What follows belongs to an exercise in optimizing a design on an open flow for small area and a short achievable clock period; a production flow would make more cautious choices. RTL that was checked went through simulation tests only; none was proved equivalent to the original. The series may have gaps, and a smaller design here may also do less where the tests do not look. The RTL of runs 14 to 17 was laid out without a check of its function.

==> run_1/metal_stack.png <==
(1.5 px per µm)
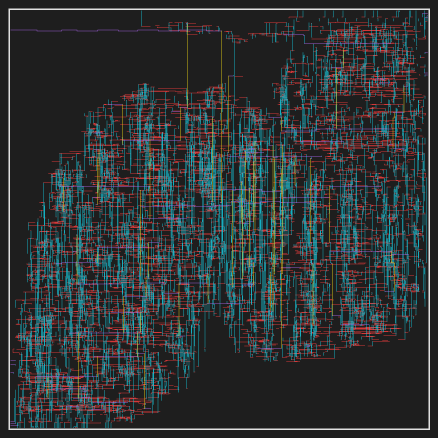
==> run_1/clock_map.png <==
(2 px per µm)
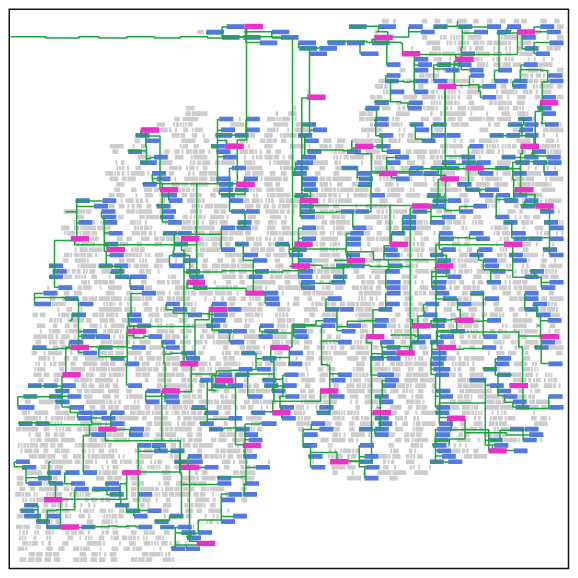
==> run_1/final_all.png <==
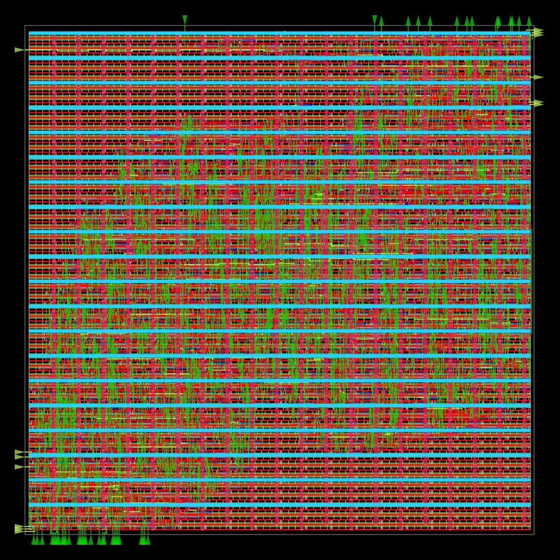
==> flow/design.v <==
`timescale 1ns/1ps
module bk_add #(parameter W = 18) (
    input  wire [W-1:0] a,
    input  wire [W-1:0] b,
    input  wire         ci,
    output wire [W-1:0] s
);
    reg [W-1:0] p, G, P;
    integer l, j;
    always @* begin
        p = a ^ b;
        G = a & b;
        P = p;
        G[0] = G[0] | (p[0] & ci);
        for (l = 1; (1 << l) <= 2 * W; l = l + 1)
            for (j = (1 << l) - 1; j < W; j = j + (1 << l)) begin
                G[j] = G[j] | (P[j] & G[j - (1 << (l - 1))]);
                P[j] = P[j] & P[j - (1 << (l - 1))];
            end
        for (l = 6; l > 0; l = l - 1)
            for (j = (1 << l) + (1 << (l - 1)) - 1; j < W; j = j + (1 << l)) begin
                G[j] = G[j] | (P[j] & G[j - (1 << (l - 1))]);
                P[j] = P[j] & P[j - (1 << (l - 1))];
            end
    end
    assign s = p ^ {G[W-2:0], ci};
endmodule
module cordic_sqrt_pipelined(
    input  wire clk,
    input  wire rst_n,
    input  wire start,
    input  wire signed [17:0] x_in,
    input  wire signed [17:0] y_in,
    output reg  signed [17:0] sqrt_out,
    output reg  done
);
    localparam N = 12;
    localparam LAT = N + 5;    
    reg signed [17:0] xr [0:N];
    reg signed [17:0] yr [0:N-1];
    always @(posedge clk) begin
        xr[0] <= x_in[17] ? -x_in : x_in;
        yr[0] <= y_in[17] ? -y_in : y_in;
    end
    genvar i;
    generate
        for (i = 0; i < N; i = i + 1) begin : st
            wire signed [17:0] x = xr[i];
            wire signed [17:0] y = yr[i];
            wire neg = y[17];
            wire signed [17:0] ys = y >>> i;
            wire signed [17:0] xs = x >>> i;
            wire [17:0] xn, yn;
            bk_add #(18) ax (.a(x), .b(ys ^ {18{neg}}), .ci(neg), .s(xn));
            always @(posedge clk) xr[i+1] <= xn;
            if (i < N - 1) begin : yu
                bk_add #(18) ay (.a(y), .b(xs ^ {18{~neg}}), .ci(~neg), .s(yn));
                always @(posedge clk) yr[i+1] <= yn;
            end
        end
    endgenerate
    wire signed [17:0] raw = xr[N];
    wire [17:0] o1 = raw >>> 1;
    wire [17:0] o2 = raw >>> 3;
    wire [17:0] o3 = ~(raw >>> 6);
    wire [17:0] o4 = ~(raw >>> 9);
    wire [17:0] c1s = o1 ^ o2 ^ o3;
    wire [17:0] c1c = (o1 & o2) | (o1 & o3) | (o2 & o3);
    wire [17:0] r2b = {c1c[16:0], 1'b0};
    wire [17:0] c2s = c1s ^ r2b ^ o4;
    wire [17:0] c2c = (c1s & r2b) | (c1s & o4) | (r2b & o4);
    reg  [17:0] ps_r, pc_r;
    always @(posedge clk) begin
        ps_r <= c2s;
        pc_r <= {c2c[16:0], 1'b1};
    end
    wire [17:0] s_w;
    bk_add #(18) as_ (.a(ps_r), .b(pc_r), .ci(1'b1), .s(s_w));
    reg  [17:0] s_r;
    wire [17:0] m_w;
    bk_add #(18) am (.a(s_r), .b(~{{12{s_r[17]}}, s_r[17:12]}), .ci(1'b1), .s(m_w));
    reg  [17:0] m_r;
    wire [17:0] f_w;
    bk_add #(18) af (.a(m_r), .b(~{{9{m_r[17]}}, m_r[17:9]}), .ci(1'b1), .s(f_w));
    always @(posedge clk) begin
        s_r <= s_w;
        m_r <= m_w;
        sqrt_out <= f_w;
    end
    reg [LAT-2:0] vld;
    always @(posedge clk or negedge rst_n) begin
        if (!rst_n) begin
            vld <= 0;
            done <= 1'b0;
        end else begin
            vld <= {vld[LAT-3:0], start};
            done <= vld[LAT-2];
        end
    end
endmodule
==> flow/run.sh <==
#!/bin/bash
# synth_recipe.tcl (not shown) runs the flow's synth.tcl, then flattens the netlist and writes it again
# the make line also repeats each setting of config.mk as NAME=value (left out here)
make -C /OpenROAD-flow-scripts/flow DESIGN_CONFIG=/design/flow/config.mk WORK_HOME=/design/flow/orfs CLKGATE_MAP_FILE= SYNTH_SCRIPT=/design/flow/synth_recipe.tcl finish
==> flow/config.mk <==
export PLATFORM = sky130hd
export DESIGN_NAME = cordic_sqrt_pipelined
export DESIGN_NICKNAME = cordic_sqrt_pipelined
export VERILOG_FILES = /design/flow/design.v
export SDC_FILE = /design/flow/constraint.sdc
export NUM_CORES = 4
export LEC_CHECK = 0
export ABC_AREA = 1
export CAP_MARGIN = 20
export CORE_MARGIN = 2
export CORE_UTILIZATION = 40
export SETUP_SLACK_MARGIN = 4.6
export SLEW_MARGIN = 20
==> flow/constraint.sdc <==
create_clock -name core_clock -period 7.3 [get_ports {clk}]
set_input_delay 1.4600 -clock core_clock [delete_from_list [all_inputs] [get_ports {clk}]]
set_output_delay 1.4600 -clock core_clock [all_outputs]
set_load 0.01 [all_outputs]
==> metrics.md, run 1 <==
| Metric | Value |
|---|---|
| Largest stage delay on the critical path | `0.44 ns` |
| Worst hold slack | `approximately 0.31 ns` |
| Post-synthesis cell type count | `46` |
| Synth warn | `4` |
| Pin count of the biggest net entering global routing | `28` |
| M1 WL | `between 20000 and 25000 µm` |
| Worst setup margin | `4.65 ns` |
| Signal inverters | `455` |
| Vias in the first global route | `slightly below 20000` |
| # nets final | `3695` |
| Multi-input combinational area share | `50.8%` |
| # fillers | `6849` |
| # clock sinks | `543` |
| Synth Instances | `2912` |
| PortBufs | `57` |
| Max Fclk | `0.377 GHz` |
| Synth area leaders | `dfxtp_1 (35%), ha_1 (15%), fa_1 (14%)` |
| Primary FF master, synth | `dfxtp_1` |
| Number of max-cap violations | `0` |
| Clock Skew | `0.0586 ns` |
| Inserted Clock Buffers | `60` |
| Leading area contributor after synthesis | `dfxtp_1` |
| Top class by area | `multi-input combinational cells` |
| Post-synthesis average cell area | `10.4 µm²` |
| Layout cells sized above 1 | `13.4%` |
| Worst setup SP type | `flop` |
| DR vias | `18659` |
| Dpl ws | `3.89 ns` |
| Final ANT Viol Nets | `0` |
| Biggest regs | `xr x232, yr x205` |
| FF-to-FF path depth | `13` |
| Fin util | `a little under half` |
| Remaining global-route overflow | `0` |
| Max clock buf depth | `3` |
| Synth Area in XOR/XNOR | `14.9%` |
| Top-count cell post-synth | `dfxtp_1` |
| RSZ-0062 raised after global routing | `yes` |
| Crit path capture type | `flop` |
| Critical path launch point | `yr[2][17]` |
| Worst Path Buf+Inv | `3` |
| Remaining DRCs | `0` |
| Fin cells | `4100` |
| CTS Hold Bufs | `0` |
| CTS tree | `built` |
| Die ar. | `0.0778 mm²` |
| R2R Path Start | `yr[2][17]` |
| Clock latency (worst-skew pair) | `0.63 ns` |
| Worst EP required | `~7.8 ns` |
| Post-Synthesis Net Count | `between 3000 and 4000` |
| Status | `no timing/DRC/antenna violations` |
| Commonest cells post-synth | `dfxtp_1 (526), inv_1 (452), ha_1 (357)` |
| Clock-cell share of area | `5.75%` |
| Slew at the pin closest to its max-slew limit | `around 0.73 ns` |
| Reg-to-Reg End | `yr[3][17]` |
| Post-Place Cell Area | `0.0319 mm²` |
| EDFF count, synth | `0` |
| Layer with the highest usage | `met2` |
| Setup TNS | `0 ns` |
| First-pass GRT wire length | `around 92000 µm` |
| Synthesis-to-finish area growth | `18.3%` |
| Yosys top cell area share | `34.8%` |
| Slew Viols, Final | `0` |
| Tcrit/Tclk final | `36.3%` |
| #MultiIn Comb | `1877` |
| Seq area share | `30.8%` |
| GRT met2 Usage | `26.9%` |
| Final Setup Violations | `0` |
| GPL Wtd Cong | `0.809` |
| Non-clock buffering overhead | `4.48%` |
| Period minus WS final | `2.65 ns` |
| DRT iter0 DRCs | `470` |
| Post-Syn Area | `between 0.03 and 0.04 mm²` |
| Seq. cell area | `about 0.011 mm²` |
| Main combinational cell family by area after synthesis | `adder cells` |
Notes on metal_stack.png above:
met3: in purple, wire length 1480 µm. met2: in cyan, wire length 29.3 mm. met4: in yellow, wire length 1840 µm. met1: in red, wire length 23.3 mm.

Notes on clock_map.png above:
flip-flops: in blue, count 543. cells driving clock nets: in magenta, count 60. clock wires: in green, length 6960 µm.
Position of the flops: all over the die. There are 61 routed clock nets.

Notes on final_all.png above:
WL final: 55900 µm
design area: 0.0358 mm²

==> run 1 -> run 2 <==
==> flow/flow/run.sh (new file) <==
#!/bin/bash
# Standard layout, run whole; its output goes to standard.log.
bash standard.sh > standard.log 2>&1
==> flow/standard.sh (new file) <==
#!/bin/bash
# synth_recipe.tcl (not shown) runs the flow's synth.tcl, then flattens the netlist and writes it again
# the make line also repeats each setting of config.mk as NAME=value (left out here)
make -C /OpenROAD-flow-scripts/flow DESIGN_CONFIG=/design/flow/config.mk WORK_HOME=/design/flow/orfs CLKGATE_MAP_FILE= SYNTH_SCRIPT=/design/flow/synth_recipe.tcl "${@:-finish}"
removed: flow/run.sh
==> run_2/zoom.png <==
Window x 189 to 229, y 50 to 90 µm. Cells in grey, sequential cells in the stronger grey; small squares are vias.
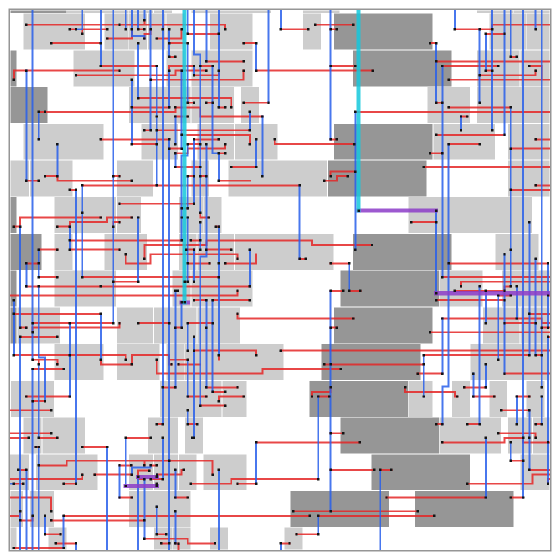
met3: in purple. met2: in blue. met4: in cyan. met1: in red.
Most frequent: inv_1 (16), ha_1 (13), dfxtp_1 (13). Netlist names of flops here include `yr` (7), `xr` (6). Sequential cells in the window: 13. 97 logic cells have their middle in the window.

==> run_2/port_nets.png <==
(2 px per µm)
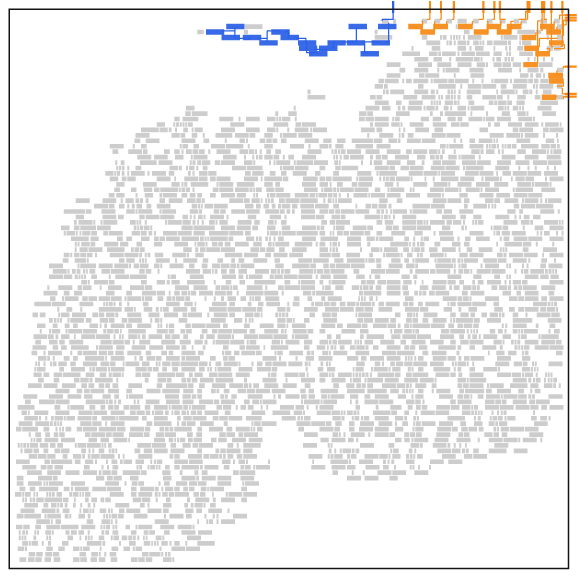
`sqrt_out`: in orange, direction output, end cells 18, buffers 18, wire 225 µm. `rst_n`: in blue, direction input, end cells 17, buffers 1, wire 120 µm.

==> metrics.md, run 2 <==
| Metric | Value |
|---|---|
| Synth area leaders | `dfxtp_1 (35%), ha_1 (15%), fa_1 (14%)` |
| Number of max-cap violations | `0 (unchanged)` |
| Max Fclk | `0.377 GHz (unchanged)` |
| Status | `no timing/DRC/antenna violations` |
| CTS Hold Bufs | `0 (unchanged)` |
| Post-Synthesis Net Count | `3523 (unchanged)` |
| HP Start | `vld[6]` |
| Leading area contributor after synthesis | `dfxtp_1` |
| Fin cells | `4100 (unchanged)` |
| Largest stage delay on the critical path | `0.44 ns (about the same)` |
| Main combinational cell family by area after synthesis | `adder cells` |
| Pin count of the biggest net entering global routing | `28 (unchanged)` |
| Worst Path Buf+Inv | `3 (unchanged)` |
| Layer with the highest usage | `met2` |
| Vias in the first global route | `19335 (unchanged)` |
| Clock Skew | `0.0586 ns (unchanged)` |
| DRT iter0 DRCs | `470 (unchanged)` |
| First-pass GRT wire length | `92300 µm (unchanged)` |
| Synth Area in XOR/XNOR | `14.9% (unchanged)` |
| Met1 global-route usage | `16.5%` |
| CTS tree | `built` |
| # clock sinks | `543 (unchanged)` |
| Synth warn | `4 (unchanged)` |
| WL final | `55900 µm (unchanged)` |
| Clock latency (worst-skew pair) | `0.63 ns (about the same)` |
| Layout cells sized above 1 | `13.4% (unchanged)` |
| Primary FF master, synth | `dfxtp_1` |
| Design area | `0.0358 mm² (unchanged)` |
| FFs & Latches | `around 540` |
| Final ANT Viol Nets | `0 (unchanged)` |
| Met2 wire len | `29300 µm` |
| GPL Wtd Cong | `0.809 (unchanged)` |
| Commonest cells post-synth | `dfxtp_1 (526), inv_1 (452), ha_1 (357)` |
| Worst setup SP type | `flop` |
| Post-Place Cell Area | `0.0319 mm² (unchanged)` |
| Die ar. | `0.0778 mm² (unchanged)` |
| PortBufs | `57 (unchanged)` |
| Multi-input combinational area share | `50.8% (unchanged)` |
| Worst hold slack | `0.315 ns (unchanged)` |
| M1 WL | `23300 µm (unchanged)` |
| Post-synthesis average cell area | `10.4 µm² (unchanged)` |
| Placed cells | `3908` |
| Max clock buf depth | `3 (unchanged)` |
| Initial antenna violation count | `0` |
| Crit path capture type | `flop` |
| Reg-to-Reg End | `yr[3][17]` |
| Worst setup margin | `4.65 ns (unchanged)` |
| Top-count cell post-synth | `dfxtp_1` |
| Slew Viols, Final | `0 (unchanged)` |
| R2R Path Start | `yr[2][17]` |
| Critical path launch point | `yr[2][17]` |
| Final Setup Violations | `0 (unchanged)` |
| Tcrit/Tclk final | `36.3% (unchanged)` |
| Seq. cell area | `0.0110 mm² (unchanged)` |
| FF-to-FF path depth | `13 (unchanged)` |
| Slew at the pin closest to its max-slew limit | `0.728 ns (unchanged)` |
| # nets final | `3695 (unchanged)` |
| Max layer used | `met4` |
| Clock-cell share of area | `5.75% (unchanged)` |
| Synthesis-to-finish area growth | `18.3% (unchanged)` |
| GRT met2 Usage | `26.9% (unchanged)` |
| RSZ-0062 raised after global routing | `yes` |
| Remaining DRCs | `0 (unchanged)` |
| Top reg by flops | `xr` |
| Critical Path Fanout Max | `8` |
| Period minus WS final | `2.65 ns (unchanged)` |
| Fin util | `47.9% (unchanged)` |
| Synth Instances | `2912 (unchanged)` |
| Worst EP required | `7.75 ns (about the same)` |
| Post-Syn Area | `0.0302 mm² (unchanged)` |
| #MultiIn Comb | `1877 (unchanged)` |
| Top class by area | `multi-input combinational cells` |
| Vias/cell | `4.55` |
| Post-synthesis cell type count | `46 (unchanged)` |
| Worst path most repeated cell | `nand2_2` |
| Multi-input logic area | `0.0182 mm²` |
| Seq area share | `30.8% (unchanged)` |
| Yosys top cell area share | `34.8% (unchanged)` |
| Dpl ws | `3.89 ns (unchanged)` |
| Remaining global-route overflow | `0 (unchanged)` |
| Non-clock buffering overhead | `4.48% (unchanged)` |
| # fillers | `6849 (unchanged)` |
| Signal inverters | `455 (unchanged)` |
| Setup TNS | `0 ns (unchanged)` |
| DR vias | `18659 (unchanged)` |
| EDFF count, synth | `0 (unchanged)` |
| Inserted Clock Buffers | `60 (unchanged)` |
==> run 2 -> run 3 <==
==> flow/run.sh (new file) <==
#!/bin/bash
# synth_recipe.tcl (not shown) runs the flow's synth.tcl, then flattens the netlist and writes it again
# the make line also repeats each setting of config.mk as NAME=value (left out here)
make -C /OpenROAD-flow-scripts/flow DESIGN_CONFIG=/design/flow/config.mk WORK_HOME=/design/flow/orfs CLKGATE_MAP_FILE= SYNTH_SCRIPT=/design/flow/synth_recipe.tcl finish
--- a/flow/config.mk
+++ b/flow/config.mk
@@ -8,6 +8,9 @@
 export ABC_AREA = 1
 export CAP_MARGIN = 20
 export CORE_MARGIN = 2
-export CORE_UTILIZATION = 40
+export CORE_UTILIZATION = 55
+export CTS_CLUSTER_DIAMETER = 100
+export CTS_CLUSTER_SIZE = 24
 export SETUP_SLACK_MARGIN = 4.6
 export SLEW_MARGIN = 20
+export TNS_END_PERCENT = 10
removed: flow/flow/run.sh
removed: flow/standard.sh
==> run_3/clock_map.png <==
(2 px per µm)
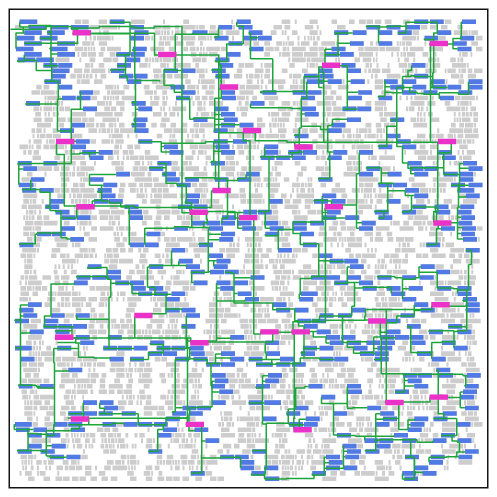
flip-flops: in blue, count 543. cells driving clock nets: in magenta, count 27. clock wires: in green, length 6030 µm.
There are 28 routed clock nets. Position of the flops: all over the die.

==> run_3/zoom.png <==
Window x 159 to 199, y 40 to 80 µm. Cells in grey, sequential cells in the stronger grey; small squares are vias.
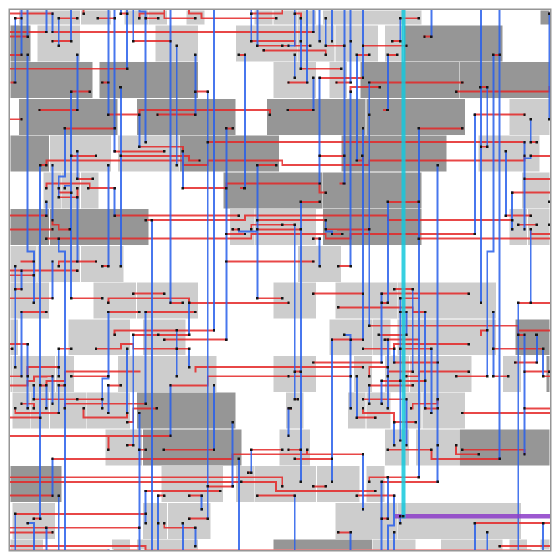
met2: in blue. met3: in purple. met4: in cyan. met1: in red.
83 logic cells have their middle in the window. Netlist names of flops here include `xr` (13), `yr` (6). Most frequent: dfxtp_1 (18), ha_1 (13), xor2_1 (11). Sequential cells in the window: 19.

==> run_3/metal_stack.png <==
(2 px per µm)
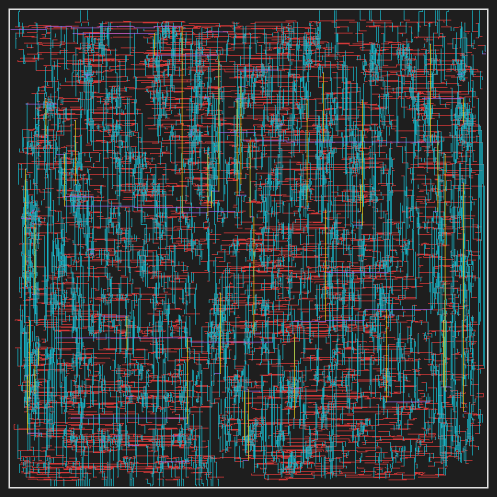
met1: in red, wire length 24.6 mm. met2: in cyan, wire length 30.9 mm. met3: in purple, wire length 910 µm. met4: in yellow, wire length 1490 µm.

==> metrics.md, run 3 <==
| Metric | Value |
|---|---|
| Status | `no timing/DRC/antenna violations` |
| Multi-input combinational area share | `53.4% (+2.6 points)` |
| Number of max-cap violations | `0 (unchanged)` |
| Placed cells | `3634 (-7.0%)` |
| Fin cells | `3713 (-9.4%)` |
| Tcrit/Tclk final | `39.8% (+3.5 points)` |
| Worst Path Buf+Inv | `1 (-2)` |
| Primary FF master, synth | `dfxtp_1` |
| Dpl ws | `3.85 ns (-0.0411 ns)` |
| # nets final | `3621 (-2.0%)` |
| Met2 wire len | `30900 µm (+5.7%)` |
| Hold Path End | `s_r[0]` |
| Multi-input logic area | `0.0177 mm² (-2.5%)` |
| Initial antenna violation count | `0 (unchanged)` |
| Yosys top cell area share | `34.8% (unchanged)` |
| Seq. cell area | `0.0110 mm² (-0.17%)` |
| Remaining DRCs | `0 (unchanged)` |
| Synth area leaders | `dfxtp_1 (35%), ha_1 (15%), fa_1 (14%)` |
| Post-Place Cell Area | `0.0315 mm² (-1.1%)` |
| Top reg by flops | `xr` |
| GPL Wtd Cong | `0.799 (-1.2%)` |
| HP Start | `ps_r[0]` |
| Top-count cell post-synth | `dfxtp_1` |
| Worst setup margin | `4.40 ns (-0.254 ns)` |
| Final Setup Violations | `0 (unchanged)` |
| FF-to-FF path depth | `10 (-3)` |
| Pin count of the biggest net entering global routing | `32 (+14%)` |
| Synthesis-to-finish area growth | `9.75%` |
| Period minus WS final | `2.90 ns (+0.254 ns)` |
| Synth warn | `4 (unchanged)` |
| Worst EP required | `5.84 ns (-1.91 ns)` |
| Met1 global-route usage | `25.2% (+8.6 points)` |
| DR vias | `18463 (-1.1%)` |
| Synth Area in XOR/XNOR | `14.9% (unchanged)` |
| M1 WL | `24600 µm (+5.7%)` |
| Non-clock buffering overhead | `3.45% (-1.0 points)` |
| Synth Instances | `2912 (unchanged)` |
| # fillers | `4470 (-35%)` |
| Layout cells sized above 1 | `7.09% (-6.3 points)` |
| Top class by area | `multi-input combinational cells` |
| Max layer used | `met4` |
| # clock sinks | `543 (unchanged)` |
| Vias/cell | `4.97 (+9.3%)` |
| Leading area contributor after synthesis | `dfxtp_1` |
| Post-synthesis average cell area | `10.4 µm² (unchanged)` |
| WL final | `58000 µm (+3.7%)` |
| Reg-to-Reg End | `yr[1][16]` |
| Max clock buf depth | `3 (unchanged)` |
| Vias in the first global route | `19692 (+1.8%)` |
| Critical path launch point | `sqrt_out[1]` |
| CTS tree | `built` |
| Design area | `0.0332 mm² (-7.2%)` |
| Final ANT Viol Nets | `0 (unchanged)` |
| Fin util | `61.3% (+13 points)` |
| Seq area share | `33.1% (+2.3 points)` |
| Main combinational cell family by area after synthesis | `adder cells` |
| RSZ-0062 raised after global routing | `yes` |
| Largest stage delay on the critical path | `0.53 ns (+0.09 ns)` |
| Post-Synthesis Net Count | `3523 (unchanged)` |
| Worst hold slack | `0.336 ns (+0.0212 ns)` |
| Max Fclk | `0.344 GHz (-8.8%)` |
| GRT met2 Usage | `40.2% (+13 points)` |
| Die ar. | `0.0569 mm² (-27%)` |
| Remaining global-route overflow | `0 (unchanged)` |
| Post-synthesis cell type count | `46 (unchanged)` |
| R2R Path Start | `yr[0][17]` |
| DRT iter0 DRCs | `619 (+32%)` |
| Clock Skew | `0.0169 ns (-0.0417 ns)` |
| Inserted Clock Buffers | `27 (-55%)` |
| Setup TNS | `0 ns (unchanged)` |
| CTS Hold Bufs | `0 (unchanged)` |
| Clock latency (worst-skew pair) | `0.59 ns (-0.04 ns)` |
| Slew Viols, Final | `0 (unchanged)` |
| FFs & Latches | `543 (unchanged)` |
| Commonest cells post-synth | `dfxtp_1 (526), inv_1 (452), ha_1 (357)` |
==> run 3 -> run 4 <==
==> flow/flow/run.sh (new file) <==
#!/bin/bash
# Standard layout, except that the port buffers are buf_2 cells rather than
# the delay cells buffer_ports picks by default. Output goes to standard.log.
export BUFFER_PORTS_ARGS="-buffer_cell sky130_fd_sc_hd__buf_2"
bash standard.sh "BUFFER_PORTS_ARGS=$BUFFER_PORTS_ARGS" finish > standard.log 2>&1
==> flow/standard.sh (new file) <==
#!/bin/bash
# synth_recipe.tcl (not shown) runs the flow's synth.tcl, then flattens the netlist and writes it again
# the make line also repeats each setting of config.mk as NAME=value (left out here)
make -C /OpenROAD-flow-scripts/flow DESIGN_CONFIG=/design/flow/config.mk WORK_HOME=/design/flow/orfs CLKGATE_MAP_FILE= SYNTH_SCRIPT=/design/flow/synth_recipe.tcl "${@:-finish}"
removed: flow/run.sh
==> run_4/metal_stack.png <==
(2 px per µm)
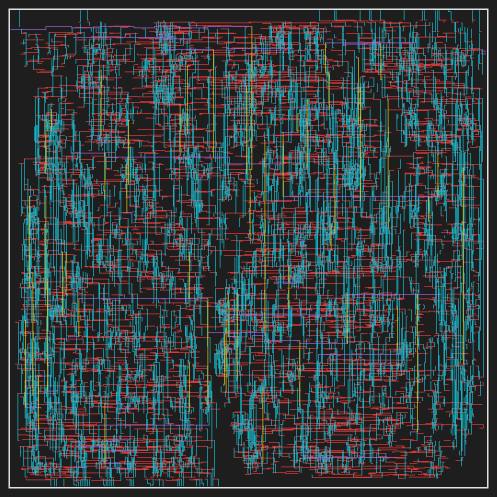
met1: in red, wire length 24.3 mm. met4: in yellow, wire length 1780 µm. met2: in cyan, wire length 30.8 mm. met3: in purple, wire length 1160 µm.

==> run_4/final_all.png <==
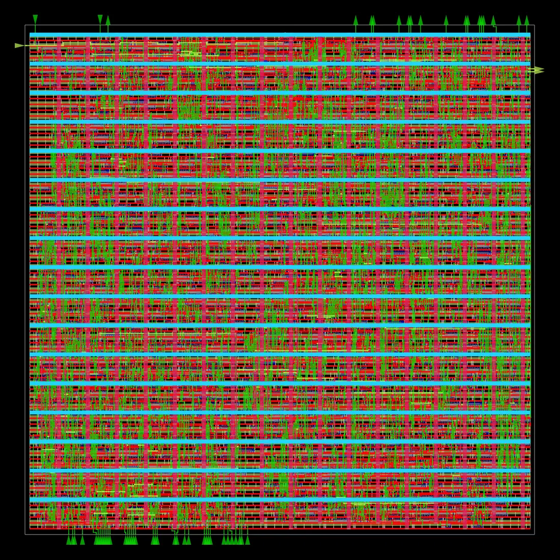
Die Ht: 238 µm
FP Rows: 85
design area: 0.0329 mm²
Die X: 238 µm
fin util: 60.8%

==> run_4/port_nets.png <==
(2 px per µm)
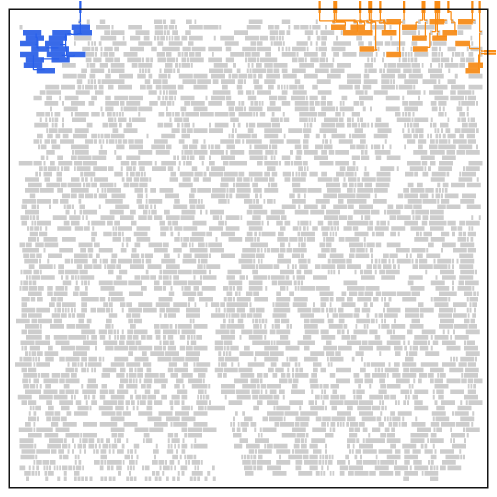
`sqrt_out`: in orange, direction output, end cells 18, buffers 18, wire 312 µm. `rst_n`: in blue, direction input, end cells 17, buffers 1, wire 82.4 µm.

==> metrics.md, run 4 <==
| Metric | Value |
|---|---|
| Met2 wire len | `30800 µm (-0.55%)` |
| Worst Path Buf+Inv | `2 (+1)` |
| HP Start | `ps_r[0]` |
| Vias in the first global route | `19950 (+1.3%)` |
| Layout cells sized above 1 | `9.17% (+2.1 points)` |
| DRT iter0 DRCs | `484 (-22%)` |
| Max Fclk | `0.370 GHz (+7.4%)` |
| # fillers | `4606 (+3.0%)` |
| Slew Viols, Final | `0 (unchanged)` |
| Synth Area in XOR/XNOR | `14.9% (unchanged)` |
| Fin cells | `3718 (+0.13%)` |
| Remaining global-route overflow | `0 (unchanged)` |
| FFs & Latches | `543 (unchanged)` |
| Status | `no timing/DRC/antenna violations` |
| Commonest cells post-synth | `dfxtp_1 (526), inv_1 (452), ha_1 (357)` |
| # clock sinks | `543 (unchanged)` |
| M1 WL | `24300 µm (-1.3%)` |
| R2R Path Start | `yr[4][17]` |
| Yosys top cell area share | `34.8% (unchanged)` |
| Top-count cell post-synth | `dfxtp_1` |
| Multi-input logic area | `0.0177 mm² (about the same)` |
| Worst EP required | `7.77 ns (+1.93 ns)` |
| Post-synthesis cell type count | `46 (unchanged)` |
| Final ANT Viol Nets | `0 (unchanged)` |
| Worst setup margin | `4.60 ns (+0.200 ns)` |
| Max clock buf depth | `3 (unchanged)` |
| # nets final | `3627 (+0.17%)` |
| Post-Place Cell Area | `0.0313 mm² (-0.93%)` |
| Dpl ws | `3.82 ns (-0.0271 ns)` |
| Initial antenna violation count | `0 (unchanged)` |
| Max layer used | `met4` |
| Post-Synthesis Net Count | `3523 (unchanged)` |
| GPL Wtd Cong | `0.800 (+0.13%)` |
| Top reg by flops | `xr` |
| Non-clock buffering overhead | `2.67% (-0.78 points)` |
| DR vias | `18735 (+1.5%)` |
| CTS tree | `built` |
| WL final | `58100 µm (about the same)` |
| Number of max-cap violations | `0 (unchanged)` |
| Placed cells | `3633 (-0.028%)` |
| Multi-input combinational area share | `53.7% (+0.37 points)` |
| Die ar. | `0.0569 mm² (unchanged)` |
==> run 4 -> run 5 <==
--- a/flow/config.mk
+++ b/flow/config.mk
@@ -10,7 +10,7 @@
 export CORE_MARGIN = 2
 export CORE_UTILIZATION = 55
 export CTS_CLUSTER_DIAMETER = 100
-export CTS_CLUSTER_SIZE = 24
+export CTS_CLUSTER_SIZE = 32
 export SETUP_SLACK_MARGIN = 4.6
 export SLEW_MARGIN = 20
 export TNS_END_PERCENT = 10
==> run_5/clock_map.png <==
(2 px per µm)
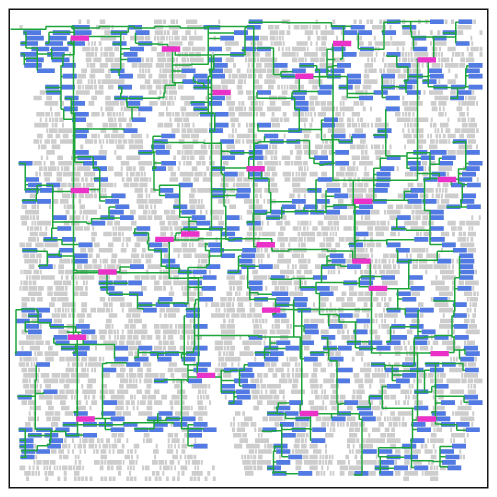
cells driving clock nets: in magenta, count 23. flip-flops: in blue, count 543. clock wires: in green, length 5950 µm.
Position of the flops: all over the die. There are 24 routed clock nets.

==> run_5/final_all.png <==
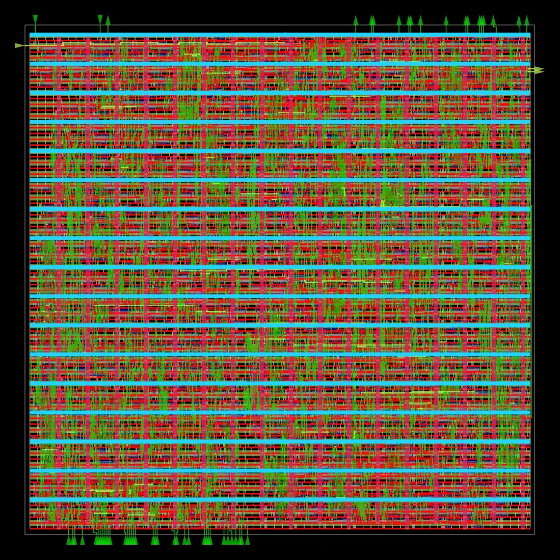
WL final: 58300 µm
fin util: 61.2%

==> run_5/port_nets.png <==
(2 px per µm)
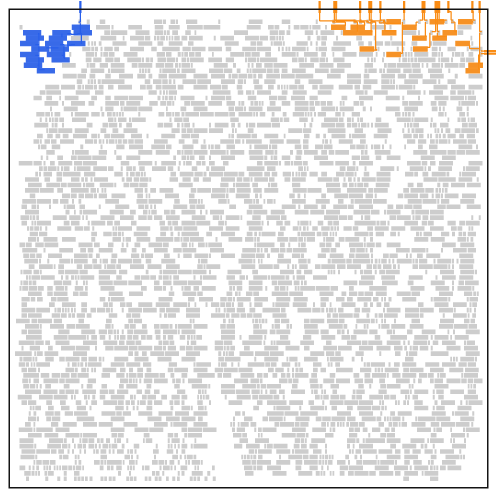
`rst_n`: in blue, direction input, end cells 17, buffers 1, wire 74.6 µm. `sqrt_out`: in orange, direction output, end cells 18, buffers 18, wire 308 µm.

==> metrics.md, run 5 <==
| Metric | Value |
|---|---|
| Status | `no timing/DRC/antenna violations` |
| Remaining global-route overflow | `0 (unchanged)` |
| R2R Path Start | `yr[4][17]` |
| Commonest cells post-synth | `dfxtp_1 (526), inv_1 (452), ha_1 (357)` |
| Number of max-cap violations | `0 (unchanged)` |
| Post-DP HPWL | `46600 µm` |
| # clock sinks | `543 (unchanged)` |
| Layout cells sized above 1 | `10.7% (+1.6 points)` |
| CTS tree | `built` |
| Clock transition at path regs | `~0.11 ns` |
| Yosys top cell area share | `34.8% (unchanged)` |
| Simple-Gate Fraction of Synth Area | `6.98%` |
| Slew at the pin closest to its max-slew limit | `0.569 ns` |
| # nets final | `3633 (+0.17%)` |
| Critical path depth | `14` |
| Post-CTS Setup Bufs | `16` |
| Crit path arrival time | `3.12 ns` |
| Slew Viols, Final | `0 (unchanged)` |
| Initial antenna violation count | `0 (unchanged)` |
| Post-Synthesis Net Count | `3523 (unchanged)` |
| Dpl ws | `3.82 ns (unchanged)` |
| DRT iter0 DRCs | `514 (+6.2%)` |
| Synth Instances | `2912` |
| Met2 wire len | `31100 µm (+1.0%)` |
| Multi-input logic area | `0.0179 mm² (+0.93%)` |
| Max layer used | `met4` |
| HP Start | `ps_r[0]` |
| Fin cells | `3725 (+0.19%)` |
| Placed cells | `3633 (unchanged)` |
| Clock latency (worst-skew pair) | `0.59 ns` |
| FP Rows | `85 (unchanged)` |
| Synth Area in XOR/XNOR | `14.9% (unchanged)` |
| Post-Syn Area | `around 0.030 mm²` |
| Die X | `238 µm (unchanged)` |
| Top reg by flops | `xr` |
| RSZ-0062 raised after global routing | `yes` |
| Top-count cell post-synth | `dfxtp_1` |
| Post-synthesis cell type count | `46 (unchanged)` |
| Worst Path Buf+Inv | `3 (+1)` |
| DR vias | `18817 (+0.44%)` |
| Clock-cell share of area | `2.19%` |
| # IOs | `58` |
| Post-Place Cell Area | `0.0313 mm² (unchanged)` |
| Max clock buf depth | `3 (unchanged)` |
| Hold Path End | `s_r[0]` |
| Die Ht | `238 µm (unchanged)` |
| Max Fclk | `0.377 GHz (+2.0%)` |
| FF-to-FF path depth | `14` |
| Vias in the first global route | `19878 (-0.36%)` |
| Final ANT Viol Nets | `0 (unchanged)` |
| FFs & Latches | `543 (unchanged)` |
| M1 WL | `24500 µm (+0.51%)` |
| Multi-input combinational area share | `53.9% (+0.14 points)` |
| # fillers | `4585 (-0.46%)` |
| Critical path launch point | `yr[4][17]` |
| Non-clock buffering overhead | `2.93% (+0.25 points)` |
| Worst EP required | `7.77 ns (about the same)` |
| Register area share after synthesis | `36.2%` |
| Worst hold slack | `0.343 ns` |
| GPL Wtd Cong | `0.800 (unchanged)` |
| Die ar. | `0.0569 mm² (unchanged)` |
| Worst setup margin | `4.65 ns (+0.0532 ns)` |
==> run 5 -> run 6 <==
--- a/flow/config.mk
+++ b/flow/config.mk
@@ -10,7 +10,7 @@
 export CORE_MARGIN = 2
 export CORE_UTILIZATION = 55
 export CTS_CLUSTER_DIAMETER = 100
-export CTS_CLUSTER_SIZE = 32
+export CTS_CLUSTER_SIZE = 28
 export SETUP_SLACK_MARGIN = 4.6
 export SLEW_MARGIN = 20
 export TNS_END_PERCENT = 10
==> run_6/clock_map.png <==
(2 px per µm)
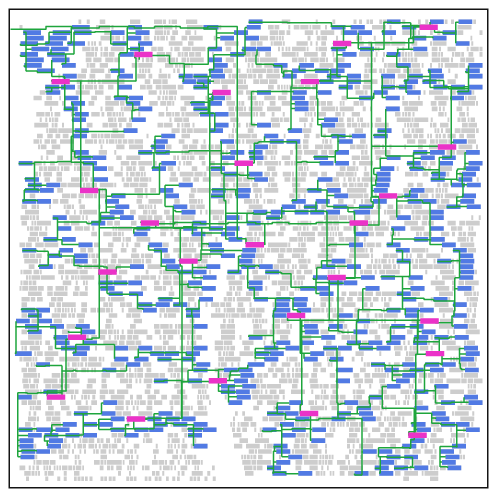
clock wires: in green, length 6020 µm. flip-flops: in blue, count 543. cells driving clock nets: in magenta, count 25.
There are 26 routed clock nets.

==> run_6/final_all.png <==
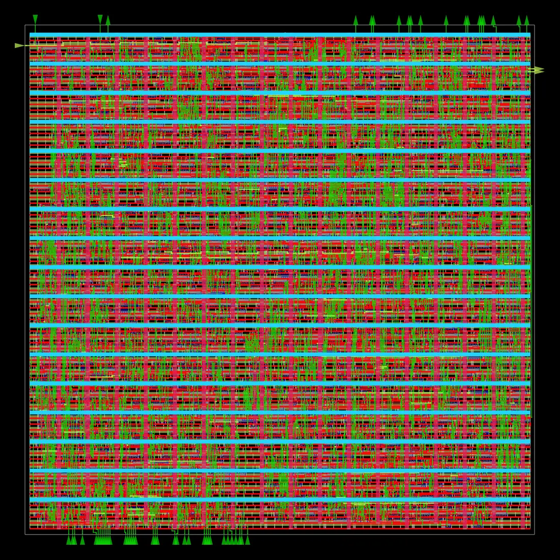
fin cells: 3708
# IOs: 58
WL final: 57300 µm

==> run_6/port_nets.png <==
(2 px per µm)
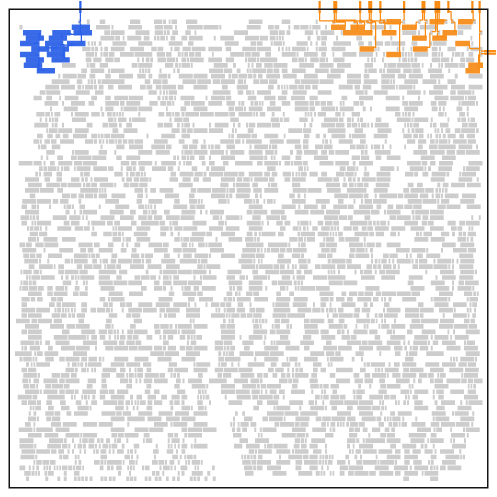
`sqrt_out`: in orange, direction output, end cells 18, buffers 18, wire 309 µm. `rst_n`: in blue, direction input, end cells 17, buffers 1, wire 75.9 µm.

==> metrics.md, run 6 <==
| Metric | Value |
|---|---|
| Multi-input logic area | `0.0176 mm² (-1.4%)` |
| Top reg by flops | `xr` |
| Top-count cell post-synth | `dfxtp_1` |
| Clock transition at path regs | `0.11 ns (about the same)` |
| Clock-cell share of area | `2.22% (+0.035 points)` |
| Post-synthesis cell type count | `46 (unchanged)` |
| Post-DP HPWL | `46600 µm (unchanged)` |
| Commonest cells post-synth | `dfxtp_1 (526), inv_1 (452), ha_1 (357)` |
| Critical path depth | `14 (unchanged)` |
| # clock sinks | `543 (unchanged)` |
| Clock latency (worst-skew pair) | `0.60 ns (about the same)` |
| DRT iter0 DRCs | `480 (-6.6%)` |
| Max layer used | `met4` |
| Flop-to-flop setup slack | `about 4.6 ns` |
| GPL Wtd Cong | `0.800 (unchanged)` |
| Critical path launch point | `yr[8][17]` |
| Post-Place Cell Area | `0.0313 mm² (unchanged)` |
| Hold Path End | `s_r[0]` |
| Die ar. | `0.0569 mm² (unchanged)` |
| Post-Synthesis Net Count | `3523 (unchanged)` |
| Metal3 WL | `1090 µm` |
| Max clock buf depth | `3 (unchanged)` |
| Number of max-cap violations | `0 (unchanged)` |
| Final ANT Viol Nets | `0 (unchanged)` |
| WL/cell | `~15 µm` |
| Non-clock buffers | `102` |
| Worst Path Buf+Inv | `3 (unchanged)` |
| Worst hold slack | `0.340 ns (-0.00337 ns)` |
| Yosys top cell area share | `34.8% (unchanged)` |
| Status | `no timing/DRC/antenna violations` |
| Die Ht | `238 µm (unchanged)` |
| # fillers | `4628 (+0.94%)` |
| #MultiIn Comb | `between 1500 and 2000` |
| CTS tree | `built` |
| Slew Viols, Final | `0 (unchanged)` |
| Synth Instances | `2912 (unchanged)` |
| Fin util | `60.4% (-0.87 points)` |
| Remaining global-route overflow | `0 (unchanged)` |
| Post-CTS Setup Bufs | `15 (-1)` |
| Simple-Gate Fraction of Synth Area | `6.98% (unchanged)` |
| Die X | `238 µm (unchanged)` |
| First-pass DRT Iterations | `5` |
| Post-Syn Area | `0.0302 mm² (unchanged)` |
| FF-to-FF path depth | `14 (unchanged)` |
| FFs & Latches | `543 (unchanged)` |
| Layout cells sized above 1 | `8.17% (-2.6 points)` |
| FP Rows | `85 (unchanged)` |
| HP Start | `ps_r[0]` |
| Placed cells | `3633 (unchanged)` |
| Crit path arrival time | `3.24 ns (+0.12 ns)` |
| DR vias | `18599 (-1.2%)` |
| Synth Area in XOR/XNOR | `14.9% (unchanged)` |
| Slew at the pin closest to its max-slew limit | `0.573 ns (+0.00409 ns)` |
| Met2 wire len | `30200 µm (-2.8%)` |
| M1 WL | `24100 µm (-1.4%)` |
| RSZ-0062 raised after global routing | `yes` |
| Compound-cell area share of the yosys netlist | `under 10%` |
| Register area share after synthesis | `36.2% (unchanged)` |
| Initial antenna violation count | `0 (unchanged)` |
| R2R Path Start | `yr[8][17]` |
| Worst setup margin | `4.56 ns (-0.0852 ns)` |
| # nets final | `3615 (-0.50%)` |
| Starting Density | `a little under three fifths` |
| Multi-input combinational area share | `53.9% (about the same)` |
==> run 6 -> run 7 <==
--- a/flow/config.mk
+++ b/flow/config.mk
@@ -9,8 +9,5 @@
 export CAP_MARGIN = 20
 export CORE_MARGIN = 2
 export CORE_UTILIZATION = 55
-export CTS_CLUSTER_DIAMETER = 100
-export CTS_CLUSTER_SIZE = 28
 export SETUP_SLACK_MARGIN = 4.6
 export SLEW_MARGIN = 20
-export TNS_END_PERCENT = 10
==> run_7/metal_stack.png <==
(2 px per µm)
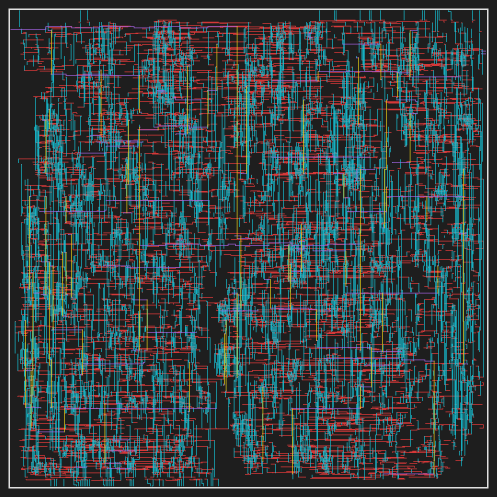
met1: in red, wire length 24.8 mm. met4: in yellow, wire length 1940 µm. met3: in purple, wire length 1470 µm. met2: in cyan, wire length 32.0 mm.

==> run_7/final_all.png <==
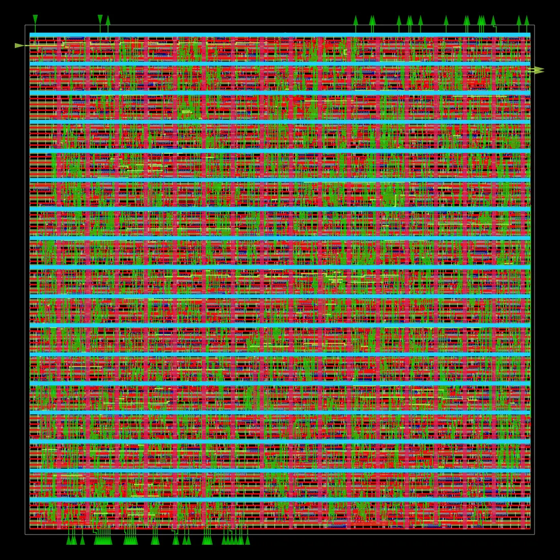
Die ar.: 0.0569 mm²
design area: 0.0348 mm²
WL final: 60200 µm
fin util: 64.3%

==> run_7/port_nets.png <==
(2 px per µm)
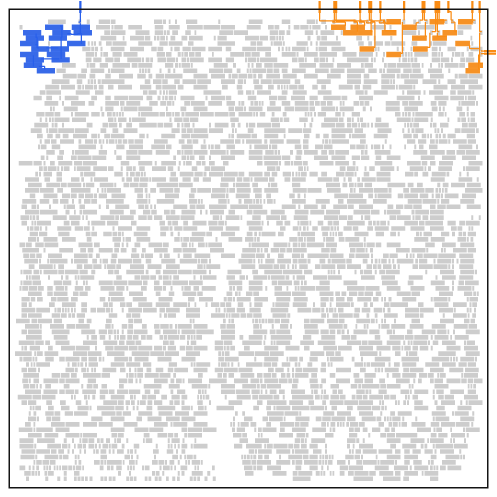
`sqrt_out`: in orange, direction output, end cells 18, buffers 18, wire 305 µm. `rst_n`: in blue, direction input, end cells 17, buffers 1, wire 77.2 µm.

==> metrics.md, run 7 <==
| Metric | Value |
|---|---|
| FF-to-FF path depth | `12 (-2)` |
| Commonest cells post-synth | `dfxtp_1 (526), inv_1 (452), ha_1 (357)` |
| Max layer used | `met4` |
| Status | `no timing/DRC/antenna violations` |
| Flop-to-flop setup slack | `4.67 ns (+0.10 ns)` |
| R2R Path Start | `yr[6][17]` |
| # fillers | `4428 (-4.3%)` |
| Number of max-cap violations | `0 (unchanged)` |
| FFs & Latches | `543 (unchanged)` |
| WL/cell | `15.8 µm (+2.2%)` |
| Post-Syn Area | `0.0302 mm² (unchanged)` |
| Yosys top cell area share | `34.8% (unchanged)` |
| Post-synthesis average cell area | `between 10 and 15 µm²` |
| Final Setup Violations | `0` |
| #MultiIn Comb | `1877 (unchanged)` |
| Worst Path Buf+Inv | `3 (unchanged)` |
| DRT iter0 DRCs | `528 (+10%)` |
| Starting Density | `55.8% (unchanged)` |
| Slew at the pin closest to its max-slew limit | `0.572 ns (-0.000998 ns)` |
| Worst EP required | `slightly below 8 ns` |
| GPL Wtd Cong | `0.800 (unchanged)` |
| Vias in the first global route | `around 20000` |
| Slew Viols, Final | `0 (unchanged)` |
| Clock-cell share of area | `5.81% (+3.6 points)` |
| Initial antenna violation count | `0 (unchanged)` |
| Die Ht | `238 µm (unchanged)` |
| First-pass GRT wire length | `98700 µm` |
| Top reg by flops | `xr` |
| Max clock buf depth | `3 (unchanged)` |
| Placed cells | `3633 (unchanged)` |
| Top-count cell post-synth | `dfxtp_1` |
| EDFF count, synth | `0` |
| # clock sinks | `543 (unchanged)` |
| HP Start | `ps_r[0]` |
| Hold Path End | `s_r[0]` |
| Multi-input combinational area share | `51.9% (-2.1 points)` |
| First-pass DRT Iterations | `5 (unchanged)` |
| Critical path launch point | `yr[6][17]` |
| Post-Place Cell Area | `0.0313 mm² (unchanged)` |
| Clock latency (worst-skew pair) | `0.63 ns (+0.03 ns)` |
| Period minus WS final | `2.63 ns` |
| Fin cells | `3812 (+2.8%)` |
| # nets final | `3683 (+1.9%)` |
| Post-CTS Setup Bufs | `17 (+2)` |
| Metal3 WL | `1470 µm (+35%)` |
| Remaining global-route overflow | `0 (unchanged)` |
| Layout cells sized above 1 | `14.2% (+6.0 points)` |
| Crit path arrival time | `3.13 ns (-0.11 ns)` |
| FP Rows | `85 (unchanged)` |
| Register area share after synthesis | `36.2% (unchanged)` |
| Worst setup margin | `4.67 ns (+0.105 ns)` |
| Simple-Gate Fraction of Synth Area | `6.98% (unchanged)` |
| Die X | `238 µm (unchanged)` |
| Critical path depth | `12 (-2)` |
| RSZ-0062 raised after global routing | `yes` |
| CTS tree | `built` |
| Worst hold slack | `0.338 ns (-0.00200 ns)` |
| Non-clock buffers | `138 (+35%)` |
| Post-Synthesis Net Count | `3523 (unchanged)` |
| Clock transition at path regs | `0.06 ns (-0.05 ns)` |
| Compound-cell area share of the yosys netlist | `6.02% (unchanged)` |
| Final ANT Viol Nets | `0 (unchanged)` |
| Worst hold path type | `flop to flop` |
| # IOs | `58 (unchanged)` |
| DR vias | `19204 (+3.3%)` |
| Synth Instances | `2912 (unchanged)` |
| Post-synthesis cell type count | `46 (unchanged)` |
| M1 WL | `24800 µm (+2.8%)` |
| Multi-input logic area | `0.0180 mm² (+2.4%)` |
==> run 7 -> run 8 <==
--- a/flow/config.mk
+++ b/flow/config.mk
@@ -8,6 +8,6 @@
 export ABC_AREA = 1
 export CAP_MARGIN = 20
 export CORE_MARGIN = 2
-export CORE_UTILIZATION = 55
+export CORE_UTILIZATION = 40
 export SETUP_SLACK_MARGIN = 4.6
 export SLEW_MARGIN = 20
==> run_8/metal_stack.png <==
(1.5 px per µm)
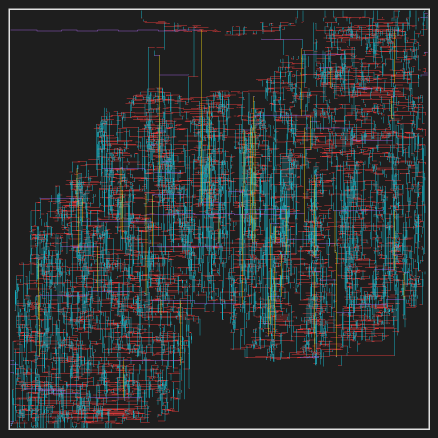
met4: in yellow, wire length 1730 µm. met3: in purple, wire length 1260 µm. met1: in red, wire length 22.9 mm. met2: in cyan, wire length 29.0 mm.

==> run_8/final_all.png <==
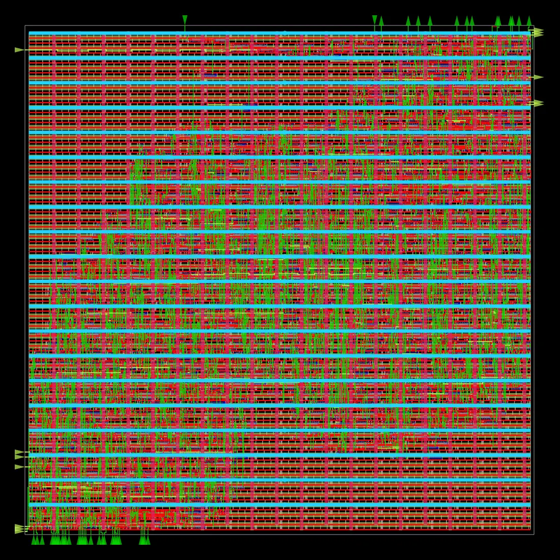
FP Rows: 100
fin util: 47.0%
WL final: 55000 µm
Die ar.: 0.0778 mm²
Die Ht: 279 µm

==> run_8/zoom.png <==
Window x 189 to 229, y 50 to 90 µm. Cells in grey, sequential cells in the stronger grey; small squares are vias.
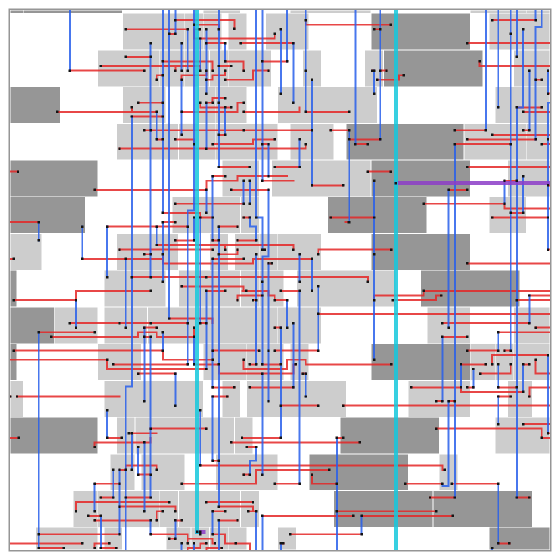
met4: in cyan. met3: in purple. met1: in red. met2: in blue.
Sequential cells in the window: 17. Most frequent: dfxtp_1 (16), inv_1 (15), ha_1 (15). 99 logic cells have their middle in the window. Netlist names of flops here include `yr` (10), `xr` (7).

==> metrics.md, run 8 <==
| Metric | Value |
|---|---|
| Status | `no timing/DRC/antenna violations` |
| Final ANT Viol Nets | `0 (unchanged)` |
| Number of max-cap violations | `0 (unchanged)` |
| Layout cells sized above 1 | `13.8% (-0.32 points)` |
| Register area share after synthesis | `36.2% (unchanged)` |
| Reg-to-Reg End | `yr[7][13]` |
| Post-synthesis average cell area | `10.4 µm² (unchanged)` |
| Hold Path End | `s_r[0]` |
| Synth Area in XOR/XNOR | `14.9%` |
| Multi-input combinational area share | `51.3% (-0.56 points)` |
| Non-clock buffers | `131 (-5.1%)` |
| Flop-to-flop setup slack | `4.62 ns (-0.05 ns)` |
| Final Setup Violations | `0 (unchanged)` |
| WL/cell | `13.5 µm (-15%)` |
| Post-Synthesis Net Count | `3523 (unchanged)` |
| Slew at the pin closest to its max-slew limit | `0.579 ns (+0.00677 ns)` |
| Metal3 WL | `1260 µm (-14%)` |
| GPL Wtd Cong | `0.816 (+2.0%)` |
| Placed cells | `3909 (+7.6%)` |
| Starting Density | `40.5% (-15 points)` |
| FF-to-FF path depth | `14 (+2)` |
| Worst hold slack | `0.327 ns (-0.0105 ns)` |
| DR vias | `18433 (-4.0%)` |
| HP Start | `ps_r[0]` |
| Initial antenna violation count | `0 (unchanged)` |
| R2R Path Start | `yr[6][17]` |
| Post-Syn Area | `0.0302 mm² (unchanged)` |
| Top-count cell post-synth | `dfxtp_1` |
| Max clock buf depth | `3 (unchanged)` |
| Critical path depth | `14 (+2)` |
| Simple-Gate Fraction of Synth Area | `6.98% (unchanged)` |
| Clock transition at path regs | `0.06 ns (about the same)` |
| Synth Instances | `2912 (unchanged)` |
| # fillers | `6914 (+56%)` |
| FFs & Latches | `543 (unchanged)` |
| Fin cells | `4084 (+7.1%)` |
| Multi-input logic area | `0.0180 mm² (-0.19%)` |
| Die X | `279 µm (+17%)` |
| Post-Place Cell Area | `0.0316 mm² (+1.2%)` |
| Design area | `0.0351 mm² (+0.90%)` |
| Worst Path Buf+Inv | `5 (+2)` |
| Crit path arrival time | `3.17 ns (+0.04 ns)` |
| Commonest cells post-synth | `dfxtp_1 (526), inv_1 (452), ha_1 (357)` |
| EDFF count, synth | `0 (unchanged)` |
| Post-CTS Setup Bufs | `11 (-6)` |
| DRT iter0 DRCs | `550 (+4.2%)` |
| M1 WL | `22900 µm (-7.5%)` |
| Max layer used | `met4` |
| # IOs | `58 (unchanged)` |
| Top reg by flops | `xr` |
| Tcrit/Tclk final | `36.8%` |
| Synth warn | `4` |
| #MultiIn Comb | `1877 (unchanged)` |
| Vias in the first global route | `18963 (-6.5%)` |
| Compound-cell area share of the yosys netlist | `6.02% (unchanged)` |
| Post-synthesis cell type count | `46 (unchanged)` |
| RSZ-0062 raised after global routing | `yes` |
| First-pass GRT wire length | `90600 µm (-8.2%)` |
| # nets final | `3680 (-0.081%)` |
| Clock-cell share of area | `5.74% (-0.073 points)` |
| Met2 wire len | `29000 µm` |
| CTS tree | `built` |
| Period minus WS final | `2.68 ns (+0.0521 ns)` |
| Slew Viols, Final | `0 (unchanged)` |
| Yosys top cell area share | `34.8% (unchanged)` |
| # clock sinks | `543 (unchanged)` |
| Remaining global-route overflow | `0 (unchanged)` |
| Worst EP required | `7.79 ns (about the same)` |
==> run 8 -> run 9 <==
--- a/flow/config.mk
+++ b/flow/config.mk
@@ -9,5 +9,6 @@
 export CAP_MARGIN = 20
 export CORE_MARGIN = 2
 export CORE_UTILIZATION = 40
+export CTS_BUF_LIST = sky130_fd_sc_hd__clkbuf_8
 export SETUP_SLACK_MARGIN = 4.6
 export SLEW_MARGIN = 20
==> run_9/zoom.png <==
Window x 189 to 229, y 50 to 90 µm. Cells in grey, sequential cells in the stronger grey; small squares are vias.
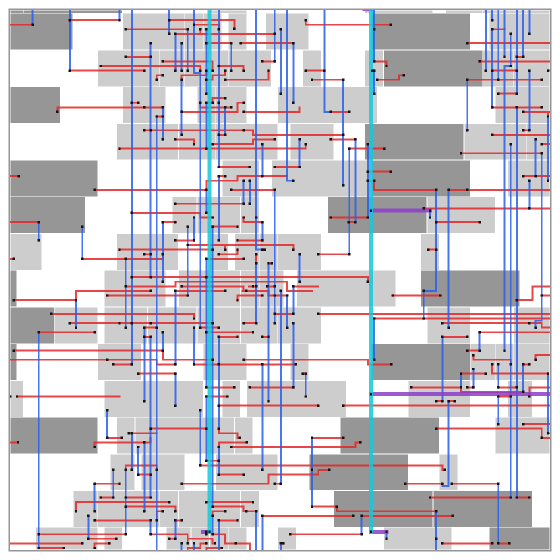
met2: in blue. met3: in purple. met1: in red. met4: in cyan.
Most frequent: dfxtp_1 (17), inv_1 (16), ha_1 (15). 102 logic cells have their middle in the window. Netlist names of flops here include `yr` (9), `xr` (8). Sequential cells in the window: 17.

==> run_9/clock_map.png <==
(2 px per µm)
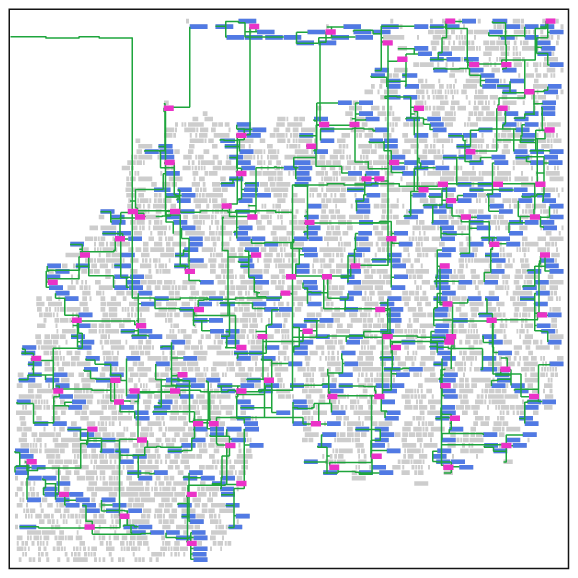
clock wires: in green, length 7620 µm. flip-flops: in blue, count 543. cells driving clock nets: in magenta, count 95.
There are 96 routed clock nets.

==> run_9/metal_stack.png <==
(1.5 px per µm)
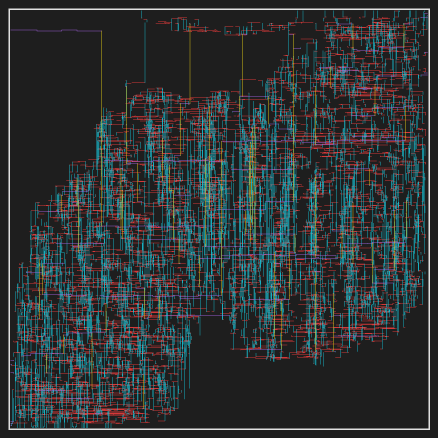
met3: in purple, wire length 1570 µm. met2: in cyan, wire length 29.2 mm. met4: in yellow, wire length 1980 µm. met1: in red, wire length 23.1 mm.

==> metrics.md, run 9 <==
| Metric | Value |
|---|---|
| Die Ht | `279 µm (unchanged)` |
| Layout cells sized above 1 | `17.7% (+3.9 points)` |
| Vias in the first global route | `19433 (+2.5%)` |
| Post-synthesis average cell area | `10.4 µm² (unchanged)` |
| DRT iter0 DRCs | `522 (-5.1%)` |
| Placed cells | `3909 (unchanged)` |
| Top-count cell post-synth | `dfxtp_1` |
| Largest stage delay on the critical path | `0.38 ns` |
| Slew headroom | `61.2%` |
| Crit path arrival time | `3.27 ns (+0.10 ns)` |
| Post-Syn Area | `0.0302 mm² (unchanged)` |
| CTS Hold Bufs | `0` |
| Worst Path Buf+Inv | `4 (-1)` |
| CTS Root Cell | `clkbuf_8` |
| DR vias | `18885 (+2.5%)` |
| Period minus WS final | `2.67 ns (-0.0140 ns)` |
| Metal3 WL | `1570 µm (+25%)` |
| TAP cells | `between 900 and 1000` |
| Compound-cell area share of the yosys netlist | `6.02% (unchanged)` |
| Post-Synthesis Net Count | `3523 (unchanged)` |
| Leading area contributor after synthesis | `dfxtp_1` |
| Clock latency (worst-skew pair) | `0.72 ns` |
| Final Setup Violations | `0 (unchanged)` |
| Clock transition at path regs | `0.07 ns (about the same)` |
| Total Routing Usage GR | `14.5%` |
| R2R Path Start | `yr[0][17]` |
| WL/cell | `13.4 µm (-0.74%)` |
| Slew at the pin closest to its max-slew limit | `0.582 ns (+0.00263 ns)` |
| Final ANT Viol Nets | `0 (unchanged)` |
| Slew Viols, Final | `0 (unchanged)` |
| Fin util | `47.8% (+0.77 points)` |
| Synth Area in XOR/XNOR | `14.9% (unchanged)` |
| Non-clock buffers | `171 (+31%)` |
| FF-to-FF path depth | `13 (-1)` |
| Die ar. | `0.0778 mm² (unchanged)` |
| Fin cells | `4185 (+2.5%)` |
| Design area | `0.0357 mm² (+1.6%)` |
| Tcrit/Tclk final | `36.6% (-0.19 points)` |
| Register area share after synthesis | `36.2% (unchanged)` |
| Worst setup SP type | `flop` |
| CTS tree | `built` |
| Initial antenna violation count | `1 (+1)` |
| Yosys top cell area share | `34.8% (unchanged)` |
| First-pass GRT wire length | `92000 µm (+1.5%)` |
| Met3 Use GR | `2.76%` |
| RSZ-0062 raised after global routing | `yes` |
| Status | `no timing/DRC/antenna violations` |
| CTS resizes | `76` |
| GPL Wtd Cong | `0.816 (unchanged)` |
| Commonest cells post-synth | `dfxtp_1 (526), inv_1 (452), ha_1 (357)` |
| M1 WL | `23100 µm (+0.73%)` |
| Critical Path Fanout Max | `5` |
| Final Hold Fails | `0` |
| Hold Path End | `vld[8]` |
| Synth Instances | `2912 (unchanged)` |
| H-tree Lvls | `3` |
| Layer with the highest usage | `met2` |
| EDFF count, synth | `0 (unchanged)` |
| FP Rows | `100 (unchanged)` |
| HP Start | `vld[7]` |
| Max layer used | `met4` |
| Most frequent cells in the layout | `dfxtp_1 (500), inv_1 (458), ha_1 (351)` |
| Worst hold path type | `flop to flop` |
| Simple-Gate Fraction of Synth Area | `6.98% (unchanged)` |
| Worst hold slack | `0.306 ns (-0.0216 ns)` |
| Synth warn | `4 (unchanged)` |
| Multi-input combinational area share | `51.3% (about the same)` |
| Critical path depth | `13 (-1)` |
| Die X | `279 µm (unchanged)` |
| WL final | `55900 µm (+1.7%)` |
| Post-Place Cell Area | `0.0316 mm² (unchanged)` |
| # fillers | `6899 (-0.22%)` |
| Post-synthesis cell type count | `46 (unchanged)` |
| Remaining global-route overflow | `0 (unchanged)` |
| Met2 wire len | `29200 µm (+0.76%)` |
| # clock sinks | `543 (unchanged)` |
| Seq area share | `30.9%` |
| Starting Density | `40.5% (unchanged)` |
| Multi-input logic area | `0.0183 mm² (+1.7%)` |
| Worst EP required | `7.90 ns (+0.11 ns)` |
| Met1 global-route usage | `16.0%` |
| Post-CTS Setup Bufs | `11 (unchanged)` |
| Max clock buf depth | `3 (unchanged)` |
| # nets final | `3754 (+2.0%)` |
| Top reg by flops | `xr` |
| Max Fclk | `around 0.37 GHz` |
| #MultiIn Comb | `1877 (unchanged)` |
| FFs & Latches | `543 (unchanged)` |
| # IOs | `58 (unchanged)` |
| Clock-cell share of area | `5.55% (-0.19 points)` |
| Reg-to-Reg End | `xr[1][13]` |
| Primary FF master, synth | `dfxtp_1` |
| Synth area leaders | `dfxtp_1 (35%), ha_1 (15%), fa_1 (14%)` |
| Most common cell after layout, fill and taps aside | `dfxtp_1` |
| Number of max-cap violations | `0 (unchanged)` |
| Flop-to-flop setup slack | `4.63 ns (about the same)` |
==> run 9 -> run 10 <==
--- a/flow/config.mk
+++ b/flow/config.mk
@@ -9,6 +9,7 @@
 export CAP_MARGIN = 20
 export CORE_MARGIN = 2
 export CORE_UTILIZATION = 40
-export CTS_BUF_LIST = sky130_fd_sc_hd__clkbuf_8
+export CTS_CLUSTER_DIAMETER = 100
+export CTS_CLUSTER_SIZE = 24
 export SETUP_SLACK_MARGIN = 4.6
 export SLEW_MARGIN = 20
==> run_10/metal_stack.png <==
(1.5 px per µm)
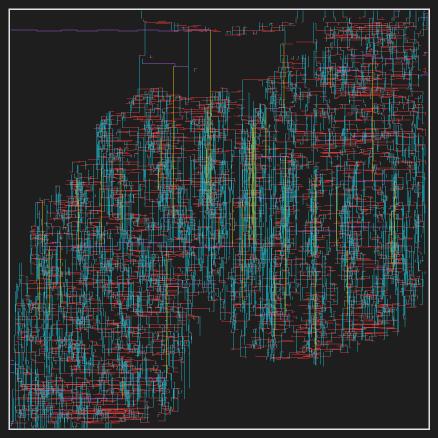
met2: in cyan, wire length 28.5 mm. met1: in red, wire length 22.6 mm. met4: in yellow, wire length 1760 µm. met3: in purple, wire length 858 µm.

==> run_10/final_all.png <==
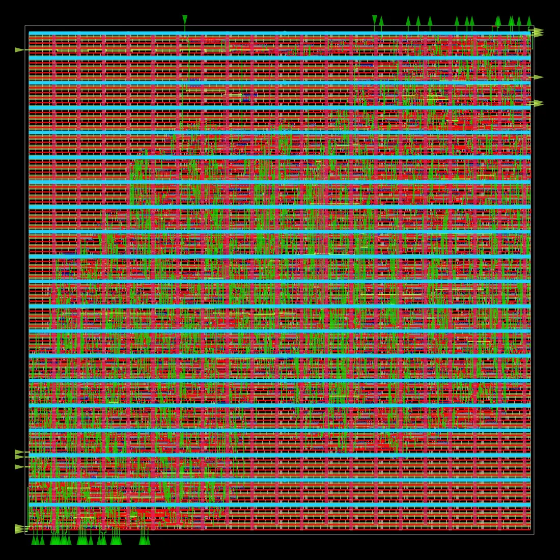
design area: 0.0342 mm²
Die X: 279 µm
WL final: 53700 µm
fin cells: 4037

==> run_10/port_nets.png <==
(2 px per µm)
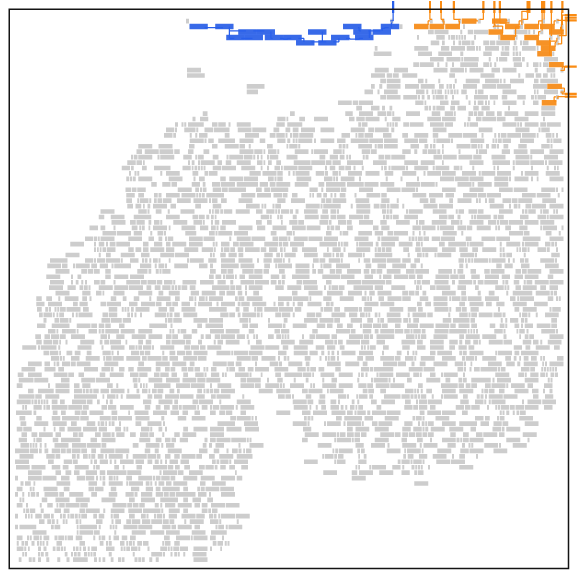
`rst_n`: in blue, direction input, end cells 17, buffers 1, wire 104 µm. `sqrt_out`: in orange, direction output, end cells 18, buffers 18, wire 213 µm.

==> metrics.md, run 10 <==
| Metric | Value |
|---|---|
| Reg-to-Reg End | `yr[5][13]` |
| CTS Hold Bufs | `0 (unchanged)` |
| # IOs | `58 (unchanged)` |
| Period minus WS final | `2.67 ns (+0.000400 ns)` |
| Worst Path Buf+Inv | `3 (-1)` |
| EDFF count, synth | `0 (unchanged)` |
| Final Hold Fails | `0 (unchanged)` |
| Post-Syn Area | `0.0302 mm² (unchanged)` |
| R2R Path Start | `yr[4][17]` |
| Non-clock buffers | `148 (-13%)` |
| Status | `no timing/DRC/antenna violations` |
| Most frequent cells in the layout | `dfxtp_1 (505), inv_1 (434), ha_1 (356)` |
| Met3 Use GR | `1.38% (-1.4 points)` |
| Metal3 WL | `857 µm (-46%)` |
| FFs & Latches | `543 (unchanged)` |
| Final Setup Violations | `0 (unchanged)` |
| H-tree Lvls | `1 (-2)` |
| TAP cells | `969 (unchanged)` |
| Synth Instances | `2912 (unchanged)` |
| # nets final | `3666 (-2.3%)` |
| Slew headroom | `61.6% (+0.41 points)` |
| Compound-cell area share of the yosys netlist | `6.02% (unchanged)` |
| Critical Path Fanout Max | `7 (+2)` |
| Post-Synthesis Net Count | `3523 (unchanged)` |
| Fin util | `45.8% (-2.0 points)` |
| Clock latency (worst-skew pair) | `0.61 ns (-0.11 ns)` |
| FF-to-FF path depth | `12 (-1)` |
| CTS resizes | `68 (-11%)` |
| Synth warn | `4 (unchanged)` |
| Top reg by flops | `xr` |
| Worst setup SP type | `flop` |
| Max clock buf depth | `3 (unchanged)` |
| Starting Density | `40.5% (unchanged)` |
| Most common cell after layout, fill and taps aside | `dfxtp_1` |
| Worst hold slack | `0.337 ns (+0.0317 ns)` |
| Die ar. | `0.0778 mm² (unchanged)` |
| Post-Place Cell Area | `0.0316 mm² (unchanged)` |
| Slew Viols, Final | `0 (unchanged)` |
| FP Rows | `100 (unchanged)` |
| Multi-input logic area | `0.0180 mm² (-1.5%)` |
| Slew at the pin closest to its max-slew limit | `0.575 ns (-0.00621 ns)` |
| WL/cell | `13.3 µm (-0.39%)` |
| Seq area share | `32.2% (+1.3 points)` |
| Primary FF master, synth | `dfxtp_1` |
| Max layer used | `met4` |
| Largest stage delay on the critical path | `0.39 ns (about the same)` |
| CTS tree | `built` |
| HP Start | `ps_r[0]` |
| CTS Root Cell | `clkbuf_16` |
| Worst hold path type | `flop to flop` |
| # fillers | `7007 (+1.6%)` |
| Commonest cells post-synth | `dfxtp_1 (526), inv_1 (452), ha_1 (357)` |
| DRT iter0 DRCs | `563 (+7.9%)` |
==> run 10 -> run 11 <==
--- a/flow/config.mk
+++ b/flow/config.mk
@@ -9,7 +9,5 @@
 export CAP_MARGIN = 20
 export CORE_MARGIN = 2
 export CORE_UTILIZATION = 40
-export CTS_CLUSTER_DIAMETER = 100
-export CTS_CLUSTER_SIZE = 24
-export SETUP_SLACK_MARGIN = 4.6
+export SETUP_SLACK_MARGIN = 4.3
 export SLEW_MARGIN = 20
==> run_11/port_nets.png <==
(2 px per µm)
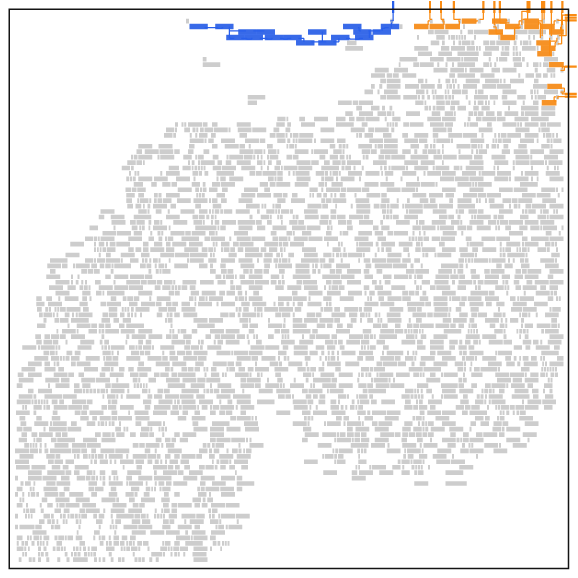
`sqrt_out`: in orange, direction output, end cells 18, buffers 18, wire 223 µm. `rst_n`: in blue, direction input, end cells 17, buffers 1, wire 108 µm.

==> run_11/final_all.png <==
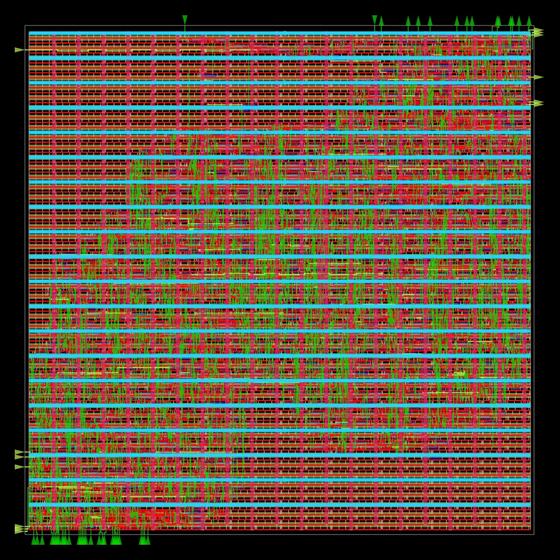
fin cells: 4026
design area: 0.0339 mm²

==> run_11/clock_map.png <==
(2 px per µm)
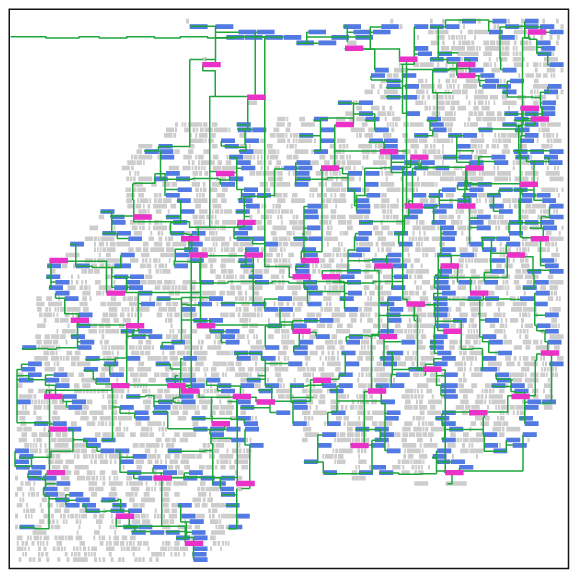
flip-flops: in blue, count 543. cells driving clock nets: in magenta, count 61. clock wires: in green, length 7080 µm.
There are 62 routed clock nets.

==> metrics.md, run 11 <==
| Metric | Value |
|---|---|
| Worst hold path type | `flop to flop` |
| Worst hold slack | `0.327 ns (-0.0104 ns)` |
| CTS tree | `built` |
| CTS Hold Bufs | `0 (unchanged)` |
| Period minus WS final | `2.80 ns (+0.128 ns)` |
| Primary FF master, synth | `dfxtp_1` |
| Compound-cell area share of the yosys netlist | `6.02% (unchanged)` |
| Fin util | `45.3% (-0.44 points)` |
| TAP cells | `969 (unchanged)` |
| Die ar. | `0.0778 mm² (unchanged)` |
| Critical Path Fanout Max | `25 (+18)` |
| Most frequent cells in the layout | `dfxtp_1 (519), inv_1 (448), ha_1 (357)` |
| R2R Path Start | `yr[5][17]` |
| Clock latency (worst-skew pair) | `0.61 ns (about the same)` |
| Largest stage delay on the critical path | `0.43 ns (+0.04 ns)` |
| Worst setup SP type | `flop` |
| Reg-to-Reg End | `yr[6][15]` |
| Starting Density | `40.5% (unchanged)` |
| Non-clock buffers | `73 (-51%)` |
| CTS Root Cell | `clkbuf_16` |
| FFs & Latches | `543 (unchanged)` |
| FP Rows | `100 (unchanged)` |
| WL/cell | `12.9 µm (-3.1%)` |
| HP Start | `ps_r[0]` |
| Seq area share | `32.4% (+0.22 points)` |
| Max layer used | `met4` |
| Commonest cells post-synth | `dfxtp_1 (526), inv_1 (452), ha_1 (357)` |
| Metal3 WL | `1280 µm (+49%)` |
| Final Hold Fails | `0 (unchanged)` |
| Slew Viols, Final | `0 (unchanged)` |
| Die X | `279 µm (unchanged)` |
| Top reg by flops | `xr` |
| # fillers | `7035 (+0.40%)` |
| Status | `no timing/DRC/antenna violations` |
| Synth warn | `4 (unchanged)` |
| Post-Synthesis Net Count | `3523 (unchanged)` |
| Worst Path Buf+Inv | `3 (unchanged)` |
| WL final | `51900 µm (-3.4%)` |
| # nets final | `3622 (-1.2%)` |
| Synth Instances | `2912 (unchanged)` |
| DRT iter0 DRCs | `510 (-9.4%)` |
| # IOs | `58 (unchanged)` |
| H-tree Lvls | `2 (+1)` |
| Post-Place Cell Area | `0.0316 mm² (unchanged)` |
==> run 11 -> run 12 <==
--- a/flow/config.mk
+++ b/flow/config.mk
@@ -9,5 +9,5 @@
 export CAP_MARGIN = 20
 export CORE_MARGIN = 2
 export CORE_UTILIZATION = 40
-export SETUP_SLACK_MARGIN = 4.3
+export SETUP_SLACK_MARGIN = 4.75
 export SLEW_MARGIN = 20
==> run_12/zoom.png <==
Window x 189 to 229, y 50 to 90 µm. Cells in grey, sequential cells in the stronger grey; small squares are vias.
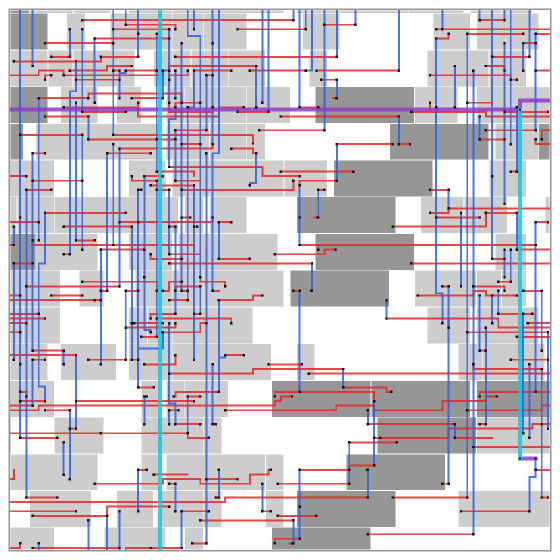
met3: in purple. met1: in red. met2: in blue. met4: in cyan.
Netlist names of flops here include `yr` (7), `xr` (6). 99 logic cells have their middle in the window. Sequential cells in the window: 13. Most frequent: inv_1 (14), dfxtp_1 (13).

==> run_12/metal_stack.png <==
(1.5 px per µm)
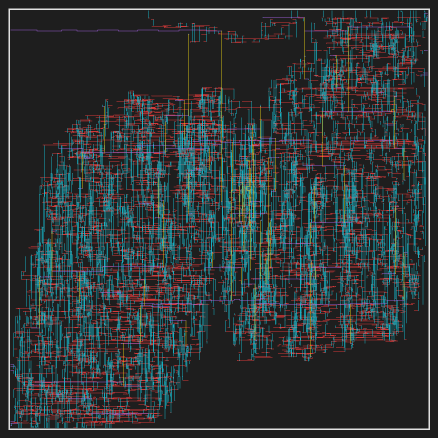
met2: in cyan, wire length 31.6 mm. met4: in yellow, wire length 1670 µm. met3: in purple, wire length 1420 µm. met1: in red, wire length 24.7 mm.

==> run_12/clock_map.png <==
(2 px per µm)
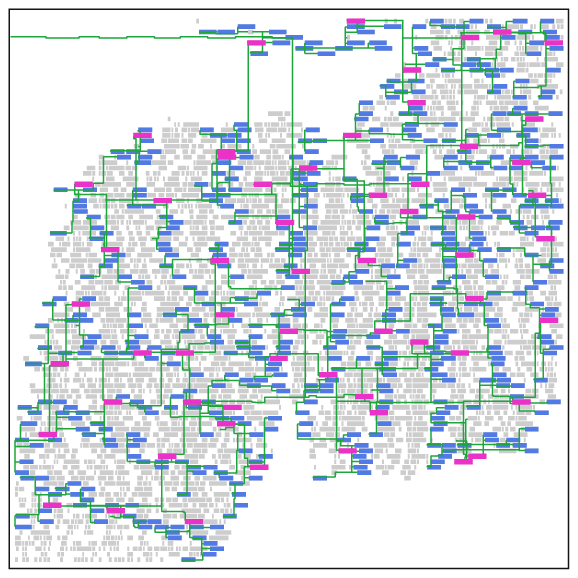
clock wires: in green, length 7030 µm. flip-flops: in blue, count 543. cells driving clock nets: in magenta, count 59.
There are 60 routed clock nets.

==> metrics.md, run 12 <==
| Metric | Value |
|---|---|
| Vias in the first global route | `19588` |
| Reg-to-Reg End | `yr[1][16]` |
| Slew Viols, Final | `0 (unchanged)` |
| Top reg by flops | `xr` |
| Most frequent cells in the layout | `dfxtp_1 (499), inv_1 (404), ha_1 (329)` |
| Primary FF master, synth | `dfxtp_1` |
| Non-clock buffers | `245 (+240%)` |
| WL/cell | `14.1 µm (+9.6%)` |
| GPL Wtd Cong | `0.836` |
| # fillers | `6555 (-6.8%)` |
| Final Hold Fails | `0 (unchanged)` |
| Largest stage delay on the critical path | `0.54 ns (+0.11 ns)` |
| CTS Root Cell | `clkbuf_16` |
| # nets final | `3792 (+4.7%)` |
| CTS Hold Bufs | `0 (unchanged)` |
| Synth Area in XOR/XNOR | `14.9%` |
| Yosys top cell area share | `34.8%` |
| DRT iter0 DRCs | `581 (+14%)` |
| Main combinational cell family by area after synthesis | `adder cells` |
| Die ar. | `0.0778 mm² (unchanged)` |
| TAP cells | `969 (unchanged)` |
| R2R Path Start | `yr[0][17]` |
| WL final | `59300 µm (+14%)` |
| HP Start | `ps_r[0]` |
| Starting Density | `40.5% (unchanged)` |
| Post-Syn Area | `0.0302 mm²` |
| Post-synthesis cell type count | `46` |
| Critical path class | `flop to flop` |
| Initial antenna violation count | `0` |
| Compound-cell area share of the yosys netlist | `6.02% (unchanged)` |
| Design area | `0.0379 mm² (+12%)` |
| Status | `no timing/DRC/antenna violations` |
| Slew at the pin closest to its max-slew limit | `0.580 ns` |
| Period minus WS final | `2.63 ns (-0.172 ns)` |
| H-tree Lvls | `2 (unchanged)` |
| Leading area contributor after synthesis | `dfxtp_1` |
| Synth warn | `4 (unchanged)` |
| Post-CTS Setup Bufs | `53` |
| Worst setup SP type | `flop` |
| CTS tree | `built` |
| # clock sinks | `543` |
| Most common cell after layout, fill and taps aside | `dfxtp_1` |
| Metal3 WL | `1420 µm (+11%)` |
| M1 WL | `24700 µm` |
| Critical path launch point | `yr[0][17]` |
| Antenna diodes | `0` |
| Worst hold slack | `0.327 ns (+0.000269 ns)` |
| Dpl ws | `4.02 ns` |
| Critical Path Fanout Max | `7 (-72%)` |
| Register area share after synthesis | `36.2%` |
| Worst hold path type | `flop to flop` |
| Worst Path Buf+Inv | `5 (+2)` |
| Post-DP HPWL | `42700 µm` |
| FP Rows | `100 (unchanged)` |
| Post-Place Cell Area | `0.0317 mm² (+0.12%)` |
| First-pass DRT Iterations | `5` |
| Crit path arrival time | `3.16 ns` |
| Fin cells | `4199 (+4.3%)` |
| Met3 Use GR | `approximately 2.2%` |
| Commonest cells post-synth | `dfxtp_1 (526), inv_1 (452), ha_1 (357)` |
| Fin util | `50.8% (+5.5 points)` |
| Clock latency (worst-skew pair) | `0.63 ns (+0.02 ns)` |
| Seq area share | `29.1% (-3.4 points)` |
| Post-Synthesis Net Count | `3523 (unchanged)` |
| Met2 wire len | `31600 µm` |
| First-pass GRT wire length | `between 90000 and 100000 µm` |
| FFs & Latches | `543 (unchanged)` |
| Core Footprint | `approximately 0.075 mm²` |
| Final Setup Violations | `0` |
| Max layer used | `met4` |
| Die X | `279 µm (unchanged)` |
| Simple-Gate Fraction of Synth Area | `between 6 and 7%` |
| Remaining global-route overflow | `0` |
| Synth Instances | `2912 (unchanged)` |
| Setup crit end | `yr[1][16]` |
| # IOs | `58 (unchanged)` |
| Crit path capture type | `flop` |
==> run 12 -> run 13 <==
--- a/flow/config.mk
+++ b/flow/config.mk
@@ -8,6 +8,9 @@
 export ABC_AREA = 1
 export CAP_MARGIN = 20
 export CORE_MARGIN = 2
-export CORE_UTILIZATION = 40
-export SETUP_SLACK_MARGIN = 4.75
+export CORE_UTILIZATION = 60
+export CTS_CLUSTER_DIAMETER = 100
+export CTS_CLUSTER_SIZE = 24
+export SETUP_SLACK_MARGIN = 4.5
 export SLEW_MARGIN = 20
+export TNS_END_PERCENT = 0
==> run_13/zoom.png <==
Window x 151 to 191, y 37 to 77 µm. Cells in grey, sequential cells in the stronger grey; small squares are vias.
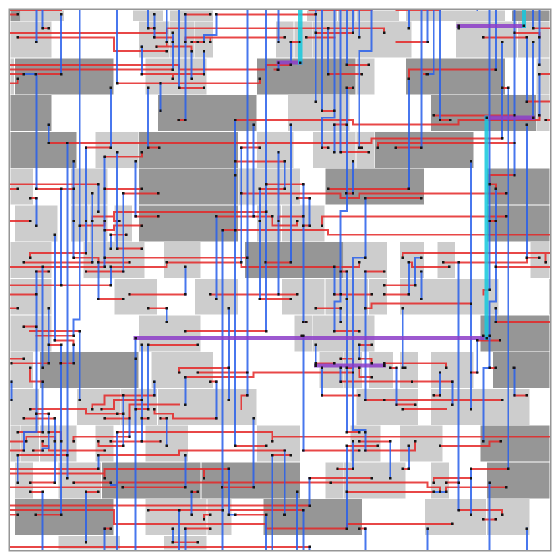
met2: in blue. met3: in purple. met4: in cyan. met1: in red.
94 logic cells have their middle in the window. Most frequent: dfxtp_1 (22), ha_1 (14). Netlist names of flops here include `xr` (16), `yr` (7). Sequential cells in the window: 23.

==> run_13/port_nets.png <==
(2 px per µm)
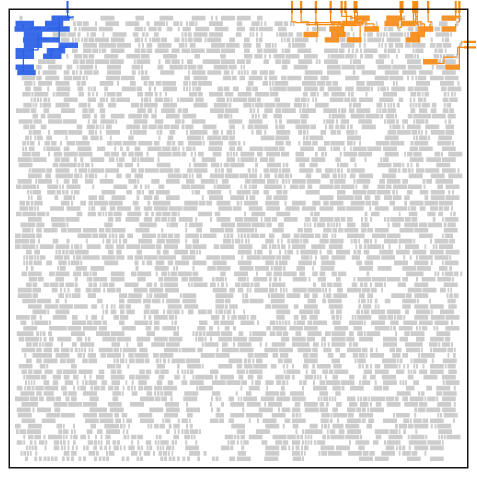
`rst_n`: in blue, direction input, end cells 17, buffers 1, wire 80.0 µm. `sqrt_out`: in orange, direction output, end cells 18, buffers 18, wire 292 µm.

==> run_13/clock_map.png <==
(2 px per µm)
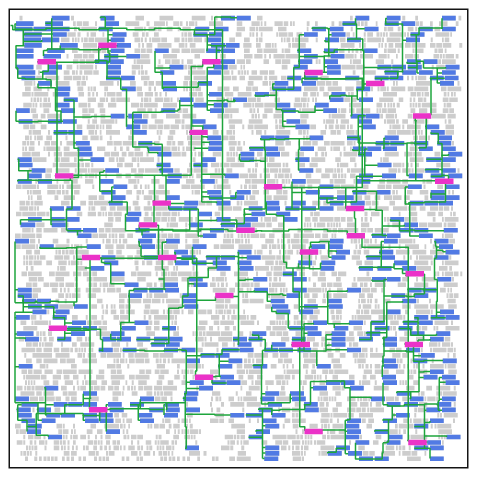
cells driving clock nets: in magenta, count 27. clock wires: in green, length 5820 µm. flip-flops: in blue, count 543.
Position of the flops: all over the die. There are 28 routed clock nets.

==> metrics.md, run 13 <==
| Metric | Value |
|---|---|
| Status | `no timing/DRC/antenna violations` |
| M1 WL | `23900 µm (-3.2%)` |
| First-pass DRT Iterations | `4 (-1)` |
| Post-synthesis cell type count | `46 (unchanged)` |
| TAP cells | `672 (-31%)` |
| Final Hold Fails | `0 (unchanged)` |
| Register area share after synthesis | `36.2% (unchanged)` |
| Met2 wire len | `29900 µm (-5.3%)` |
| First-pass GRT wire length | `93900 µm (-0.41%)` |
| Post-Syn Area | `0.0302 mm² (unchanged)` |
| Period minus WS final | `2.72 ns (+0.0946 ns)` |
| Top reg by flops | `xr` |
| FP Rows | `82 (-18%)` |
| Die X | `228 µm (-18%)` |
| WL final | `56000 µm (-5.6%)` |
| Dpl ws | `3.93 ns (-0.0898 ns)` |
| # clock sinks | `543 (unchanged)` |
| Fin cells | `3672 (-13%)` |
| Starting Density | `60.5% (+20 points)` |
| Core Footprint | `0.0500 mm² (-33%)` |
| # fillers | `4121 (-37%)` |
| Leading area contributor after synthesis | `dfxtp_1` |
| Metal3 WL | `756 µm (-47%)` |
| WL/cell | `15.3 µm (+7.9%)` |
| Antenna diodes | `0 (unchanged)` |
| Worst setup SP type | `flop` |
| Largest stage delay on the critical path | `0.45 ns (-0.09 ns)` |
| Worst Path Buf+Inv | `2 (-3)` |
| Fin util | `64.9% (+14 points)` |
| Main combinational cell family by area after synthesis | `adder cells` |
| FFs & Latches | `543 (unchanged)` |
| Non-clock buffers | `90 (-63%)` |
| Worst hold path type | `flop to flop` |
| Max layer used | `met4` |
| Slew Viols, Final | `0 (unchanged)` |
| Setup crit end | `yr[5][15]` |
| Initial antenna violation count | `0 (unchanged)` |
| Post-Synthesis Net Count | `3523 (unchanged)` |
| H-tree Lvls | `1 (-1)` |
| Met3 Use GR | `2.00% (-0.23 points)` |
| Post-DP HPWL | `45600 µm (+6.7%)` |
| # nets final | `3605 (-4.9%)` |
| Synth warn | `4 (unchanged)` |
| # IOs | `58 (unchanged)` |
| Critical path launch point | `yr[4][17]` |
| Most frequent cells in the layout | `dfxtp_1 (517), inv_1 (446), ha_1 (357)` |
| Final Setup Violations | `0 (unchanged)` |
| Post-Place Cell Area | `0.0312 mm² (-1.4%)` |
| Critical Path Fanout Max | `27 (+20)` |
| R2R Path Start | `yr[4][17]` |
| Compound-cell area share of the yosys netlist | `6.02% (unchanged)` |
| Yosys top cell area share | `34.8% (unchanged)` |
| CTS Hold Bufs | `0 (unchanged)` |
| Synth Instances | `2912 (unchanged)` |
| CTS Root Cell | `clkbuf_16` |
| HP Start | `ps_r[0]` |
| Post-CTS Setup Bufs | `1 (-98%)` |
| DRT iter0 DRCs | `612 (+5.3%)` |
| Slew at the pin closest to its max-slew limit | `0.537 ns (-0.0426 ns)` |
| Commonest cells post-synth | `dfxtp_1 (526), inv_1 (452), ha_1 (357)` |
| Worst hold slack | `0.340 ns (+0.0130 ns)` |
| Die ar. | `0.0522 mm² (-33%)` |
==> run 13 -> run 14 <==
--- a/flow/design.v
+++ b/flow/design.v
@@ -35,7 +35,7 @@
     output reg  done
 );
     localparam N = 12;
-    localparam LAT = N + 5;    
+    localparam LAT = N + 4;    
     reg signed [17:0] xr [0:N];
     reg signed [17:0] yr [0:N-1];
     always @(posedge clk) begin
@@ -69,13 +69,8 @@
     wire [17:0] r2b = {c1c[16:0], 1'b0};
     wire [17:0] c2s = c1s ^ r2b ^ o4;
     wire [17:0] c2c = (c1s & r2b) | (c1s & o4) | (r2b & o4);
-    reg  [17:0] ps_r, pc_r;
-    always @(posedge clk) begin
-        ps_r <= c2s;
-        pc_r <= {c2c[16:0], 1'b1};
-    end
     wire [17:0] s_w;
-    bk_add #(18) as_ (.a(ps_r), .b(pc_r), .ci(1'b1), .s(s_w));
+    bk_add #(18) as_ (.a(c2s), .b({c2c[16:0], 1'b1}), .ci(1'b1), .s(s_w));
     reg  [17:0] s_r;
     wire [17:0] m_w;
     bk_add #(18) am (.a(s_r), .b(~{{12{s_r[17]}}, s_r[17:12]}), .ci(1'b1), .s(m_w));
==> flow/run.sh (new file) <==
#!/bin/bash
# synth_recipe.tcl (not shown) runs the flow's synth.tcl, then flattens the netlist and writes it again
# the make line also repeats each setting of config.mk as NAME=value (left out here)
make -C /OpenROAD-flow-scripts/flow DESIGN_CONFIG=/design/flow/config.mk WORK_HOME=/design/flow/orfs CLKGATE_MAP_FILE= SYNTH_SCRIPT=/design/flow/synth_recipe.tcl finish
==> flow/config.mk (replaced) <==
export PLATFORM = sky130hd
export DESIGN_NAME = cordic_sqrt_pipelined
export DESIGN_NICKNAME = cordic_sqrt_pipelined
export VERILOG_FILES = /design/flow/design.v
export SDC_FILE = /design/flow/constraint.sdc
export NUM_CORES = 4
export LEC_CHECK = 0
export CAP_MARGIN = 20
export CORE_MARGIN = 2
export CORE_UTILIZATION = 40
export SETUP_SLACK_MARGIN = 4.4
export SLEW_MARGIN = 20
removed: flow/flow/run.sh
removed: flow/standard.sh
==> run_14/zoom.png <==
Window x 189 to 229, y 50 to 90 µm. Cells in grey, sequential cells in the stronger grey; small squares are vias.
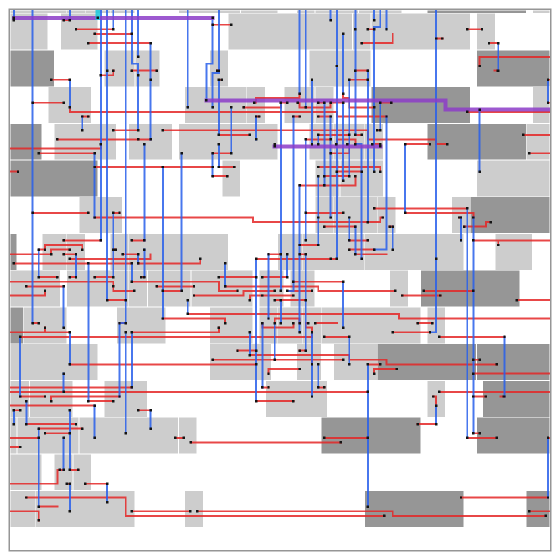
met1: in red. met2: in blue. met3: in purple. met4: in cyan.
Netlist names of flops here include `yr` (7), `xr` (5). Most frequent: inv_1 (17), dfxtp_1 (12), ha_1 (10). Sequential cells in the window: 12. 82 logic cells have their middle in the window.

==> run_14/final_all.png <==
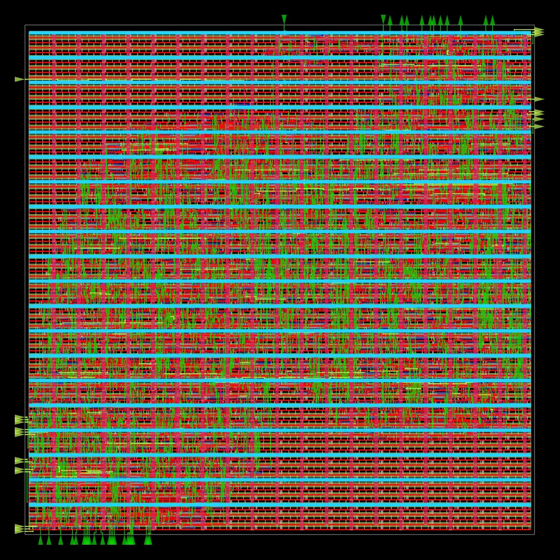
Die Ht: 279 µm
Die X: 279 µm

==> run_14/clock_map.png <==
(2 px per µm)
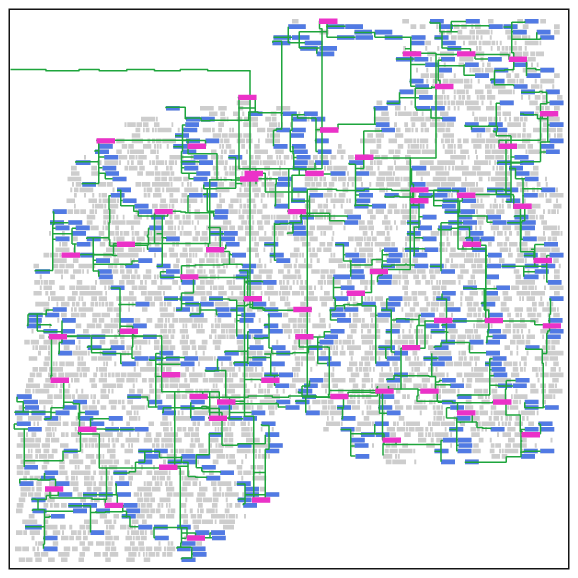
clock wires: in green, length 7030 µm. flip-flops: in blue, count 507. cells driving clock nets: in magenta, count 57.
Position of the flops: all over the die. There are 58 routed clock nets.

==> metrics.md, run 14 <==
| Metric | Value |
|---|---|
| Status | `no timing/DRC/antenna violations` |
| Slew at the pin closest to its max-slew limit | `0.741 ns (+0.204 ns)` |
| Min-Delay Path Depth | `0` |
| Critical path launch point | `xr[12][5]` |
| Seq. cell area | `0.0103 mm²` |
| # fillers | `6967 (+69%)` |
| Worst setup SP type | `flop` |
| FFs & Latches | `507 (-6.6%)` |
| Post-Syn Area | `0.0302 mm² (about the same)` |
| # nets final | `3718 (+3.1%)` |
| Synth warn | `4 (unchanged)` |
| Final Hold Fails | `0 (unchanged)` |
| Metal3 WL | `1620 µm (+110%)` |
| # clock sinks | `507 (-6.6%)` |
| Fin util | `47.1% (-18 points)` |
| Period minus WS final | `3.66 ns (+0.937 ns)` |
| Core Footprint | `0.0747 mm² (+49%)` |
| Post-Synthesis Net Count | `3597 (+2.1%)` |
| Commonest cells post-synth | `inv_1 (582), dfxtp_1 (491), ha_1 (357)` |
| Non-clock buffers | `101 (+12%)` |
| Worst hold slack | `0.337 ns (-0.00287 ns)` |
| CTS Hold Bufs | `0 (unchanged)` |
| First-pass GRT wire length | `95500 µm (+1.7%)` |
| TAP cells | `969 (+44%)` |
| Met2 wire len | `28900 µm (-3.2%)` |
| Initial antenna violation count | `0 (unchanged)` |
| Compound-cell area share of the yosys netlist | `7.86% (+1.8 points)` |
| Synth Instances | `2986 (+2.5%)` |
| Simple-Gate Fraction of Synth Area | `6.03%` |
| Register area share after synthesis | `33.8% (-2.4 points)` |
| Most frequent cells in the layout | `inv_1 (573), dfxtp_1 (474), ha_1 (354)` |
| Post-Place Cell Area | `0.0320 mm² (+2.5%)` |
| R2R Path Start | `xr[12][5]` |
| Max layer used | `met4` |
| Dpl ws | `3.54 ns (-0.384 ns)` |
| Worst Path Buf+Inv | `2 (unchanged)` |
| Met3 Use GR | `2.38% (+0.38 points)` |
| Critical path class | `flop to flop` |
| Slew Viols, Final | `0 (unchanged)` |
| Post-DP HPWL | `44600 µm (-2.1%)` |
| DRT iter0 DRCs | `558 (-8.8%)` |
| HP Start | `vld[12]` |
| CTS Root Cell | `clkbuf_16` |
| Post-CTS Setup Bufs | `17 (+16)` |
| Slew headroom | `50.4%` |
| Number of synthesized register bits | `507` |
| # IOs | `58 (unchanged)` |
| H-tree Lvls | `2 (+1)` |
| Leading area contributor after synthesis | `dfxtp_1` |
| Critical Path Fanout Max | `2 (-93%)` |
| Fin cells | `4123 (+12%)` |
| Antenna diodes | `0 (unchanged)` |
| Setup crit end | `s_r[17]` |
| First-pass DRT Iterations | `4 (unchanged)` |
| WL final | `56800 µm (+1.4%)` |
| Tcrit/Tclk final | `50.1%` |
| #MultiIn Comb | `roughly 1900` |
| Vias/cell | `about 4.6` |
| Post-synthesis cell type count | `54 (+17%)` |
| Worst hold path type | `flop to flop` |
| Top reg by flops | `xr` |
| Largest stage delay on the critical path | `0.52 ns (+0.07 ns)` |
| Main combinational cell family by area after synthesis | `adder cells` |
| Final Setup Violations | `0 (unchanged)` |
| Die ar. | `0.0778 mm² (+49%)` |
| Top class by area | `multi-input combinational cells` |
| Starting Density | `40.5% (-20 points)` |
==> run 14 -> run 15 <==
--- a/flow/config.mk
+++ b/flow/config.mk
@@ -8,5 +8,5 @@
 export CAP_MARGIN = 20
 export CORE_MARGIN = 2
 export CORE_UTILIZATION = 40
-export SETUP_SLACK_MARGIN = 4.4
+export SETUP_SLACK_MARGIN = 4.8
 export SLEW_MARGIN = 20
==> run_15/clock_map.png <==
(2 px per µm)
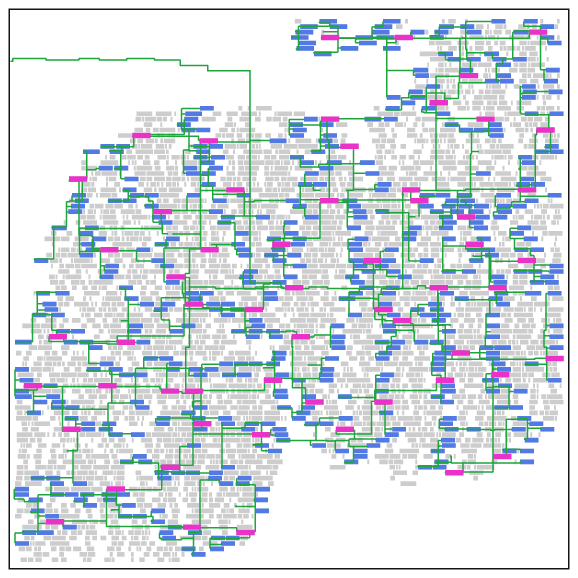
cells driving clock nets: in magenta, count 58. clock wires: in green, length 6700 µm. flip-flops: in blue, count 507.
Position of the flops: all over the die.

==> run_15/final_all.png <==
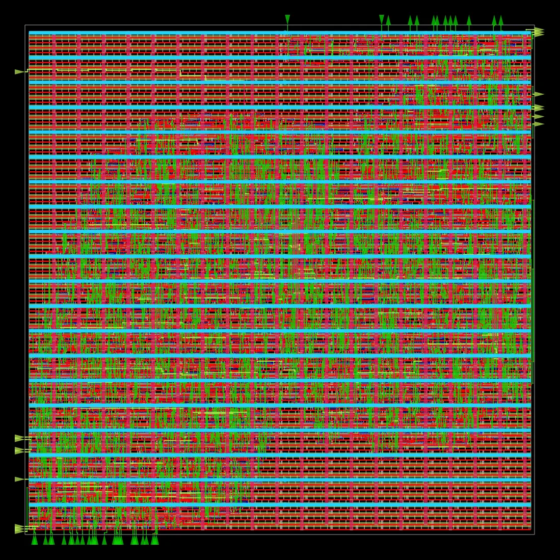
WL final: 64300 µm
fin cells: 4375
fin util: 54.6%
design area: 0.0408 mm²

==> run_15/port_nets.png <==
(2 px per µm)
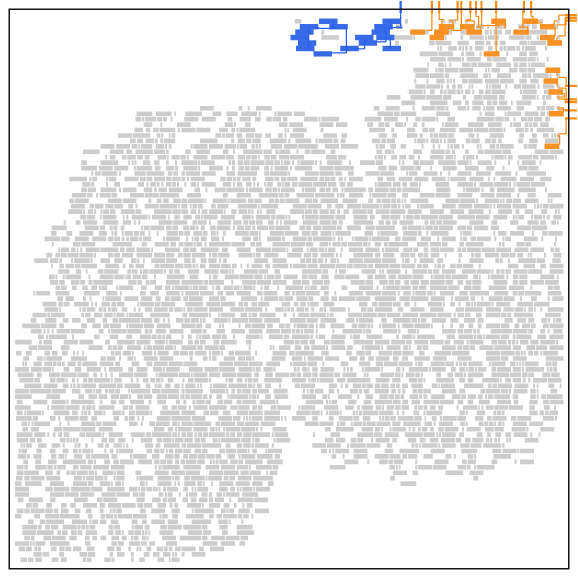
`rst_n`: in blue, direction input, end cells 16, buffers 1, wire 103 µm. `sqrt_out`: in orange, direction output, end cells 18, buffers 18, wire 256 µm.

==> metrics.md, run 15 <==
| Metric | Value |
|---|---|
| Synth Instances | `2986 (unchanged)` |
| Worst Path Buf+Inv | `2 (unchanged)` |
| Antenna diodes | `0 (unchanged)` |
| Worst hold slack | `0.349 ns (+0.0115 ns)` |
| Yosys top cell area share | `32.5%` |
| Starting Density | `40.5% (unchanged)` |
| Post-CTS Setup Bufs | `170 (+153)` |
| HP Start | `vld[8]` |
| Post-synthesis cell type count | `54 (unchanged)` |
| First-pass GRT wire length | `104000 µm (+8.4%)` |
| Inserted Clock Buffers | `58` |
| Setup crit end | `s_r[17]` |
| Die Ht | `279 µm (unchanged)` |
| CTS Hold Bufs | `0 (unchanged)` |
| Post-Place Cell Area | `0.0325 mm² (+1.5%)` |
| First-pass DRT Iterations | `4 (unchanged)` |
| # nets final | `3969 (+6.8%)` |
| Tcrit/Tclk final | `48.8% (-1.3 points)` |
| Critical Path Fanout Max | `4 (+2)` |
| Most frequent cells in the layout | `inv_1 (553), dfxtp_1 (455), ha_1 (302)` |
| Met3 Use GR | `2.35% (-0.025 points)` |
| Leading area contributor after synthesis | `dfxtp_1` |
| WL/cell | `14.7 µm` |
| DRT iter0 DRCs | `565 (+1.3%)` |
| Synth warn | `4 (unchanged)` |
| Number of synthesized register bits | `507 (unchanged)` |
| Worst setup SP type | `flop` |
| Largest stage delay on the critical path | `0.49 ns (-0.03 ns)` |
| Dpl ws | `3.49 ns (-0.0582 ns)` |
| Top reg by flops | `xr` |
| Register area share after synthesis | `33.8% (unchanged)` |
| Die X | `279 µm (unchanged)` |
| # IOs | `58 (unchanged)` |
| CTS Root Cell | `clkbuf_16` |
| Worst hold path type | `flop to flop` |
| TAP cells | `969 (unchanged)` |
| H-tree Lvls | `2 (unchanged)` |
| Metal3 WL | `1750 µm (+8.2%)` |
| Slew at the pin closest to its max-slew limit | `0.999 ns (+0.257 ns)` |
| FFs & Latches | `507 (unchanged)` |
| Slew headroom | `33.3% (-17 points)` |
| Vias/cell | `4.64 (+1.9%)` |
| Main combinational cell family by area after synthesis | `adder cells` |
| Critical path class | `flop to flop` |
| Min-Delay Path Depth | `0 (unchanged)` |
| Met2 wire len | `34700 µm (+20%)` |
| Initial antenna violation count | `1 (+1)` |
| Seq. cell area | `0.0103 mm² (+0.43%)` |
| Top class by area | `multi-input combinational cells` |
| Simple-Gate Fraction of Synth Area | `6.03% (unchanged)` |
| R2R Path Start | `xr[12][10]` |
| Final Hold Fails | `0 (unchanged)` |
| # fillers | `6285 (-9.8%)` |
| #MultiIn Comb | `1859 (+0.054%)` |
| Status | `no timing/DRC/antenna violations` |
| # clock sinks | `507 (unchanged)` |
| Final Setup Violations | `0 (unchanged)` |
| Post-Syn Area | `0.0302 mm² (unchanged)` |
| Core Footprint | `0.0747 mm² (unchanged)` |
| Slew Viols, Final | `0 (unchanged)` |
| Post-DP HPWL | `44300 µm (-0.67%)` |
| Period minus WS final | `3.56 ns (-0.0970 ns)` |
==> run 15 -> run 16 <==
--- a/flow/config.mk
+++ b/flow/config.mk
@@ -5,8 +5,9 @@
 export SDC_FILE = /design/flow/constraint.sdc
 export NUM_CORES = 4
 export LEC_CHECK = 0
+export ABC_AREA = 1
 export CAP_MARGIN = 20
 export CORE_MARGIN = 2
 export CORE_UTILIZATION = 40
-export SETUP_SLACK_MARGIN = 4.8
+export SETUP_SLACK_MARGIN = 4.6
 export SLEW_MARGIN = 20
==> run_16/clock_map.png <==
(2 px per µm)
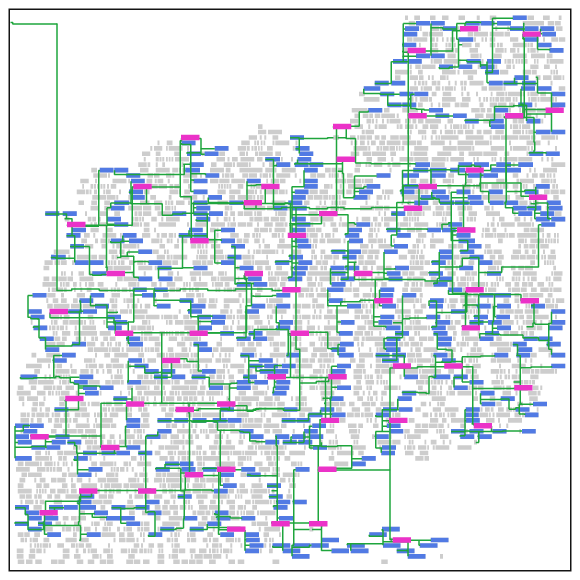
clock wires: in green, length 6890 µm. flip-flops: in blue, count 507. cells driving clock nets: in magenta, count 58.
There are 59 routed clock nets.

==> run_16/port_nets.png <==
(2 px per µm)
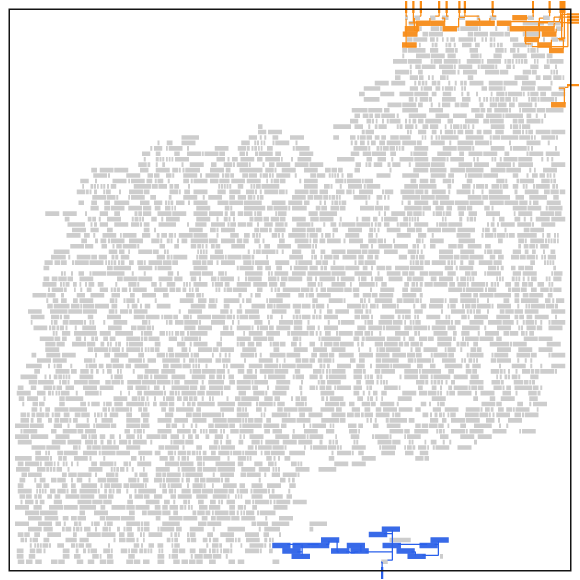
`sqrt_out`: in orange, direction output, end cells 18, buffers 18, wire 275 µm. `rst_n`: in blue, direction input, end cells 16, buffers 1, wire 114 µm.

==> run_16/final_all.png <==
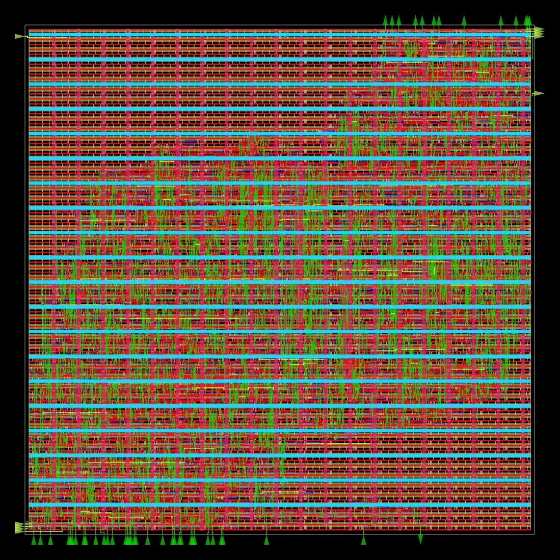
design area: 0.0359 mm²
FP Rows: 101
fin util: 47.5%
WL final: 55700 µm
Die ar.: 0.0784 mm²

==> metrics.md, run 16 <==
| Metric | Value |
|---|---|
| Status | `no timing/DRC/antenna violations` |
| Post-Place Cell Area | `0.0322 mm² (-0.85%)` |
| Dpl ws | `3.80 ns (+0.313 ns)` |
| Die X | `280 µm (+0.36%)` |
| Antenna diodes | `0 (unchanged)` |
| Synth warn | `4 (unchanged)` |
| Largest stage delay on the critical path | `0.51 ns (+0.02 ns)` |
| Yosys top cell area share | `32.3% (-0.24 points)` |
| Met3 Use GR | `2.12% (-0.24 points)` |
| Post-synthesis cell type count | `49 (-9.3%)` |
| Worst setup SP type | `flop` |
| First-pass GRT wire length | `94700 µm (-8.5%)` |
| Critical Path Fanout Max | `3 (-1)` |
| Tcrit/Tclk final | `41.8% (-7.0 points)` |
| TAP cells | `978 (+0.93%)` |
| Min-Delay Path Depth | `0 (unchanged)` |
| Initial antenna violation count | `0 (-1)` |
| Die Ht | `280 µm (+0.36%)` |
| Setup crit end | `s_r[17]` |
| Final Setup Violations | `0 (unchanged)` |
| Metal3 WL | `1340 µm (-24%)` |
| Slew headroom | `54.5% (+21 points)` |
| Simple-Gate Fraction of Synth Area | `6.65% (+0.61 points)` |
| Fin cells | `4324 (-1.2%)` |
| FFs & Latches | `507 (unchanged)` |
| # fillers | `7040 (+12%)` |
| H-tree Lvls | `2 (unchanged)` |
| Starting Density | `40.2% (-0.24 points)` |
| Met2 wire len | `27700 µm (-20%)` |
| Critical path class | `flop to flop` |
| #MultiIn Comb | `1895 (+1.9%)` |
| Register area share after synthesis | `33.6% (-0.25 points)` |
| Post-CTS Setup Bufs | `14 (-92%)` |
| Most frequent cells in the layout | `inv_1 (654), dfxtp_1 (456), ha_1 (350)` |
| Post-Syn Area | `0.0305 mm² (+0.73%)` |
| CTS Hold Bufs | `0 (unchanged)` |
| Seq. cell area | `0.0103 mm² (about the same)` |
| # nets final | `3913 (-1.4%)` |
| Worst Path Buf+Inv | `2 (unchanged)` |
| R2R Path Start | `xr[12][4]` |
| Slew at the pin closest to its max-slew limit | `0.681 ns (-0.318 ns)` |
| WL/cell | `12.9 µm (-12%)` |
| Leading area contributor after synthesis | `dfxtp_1` |
| Post-DP HPWL | `43500 µm (-2.0%)` |
| First-pass DRT Iterations | `5 (+1)` |
| Worst hold slack | `0.346 ns (-0.00294 ns)` |
==> run 16 -> run 17 <==
--- a/flow/design.v
+++ b/flow/design.v
@@ -69,17 +69,26 @@
     wire [17:0] r2b = {c1c[16:0], 1'b0};
     wire [17:0] c2s = c1s ^ r2b ^ o4;
     wire [17:0] c2c = (c1s & r2b) | (c1s & o4) | (r2b & o4);
+    reg  [17:0] ps_r, pc_r;
+    always @(posedge clk) begin
+        ps_r <= c2s;
+        pc_r <= {c2c[16:0], 1'b1};
+    end
     wire [17:0] s_w;
-    bk_add #(18) as_ (.a(c2s), .b({c2c[16:0], 1'b1}), .ci(1'b1), .s(s_w));
+    bk_add #(18) as_ (.a(ps_r), .b(pc_r), .ci(1'b1), .s(s_w));
     reg  [17:0] s_r;
-    wire [17:0] m_w;
-    bk_add #(18) am (.a(s_r), .b(~{{12{s_r[17]}}, s_r[17:12]}), .ci(1'b1), .s(m_w));
-    reg  [17:0] m_r;
+    wire [5:0] t6 = s_r[17:12];
+    wire [6:0] nt7 = -{t6[5], t6};                       
+    wire [17:0] nt = {{11{nt7[6]}}, nt7};
+    wire [17:0] nh = ~{{9{s_r[17]}}, s_r[17:9]};         
+    wire dm = ~s_r[17] & (s_r[8:5] == 4'b0000) & (s_r[4:0] < s_r[16:12]);
+    wire dp =  s_r[17] & (s_r[8:5] == 4'b1111) & (s_r[4:0] >= s_r[16:12]);
+    wire [17:0] f1s = s_r ^ nt ^ nh;
+    wire [17:0] f1c = (s_r & nt) | (s_r & nh) | (nt & nh);
     wire [17:0] f_w;
-    bk_add #(18) af (.a(m_r), .b(~{{9{m_r[17]}}, m_r[17:9]}), .ci(1'b1), .s(f_w));
+    bk_add #(18) af (.a(f1s), .b({f1c[16:0], ~dp}), .ci(dm), .s(f_w));
     always @(posedge clk) begin
         s_r <= s_w;
-        m_r <= m_w;
         sqrt_out <= f_w;
     end
     reg [LAT-2:0] vld;
==> run_17/zoom.png <==
Window x 190 to 230, y 50 to 90 µm. Cells in grey, sequential cells in the stronger grey; small squares are vias.
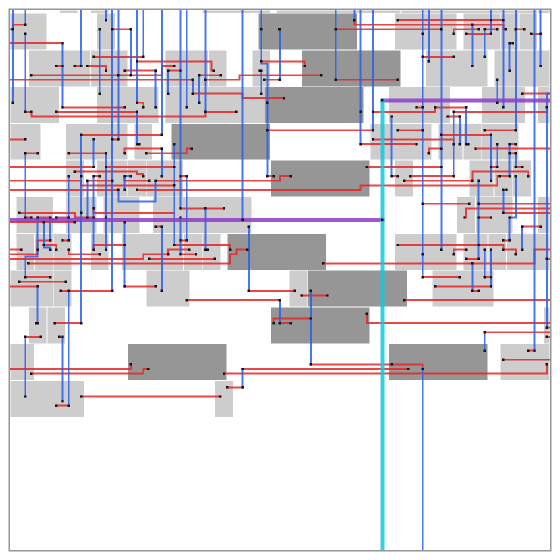
met2: in blue. met4: in cyan. met1: in red. met3: in purple.
Sequential cells in the window: 10. 69 logic cells have their middle in the window. Most frequent: inv_1 (16), ha_1 (12), dfxtp_1 (10). Netlist names of flops here include `yr` (10).

==> run_17/port_nets.png <==
(2 px per µm)
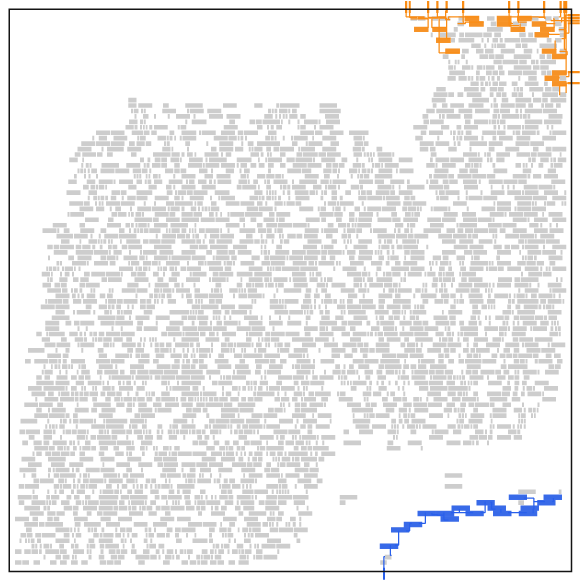
`sqrt_out`: in orange, direction output, end cells 18, buffers 18, wire 358 µm. `rst_n`: in blue, direction input, end cells 16, buffers 1, wire 108 µm.

==> run_17/final_all.png <==
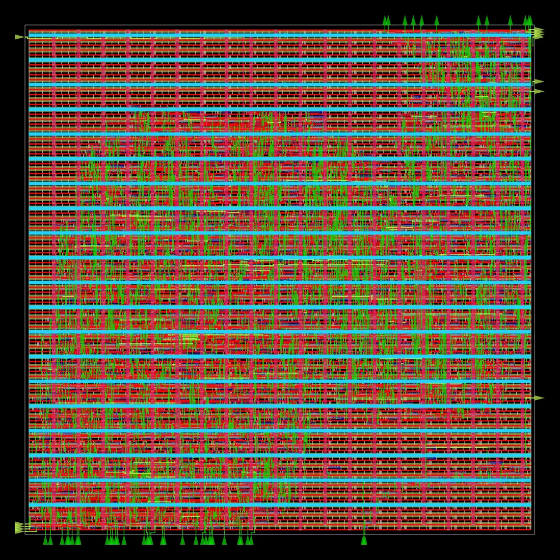
WL final: 57100 µm
fin cells: 4315

==> metrics.md, run 17 <==
| Metric | Value |
|---|---|
| Status | `no timing/DRC/antenna violations` |
| Clock transition at path regs | `0.06 ns` |
| Top class by area | `multi-input combinational cells` |
| Die Ht | `280 µm (+0.13%)` |
| Slew headroom | `54.5% (about the same)` |
| Final Setup Violations | `0 (unchanged)` |
| Worst hold slack | `0.329 ns (-0.0171 ns)` |
| First-pass GRT wire length | `94100 µm (-0.66%)` |
| Die X | `280 µm (+0.13%)` |
| Layout cells sized above 1 | `13.2%` |
| WL/cell | `13.2 µm (+2.7%)` |
| TAP cells | `978 (unchanged)` |
| # clock sinks | `524` |
| CLK BUF | `79` |
| Post-synthesis cell type count | `51 (+4.1%)` |
| Post-Place Cell Area | `0.0323 mm² (+0.40%)` |
| # nets final | `3891 (-0.56%)` |
| Slew at the pin closest to its max-slew limit | `0.681 ns (-0.000376 ns)` |
| CTS Hold Bufs | `0 (unchanged)` |
| Starting Density | `40.3% (about the same)` |
| Most frequent cells in the layout | `inv_1 (639), dfxtp_1 (486), ha_1 (340)` |
| Largest stage delay on the critical path | `0.39 ns (-0.12 ns)` |
| R2R Path Start | `s_r[12]` |
| Crit path arrival time | `3.65 ns` |
| Pin count of the biggest net entering global routing | `34` |
| Antenna diodes | `0 (unchanged)` |
| Leading area contributor after synthesis | `dfxtp_1` |
| FP Rows | `101 (unchanged)` |
| Crit path capture type | `flop` |
| Top-count cell post-synth | `inv_1` |
| Met2 wire len | `28300 µm (+2.1%)` |
| FF-to-FF path depth | `16` |
| Dpl ws | `3.88 ns (+0.0863 ns)` |
| Min-Delay Path Depth | `0 (unchanged)` |
| Metal3 WL | `1410 µm (+5.1%)` |
| Synth warn | `4 (unchanged)` |
| Fin util | `48.1% (+0.62 points)` |
| # fillers | `7045 (+0.071%)` |
| Met3 Use GR | `1.91% (-0.21 points)` |
| Post-CTS Setup Bufs | `16 (+2)` |
| FFs & Latches | `524 (+3.4%)` |
| PortBufs | `57` |
| Register area share after synthesis | `34.6% (+1.0 points)` |
| Worst hold path type | `flop to flop` |
| Commonest cells post-synth | `inv_1 (655), dfxtp_1 (508), ha_1 (349)` |
| #MultiIn Comb | `1885 (-0.53%)` |
| Design area | `0.0364 mm² (+1.5%)` |
| First-pass DRT Iterations | `5 (unchanged)` |
| Setup TNS | `0 ns` |
| Final ANT Viol Nets | `0` |
| Number of synthesized register bits | `524` |
| H-tree Lvls | `2 (unchanged)` |
| Inserted Clock Buffers | `59` |
| Initial antenna violation count | `0 (unchanged)` |
| Synth Area in XOR/XNOR | `15.0%` |
| EDFF count, synth | `0` |
| Setup crit end | `sqrt_out[13]` |
| Post-Syn Area | `0.0305 mm² (+0.25%)` |
| Seq. cell area | `0.0106 mm² (+3.1%)` |
| CTS resizes | `109` |
| Die ar. | `0.0786 mm² (+0.25%)` |
| HP Start | `ps_r[0]` |
| Mux contribution to synthesized area | `less than 1%` |
| Tcrit/Tclk final | `42.9% (+1.1 points)` |
| Critical Path Fanout Max | `8 (+5)` |
| Simple-Gate Fraction of Synth Area | `6.76% (+0.11 points)` |
| Non-clock buffers | `about 160` |
| Critical path class | `flop to flop` |
| Reg-to-Reg End | `sqrt_out[13]` |
| Yosys top cell area share | `33.3% (+1.0 points)` |
| Worst Path Buf+Inv | `3 (+1)` |
| Placed cells | `4107` |
| Compound-cell area share of the yosys netlist | `6.14%` |
| Post-DP HPWL | `43900 µm (+1.0%)` |
| RSZ-0062 raised after global routing | `yes` |
| Total Routing Usage GR | `14.6%` |
| Worst setup margin | `4.17 ns` |
| Vias in the first global route | `19573` |
| Worst setup SP type | `flop` |

==> notes/layouts.md <==
Pictures saved along the way, in no particular order.

I/O nets highlighted.
(2 px per µm)
Plate I
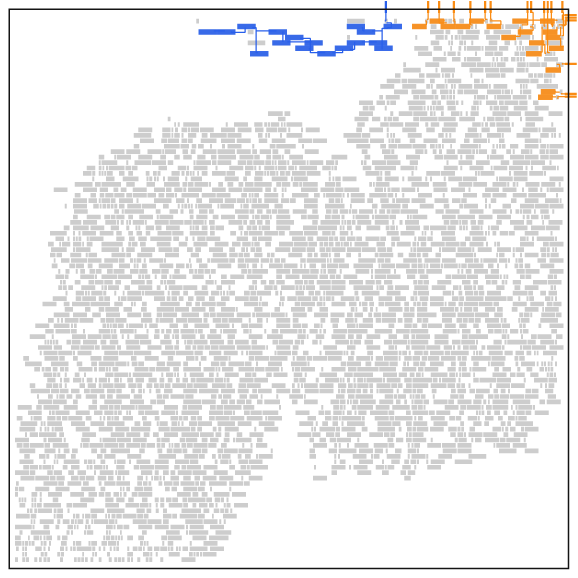
Plate II
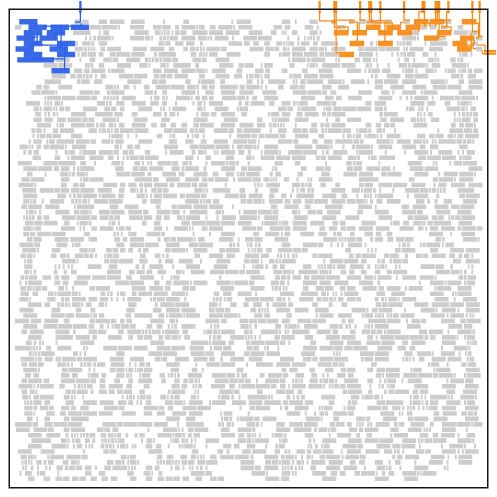
For run 12, see Plate I.
For run 3, see Plate II.


==> gallery <==
Signal wires by layer.
panel A
(1.5 px per µm)
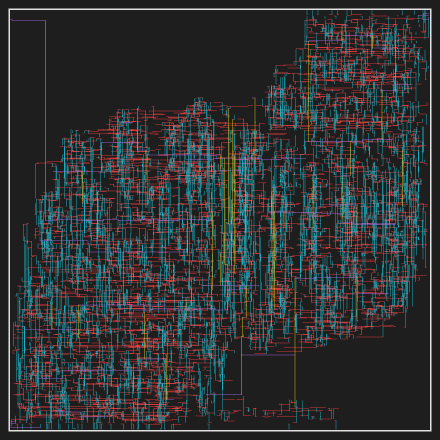
panel B
(2 px per µm)
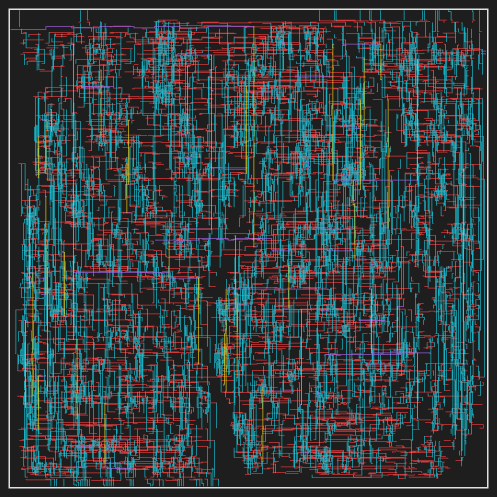
panel C
(1.5 px per µm)
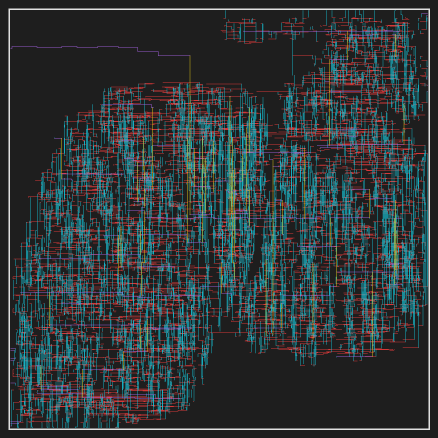
panel D
(1.5 px per µm)
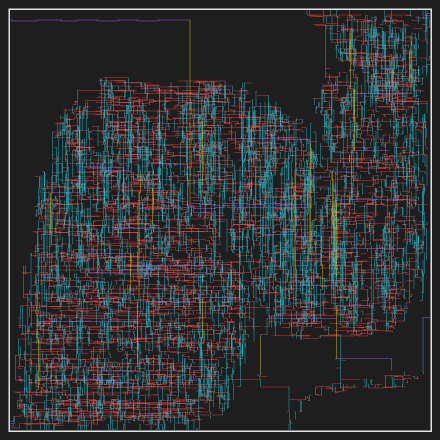
panel C -> run 15
panel B -> run 5
panel A -> run 16
panel D -> run 17
Of these, smallest die: panel B

what the ideal ports hide:
The flow's constraints put no driver on any port. The routed layouts listed below were extracted and timed again, unchanged, in two steps. Step 1 sets driving cells, clkbuf_16 on the clock port and buf_2 on the other inputs (assumed; they add their load-dependent delay and slew). Step 2, shift: input delay + t, output delay - t, t = (earliest + latest rising clock arrival at the registers) / 2. This alone moves slack from input paths to output paths. a / b / c = ideal ports / drivers / drivers and shift; a / b = the first two.
| run | t (ns) | slack for setup (ns) | pins driven straight from the clock port |
|---|---|---|---|
| run 1 | 0.662 | 4.650 / 4.595 / 4.079 | 1 |
| run 2 | 0.662 | 4.650 / 4.595 / 4.079 | 1 |
| run 3 | 0.635 | 4.396 / 4.339 / 4.035 | 1 |
| run 4 | 0.640 | 4.596 / 4.596 / 4.368 | 1 |
| run 5 | 0.634 | 4.649 / 4.649 / 4.360 | 1 |
| run 6 | 0.639 | 4.564 / 4.564 / 4.351 | 1 |
| run 7 | 0.675 | 4.669 / 4.669 / 4.343 | 1 |
| run 8 | 0.670 | 4.617 / 4.617 / 4.380 | 1 |
| run 9 | 0.758 | 4.630 / 4.582 / 4.386 | 1 |
| run 10 | 0.662 | 4.630 / 4.630 / 4.391 | 1 |
| run 11 | 0.667 | 4.503 / 4.503 / 4.381 | 1 |
| run 12 | 0.681 | 4.674 / 4.670 / 4.408 | 1 |
| run 13 | 0.637 | 4.579 / 4.579 / 4.359 | 1 |
| run 14 | 0.671 | 3.643 / 3.643 / 3.643 | 1 |
| run 15 | 0.656 | 3.739 / 3.739 / 3.739 | 1 |
| run 16 | 0.675 | 4.250 / 4.250 / 4.137 | 1 |
| run 17 | 0.675 | 4.170 / 4.170 / 4.055 | 1 |
After both steps setup and hold are still met in every run listed.
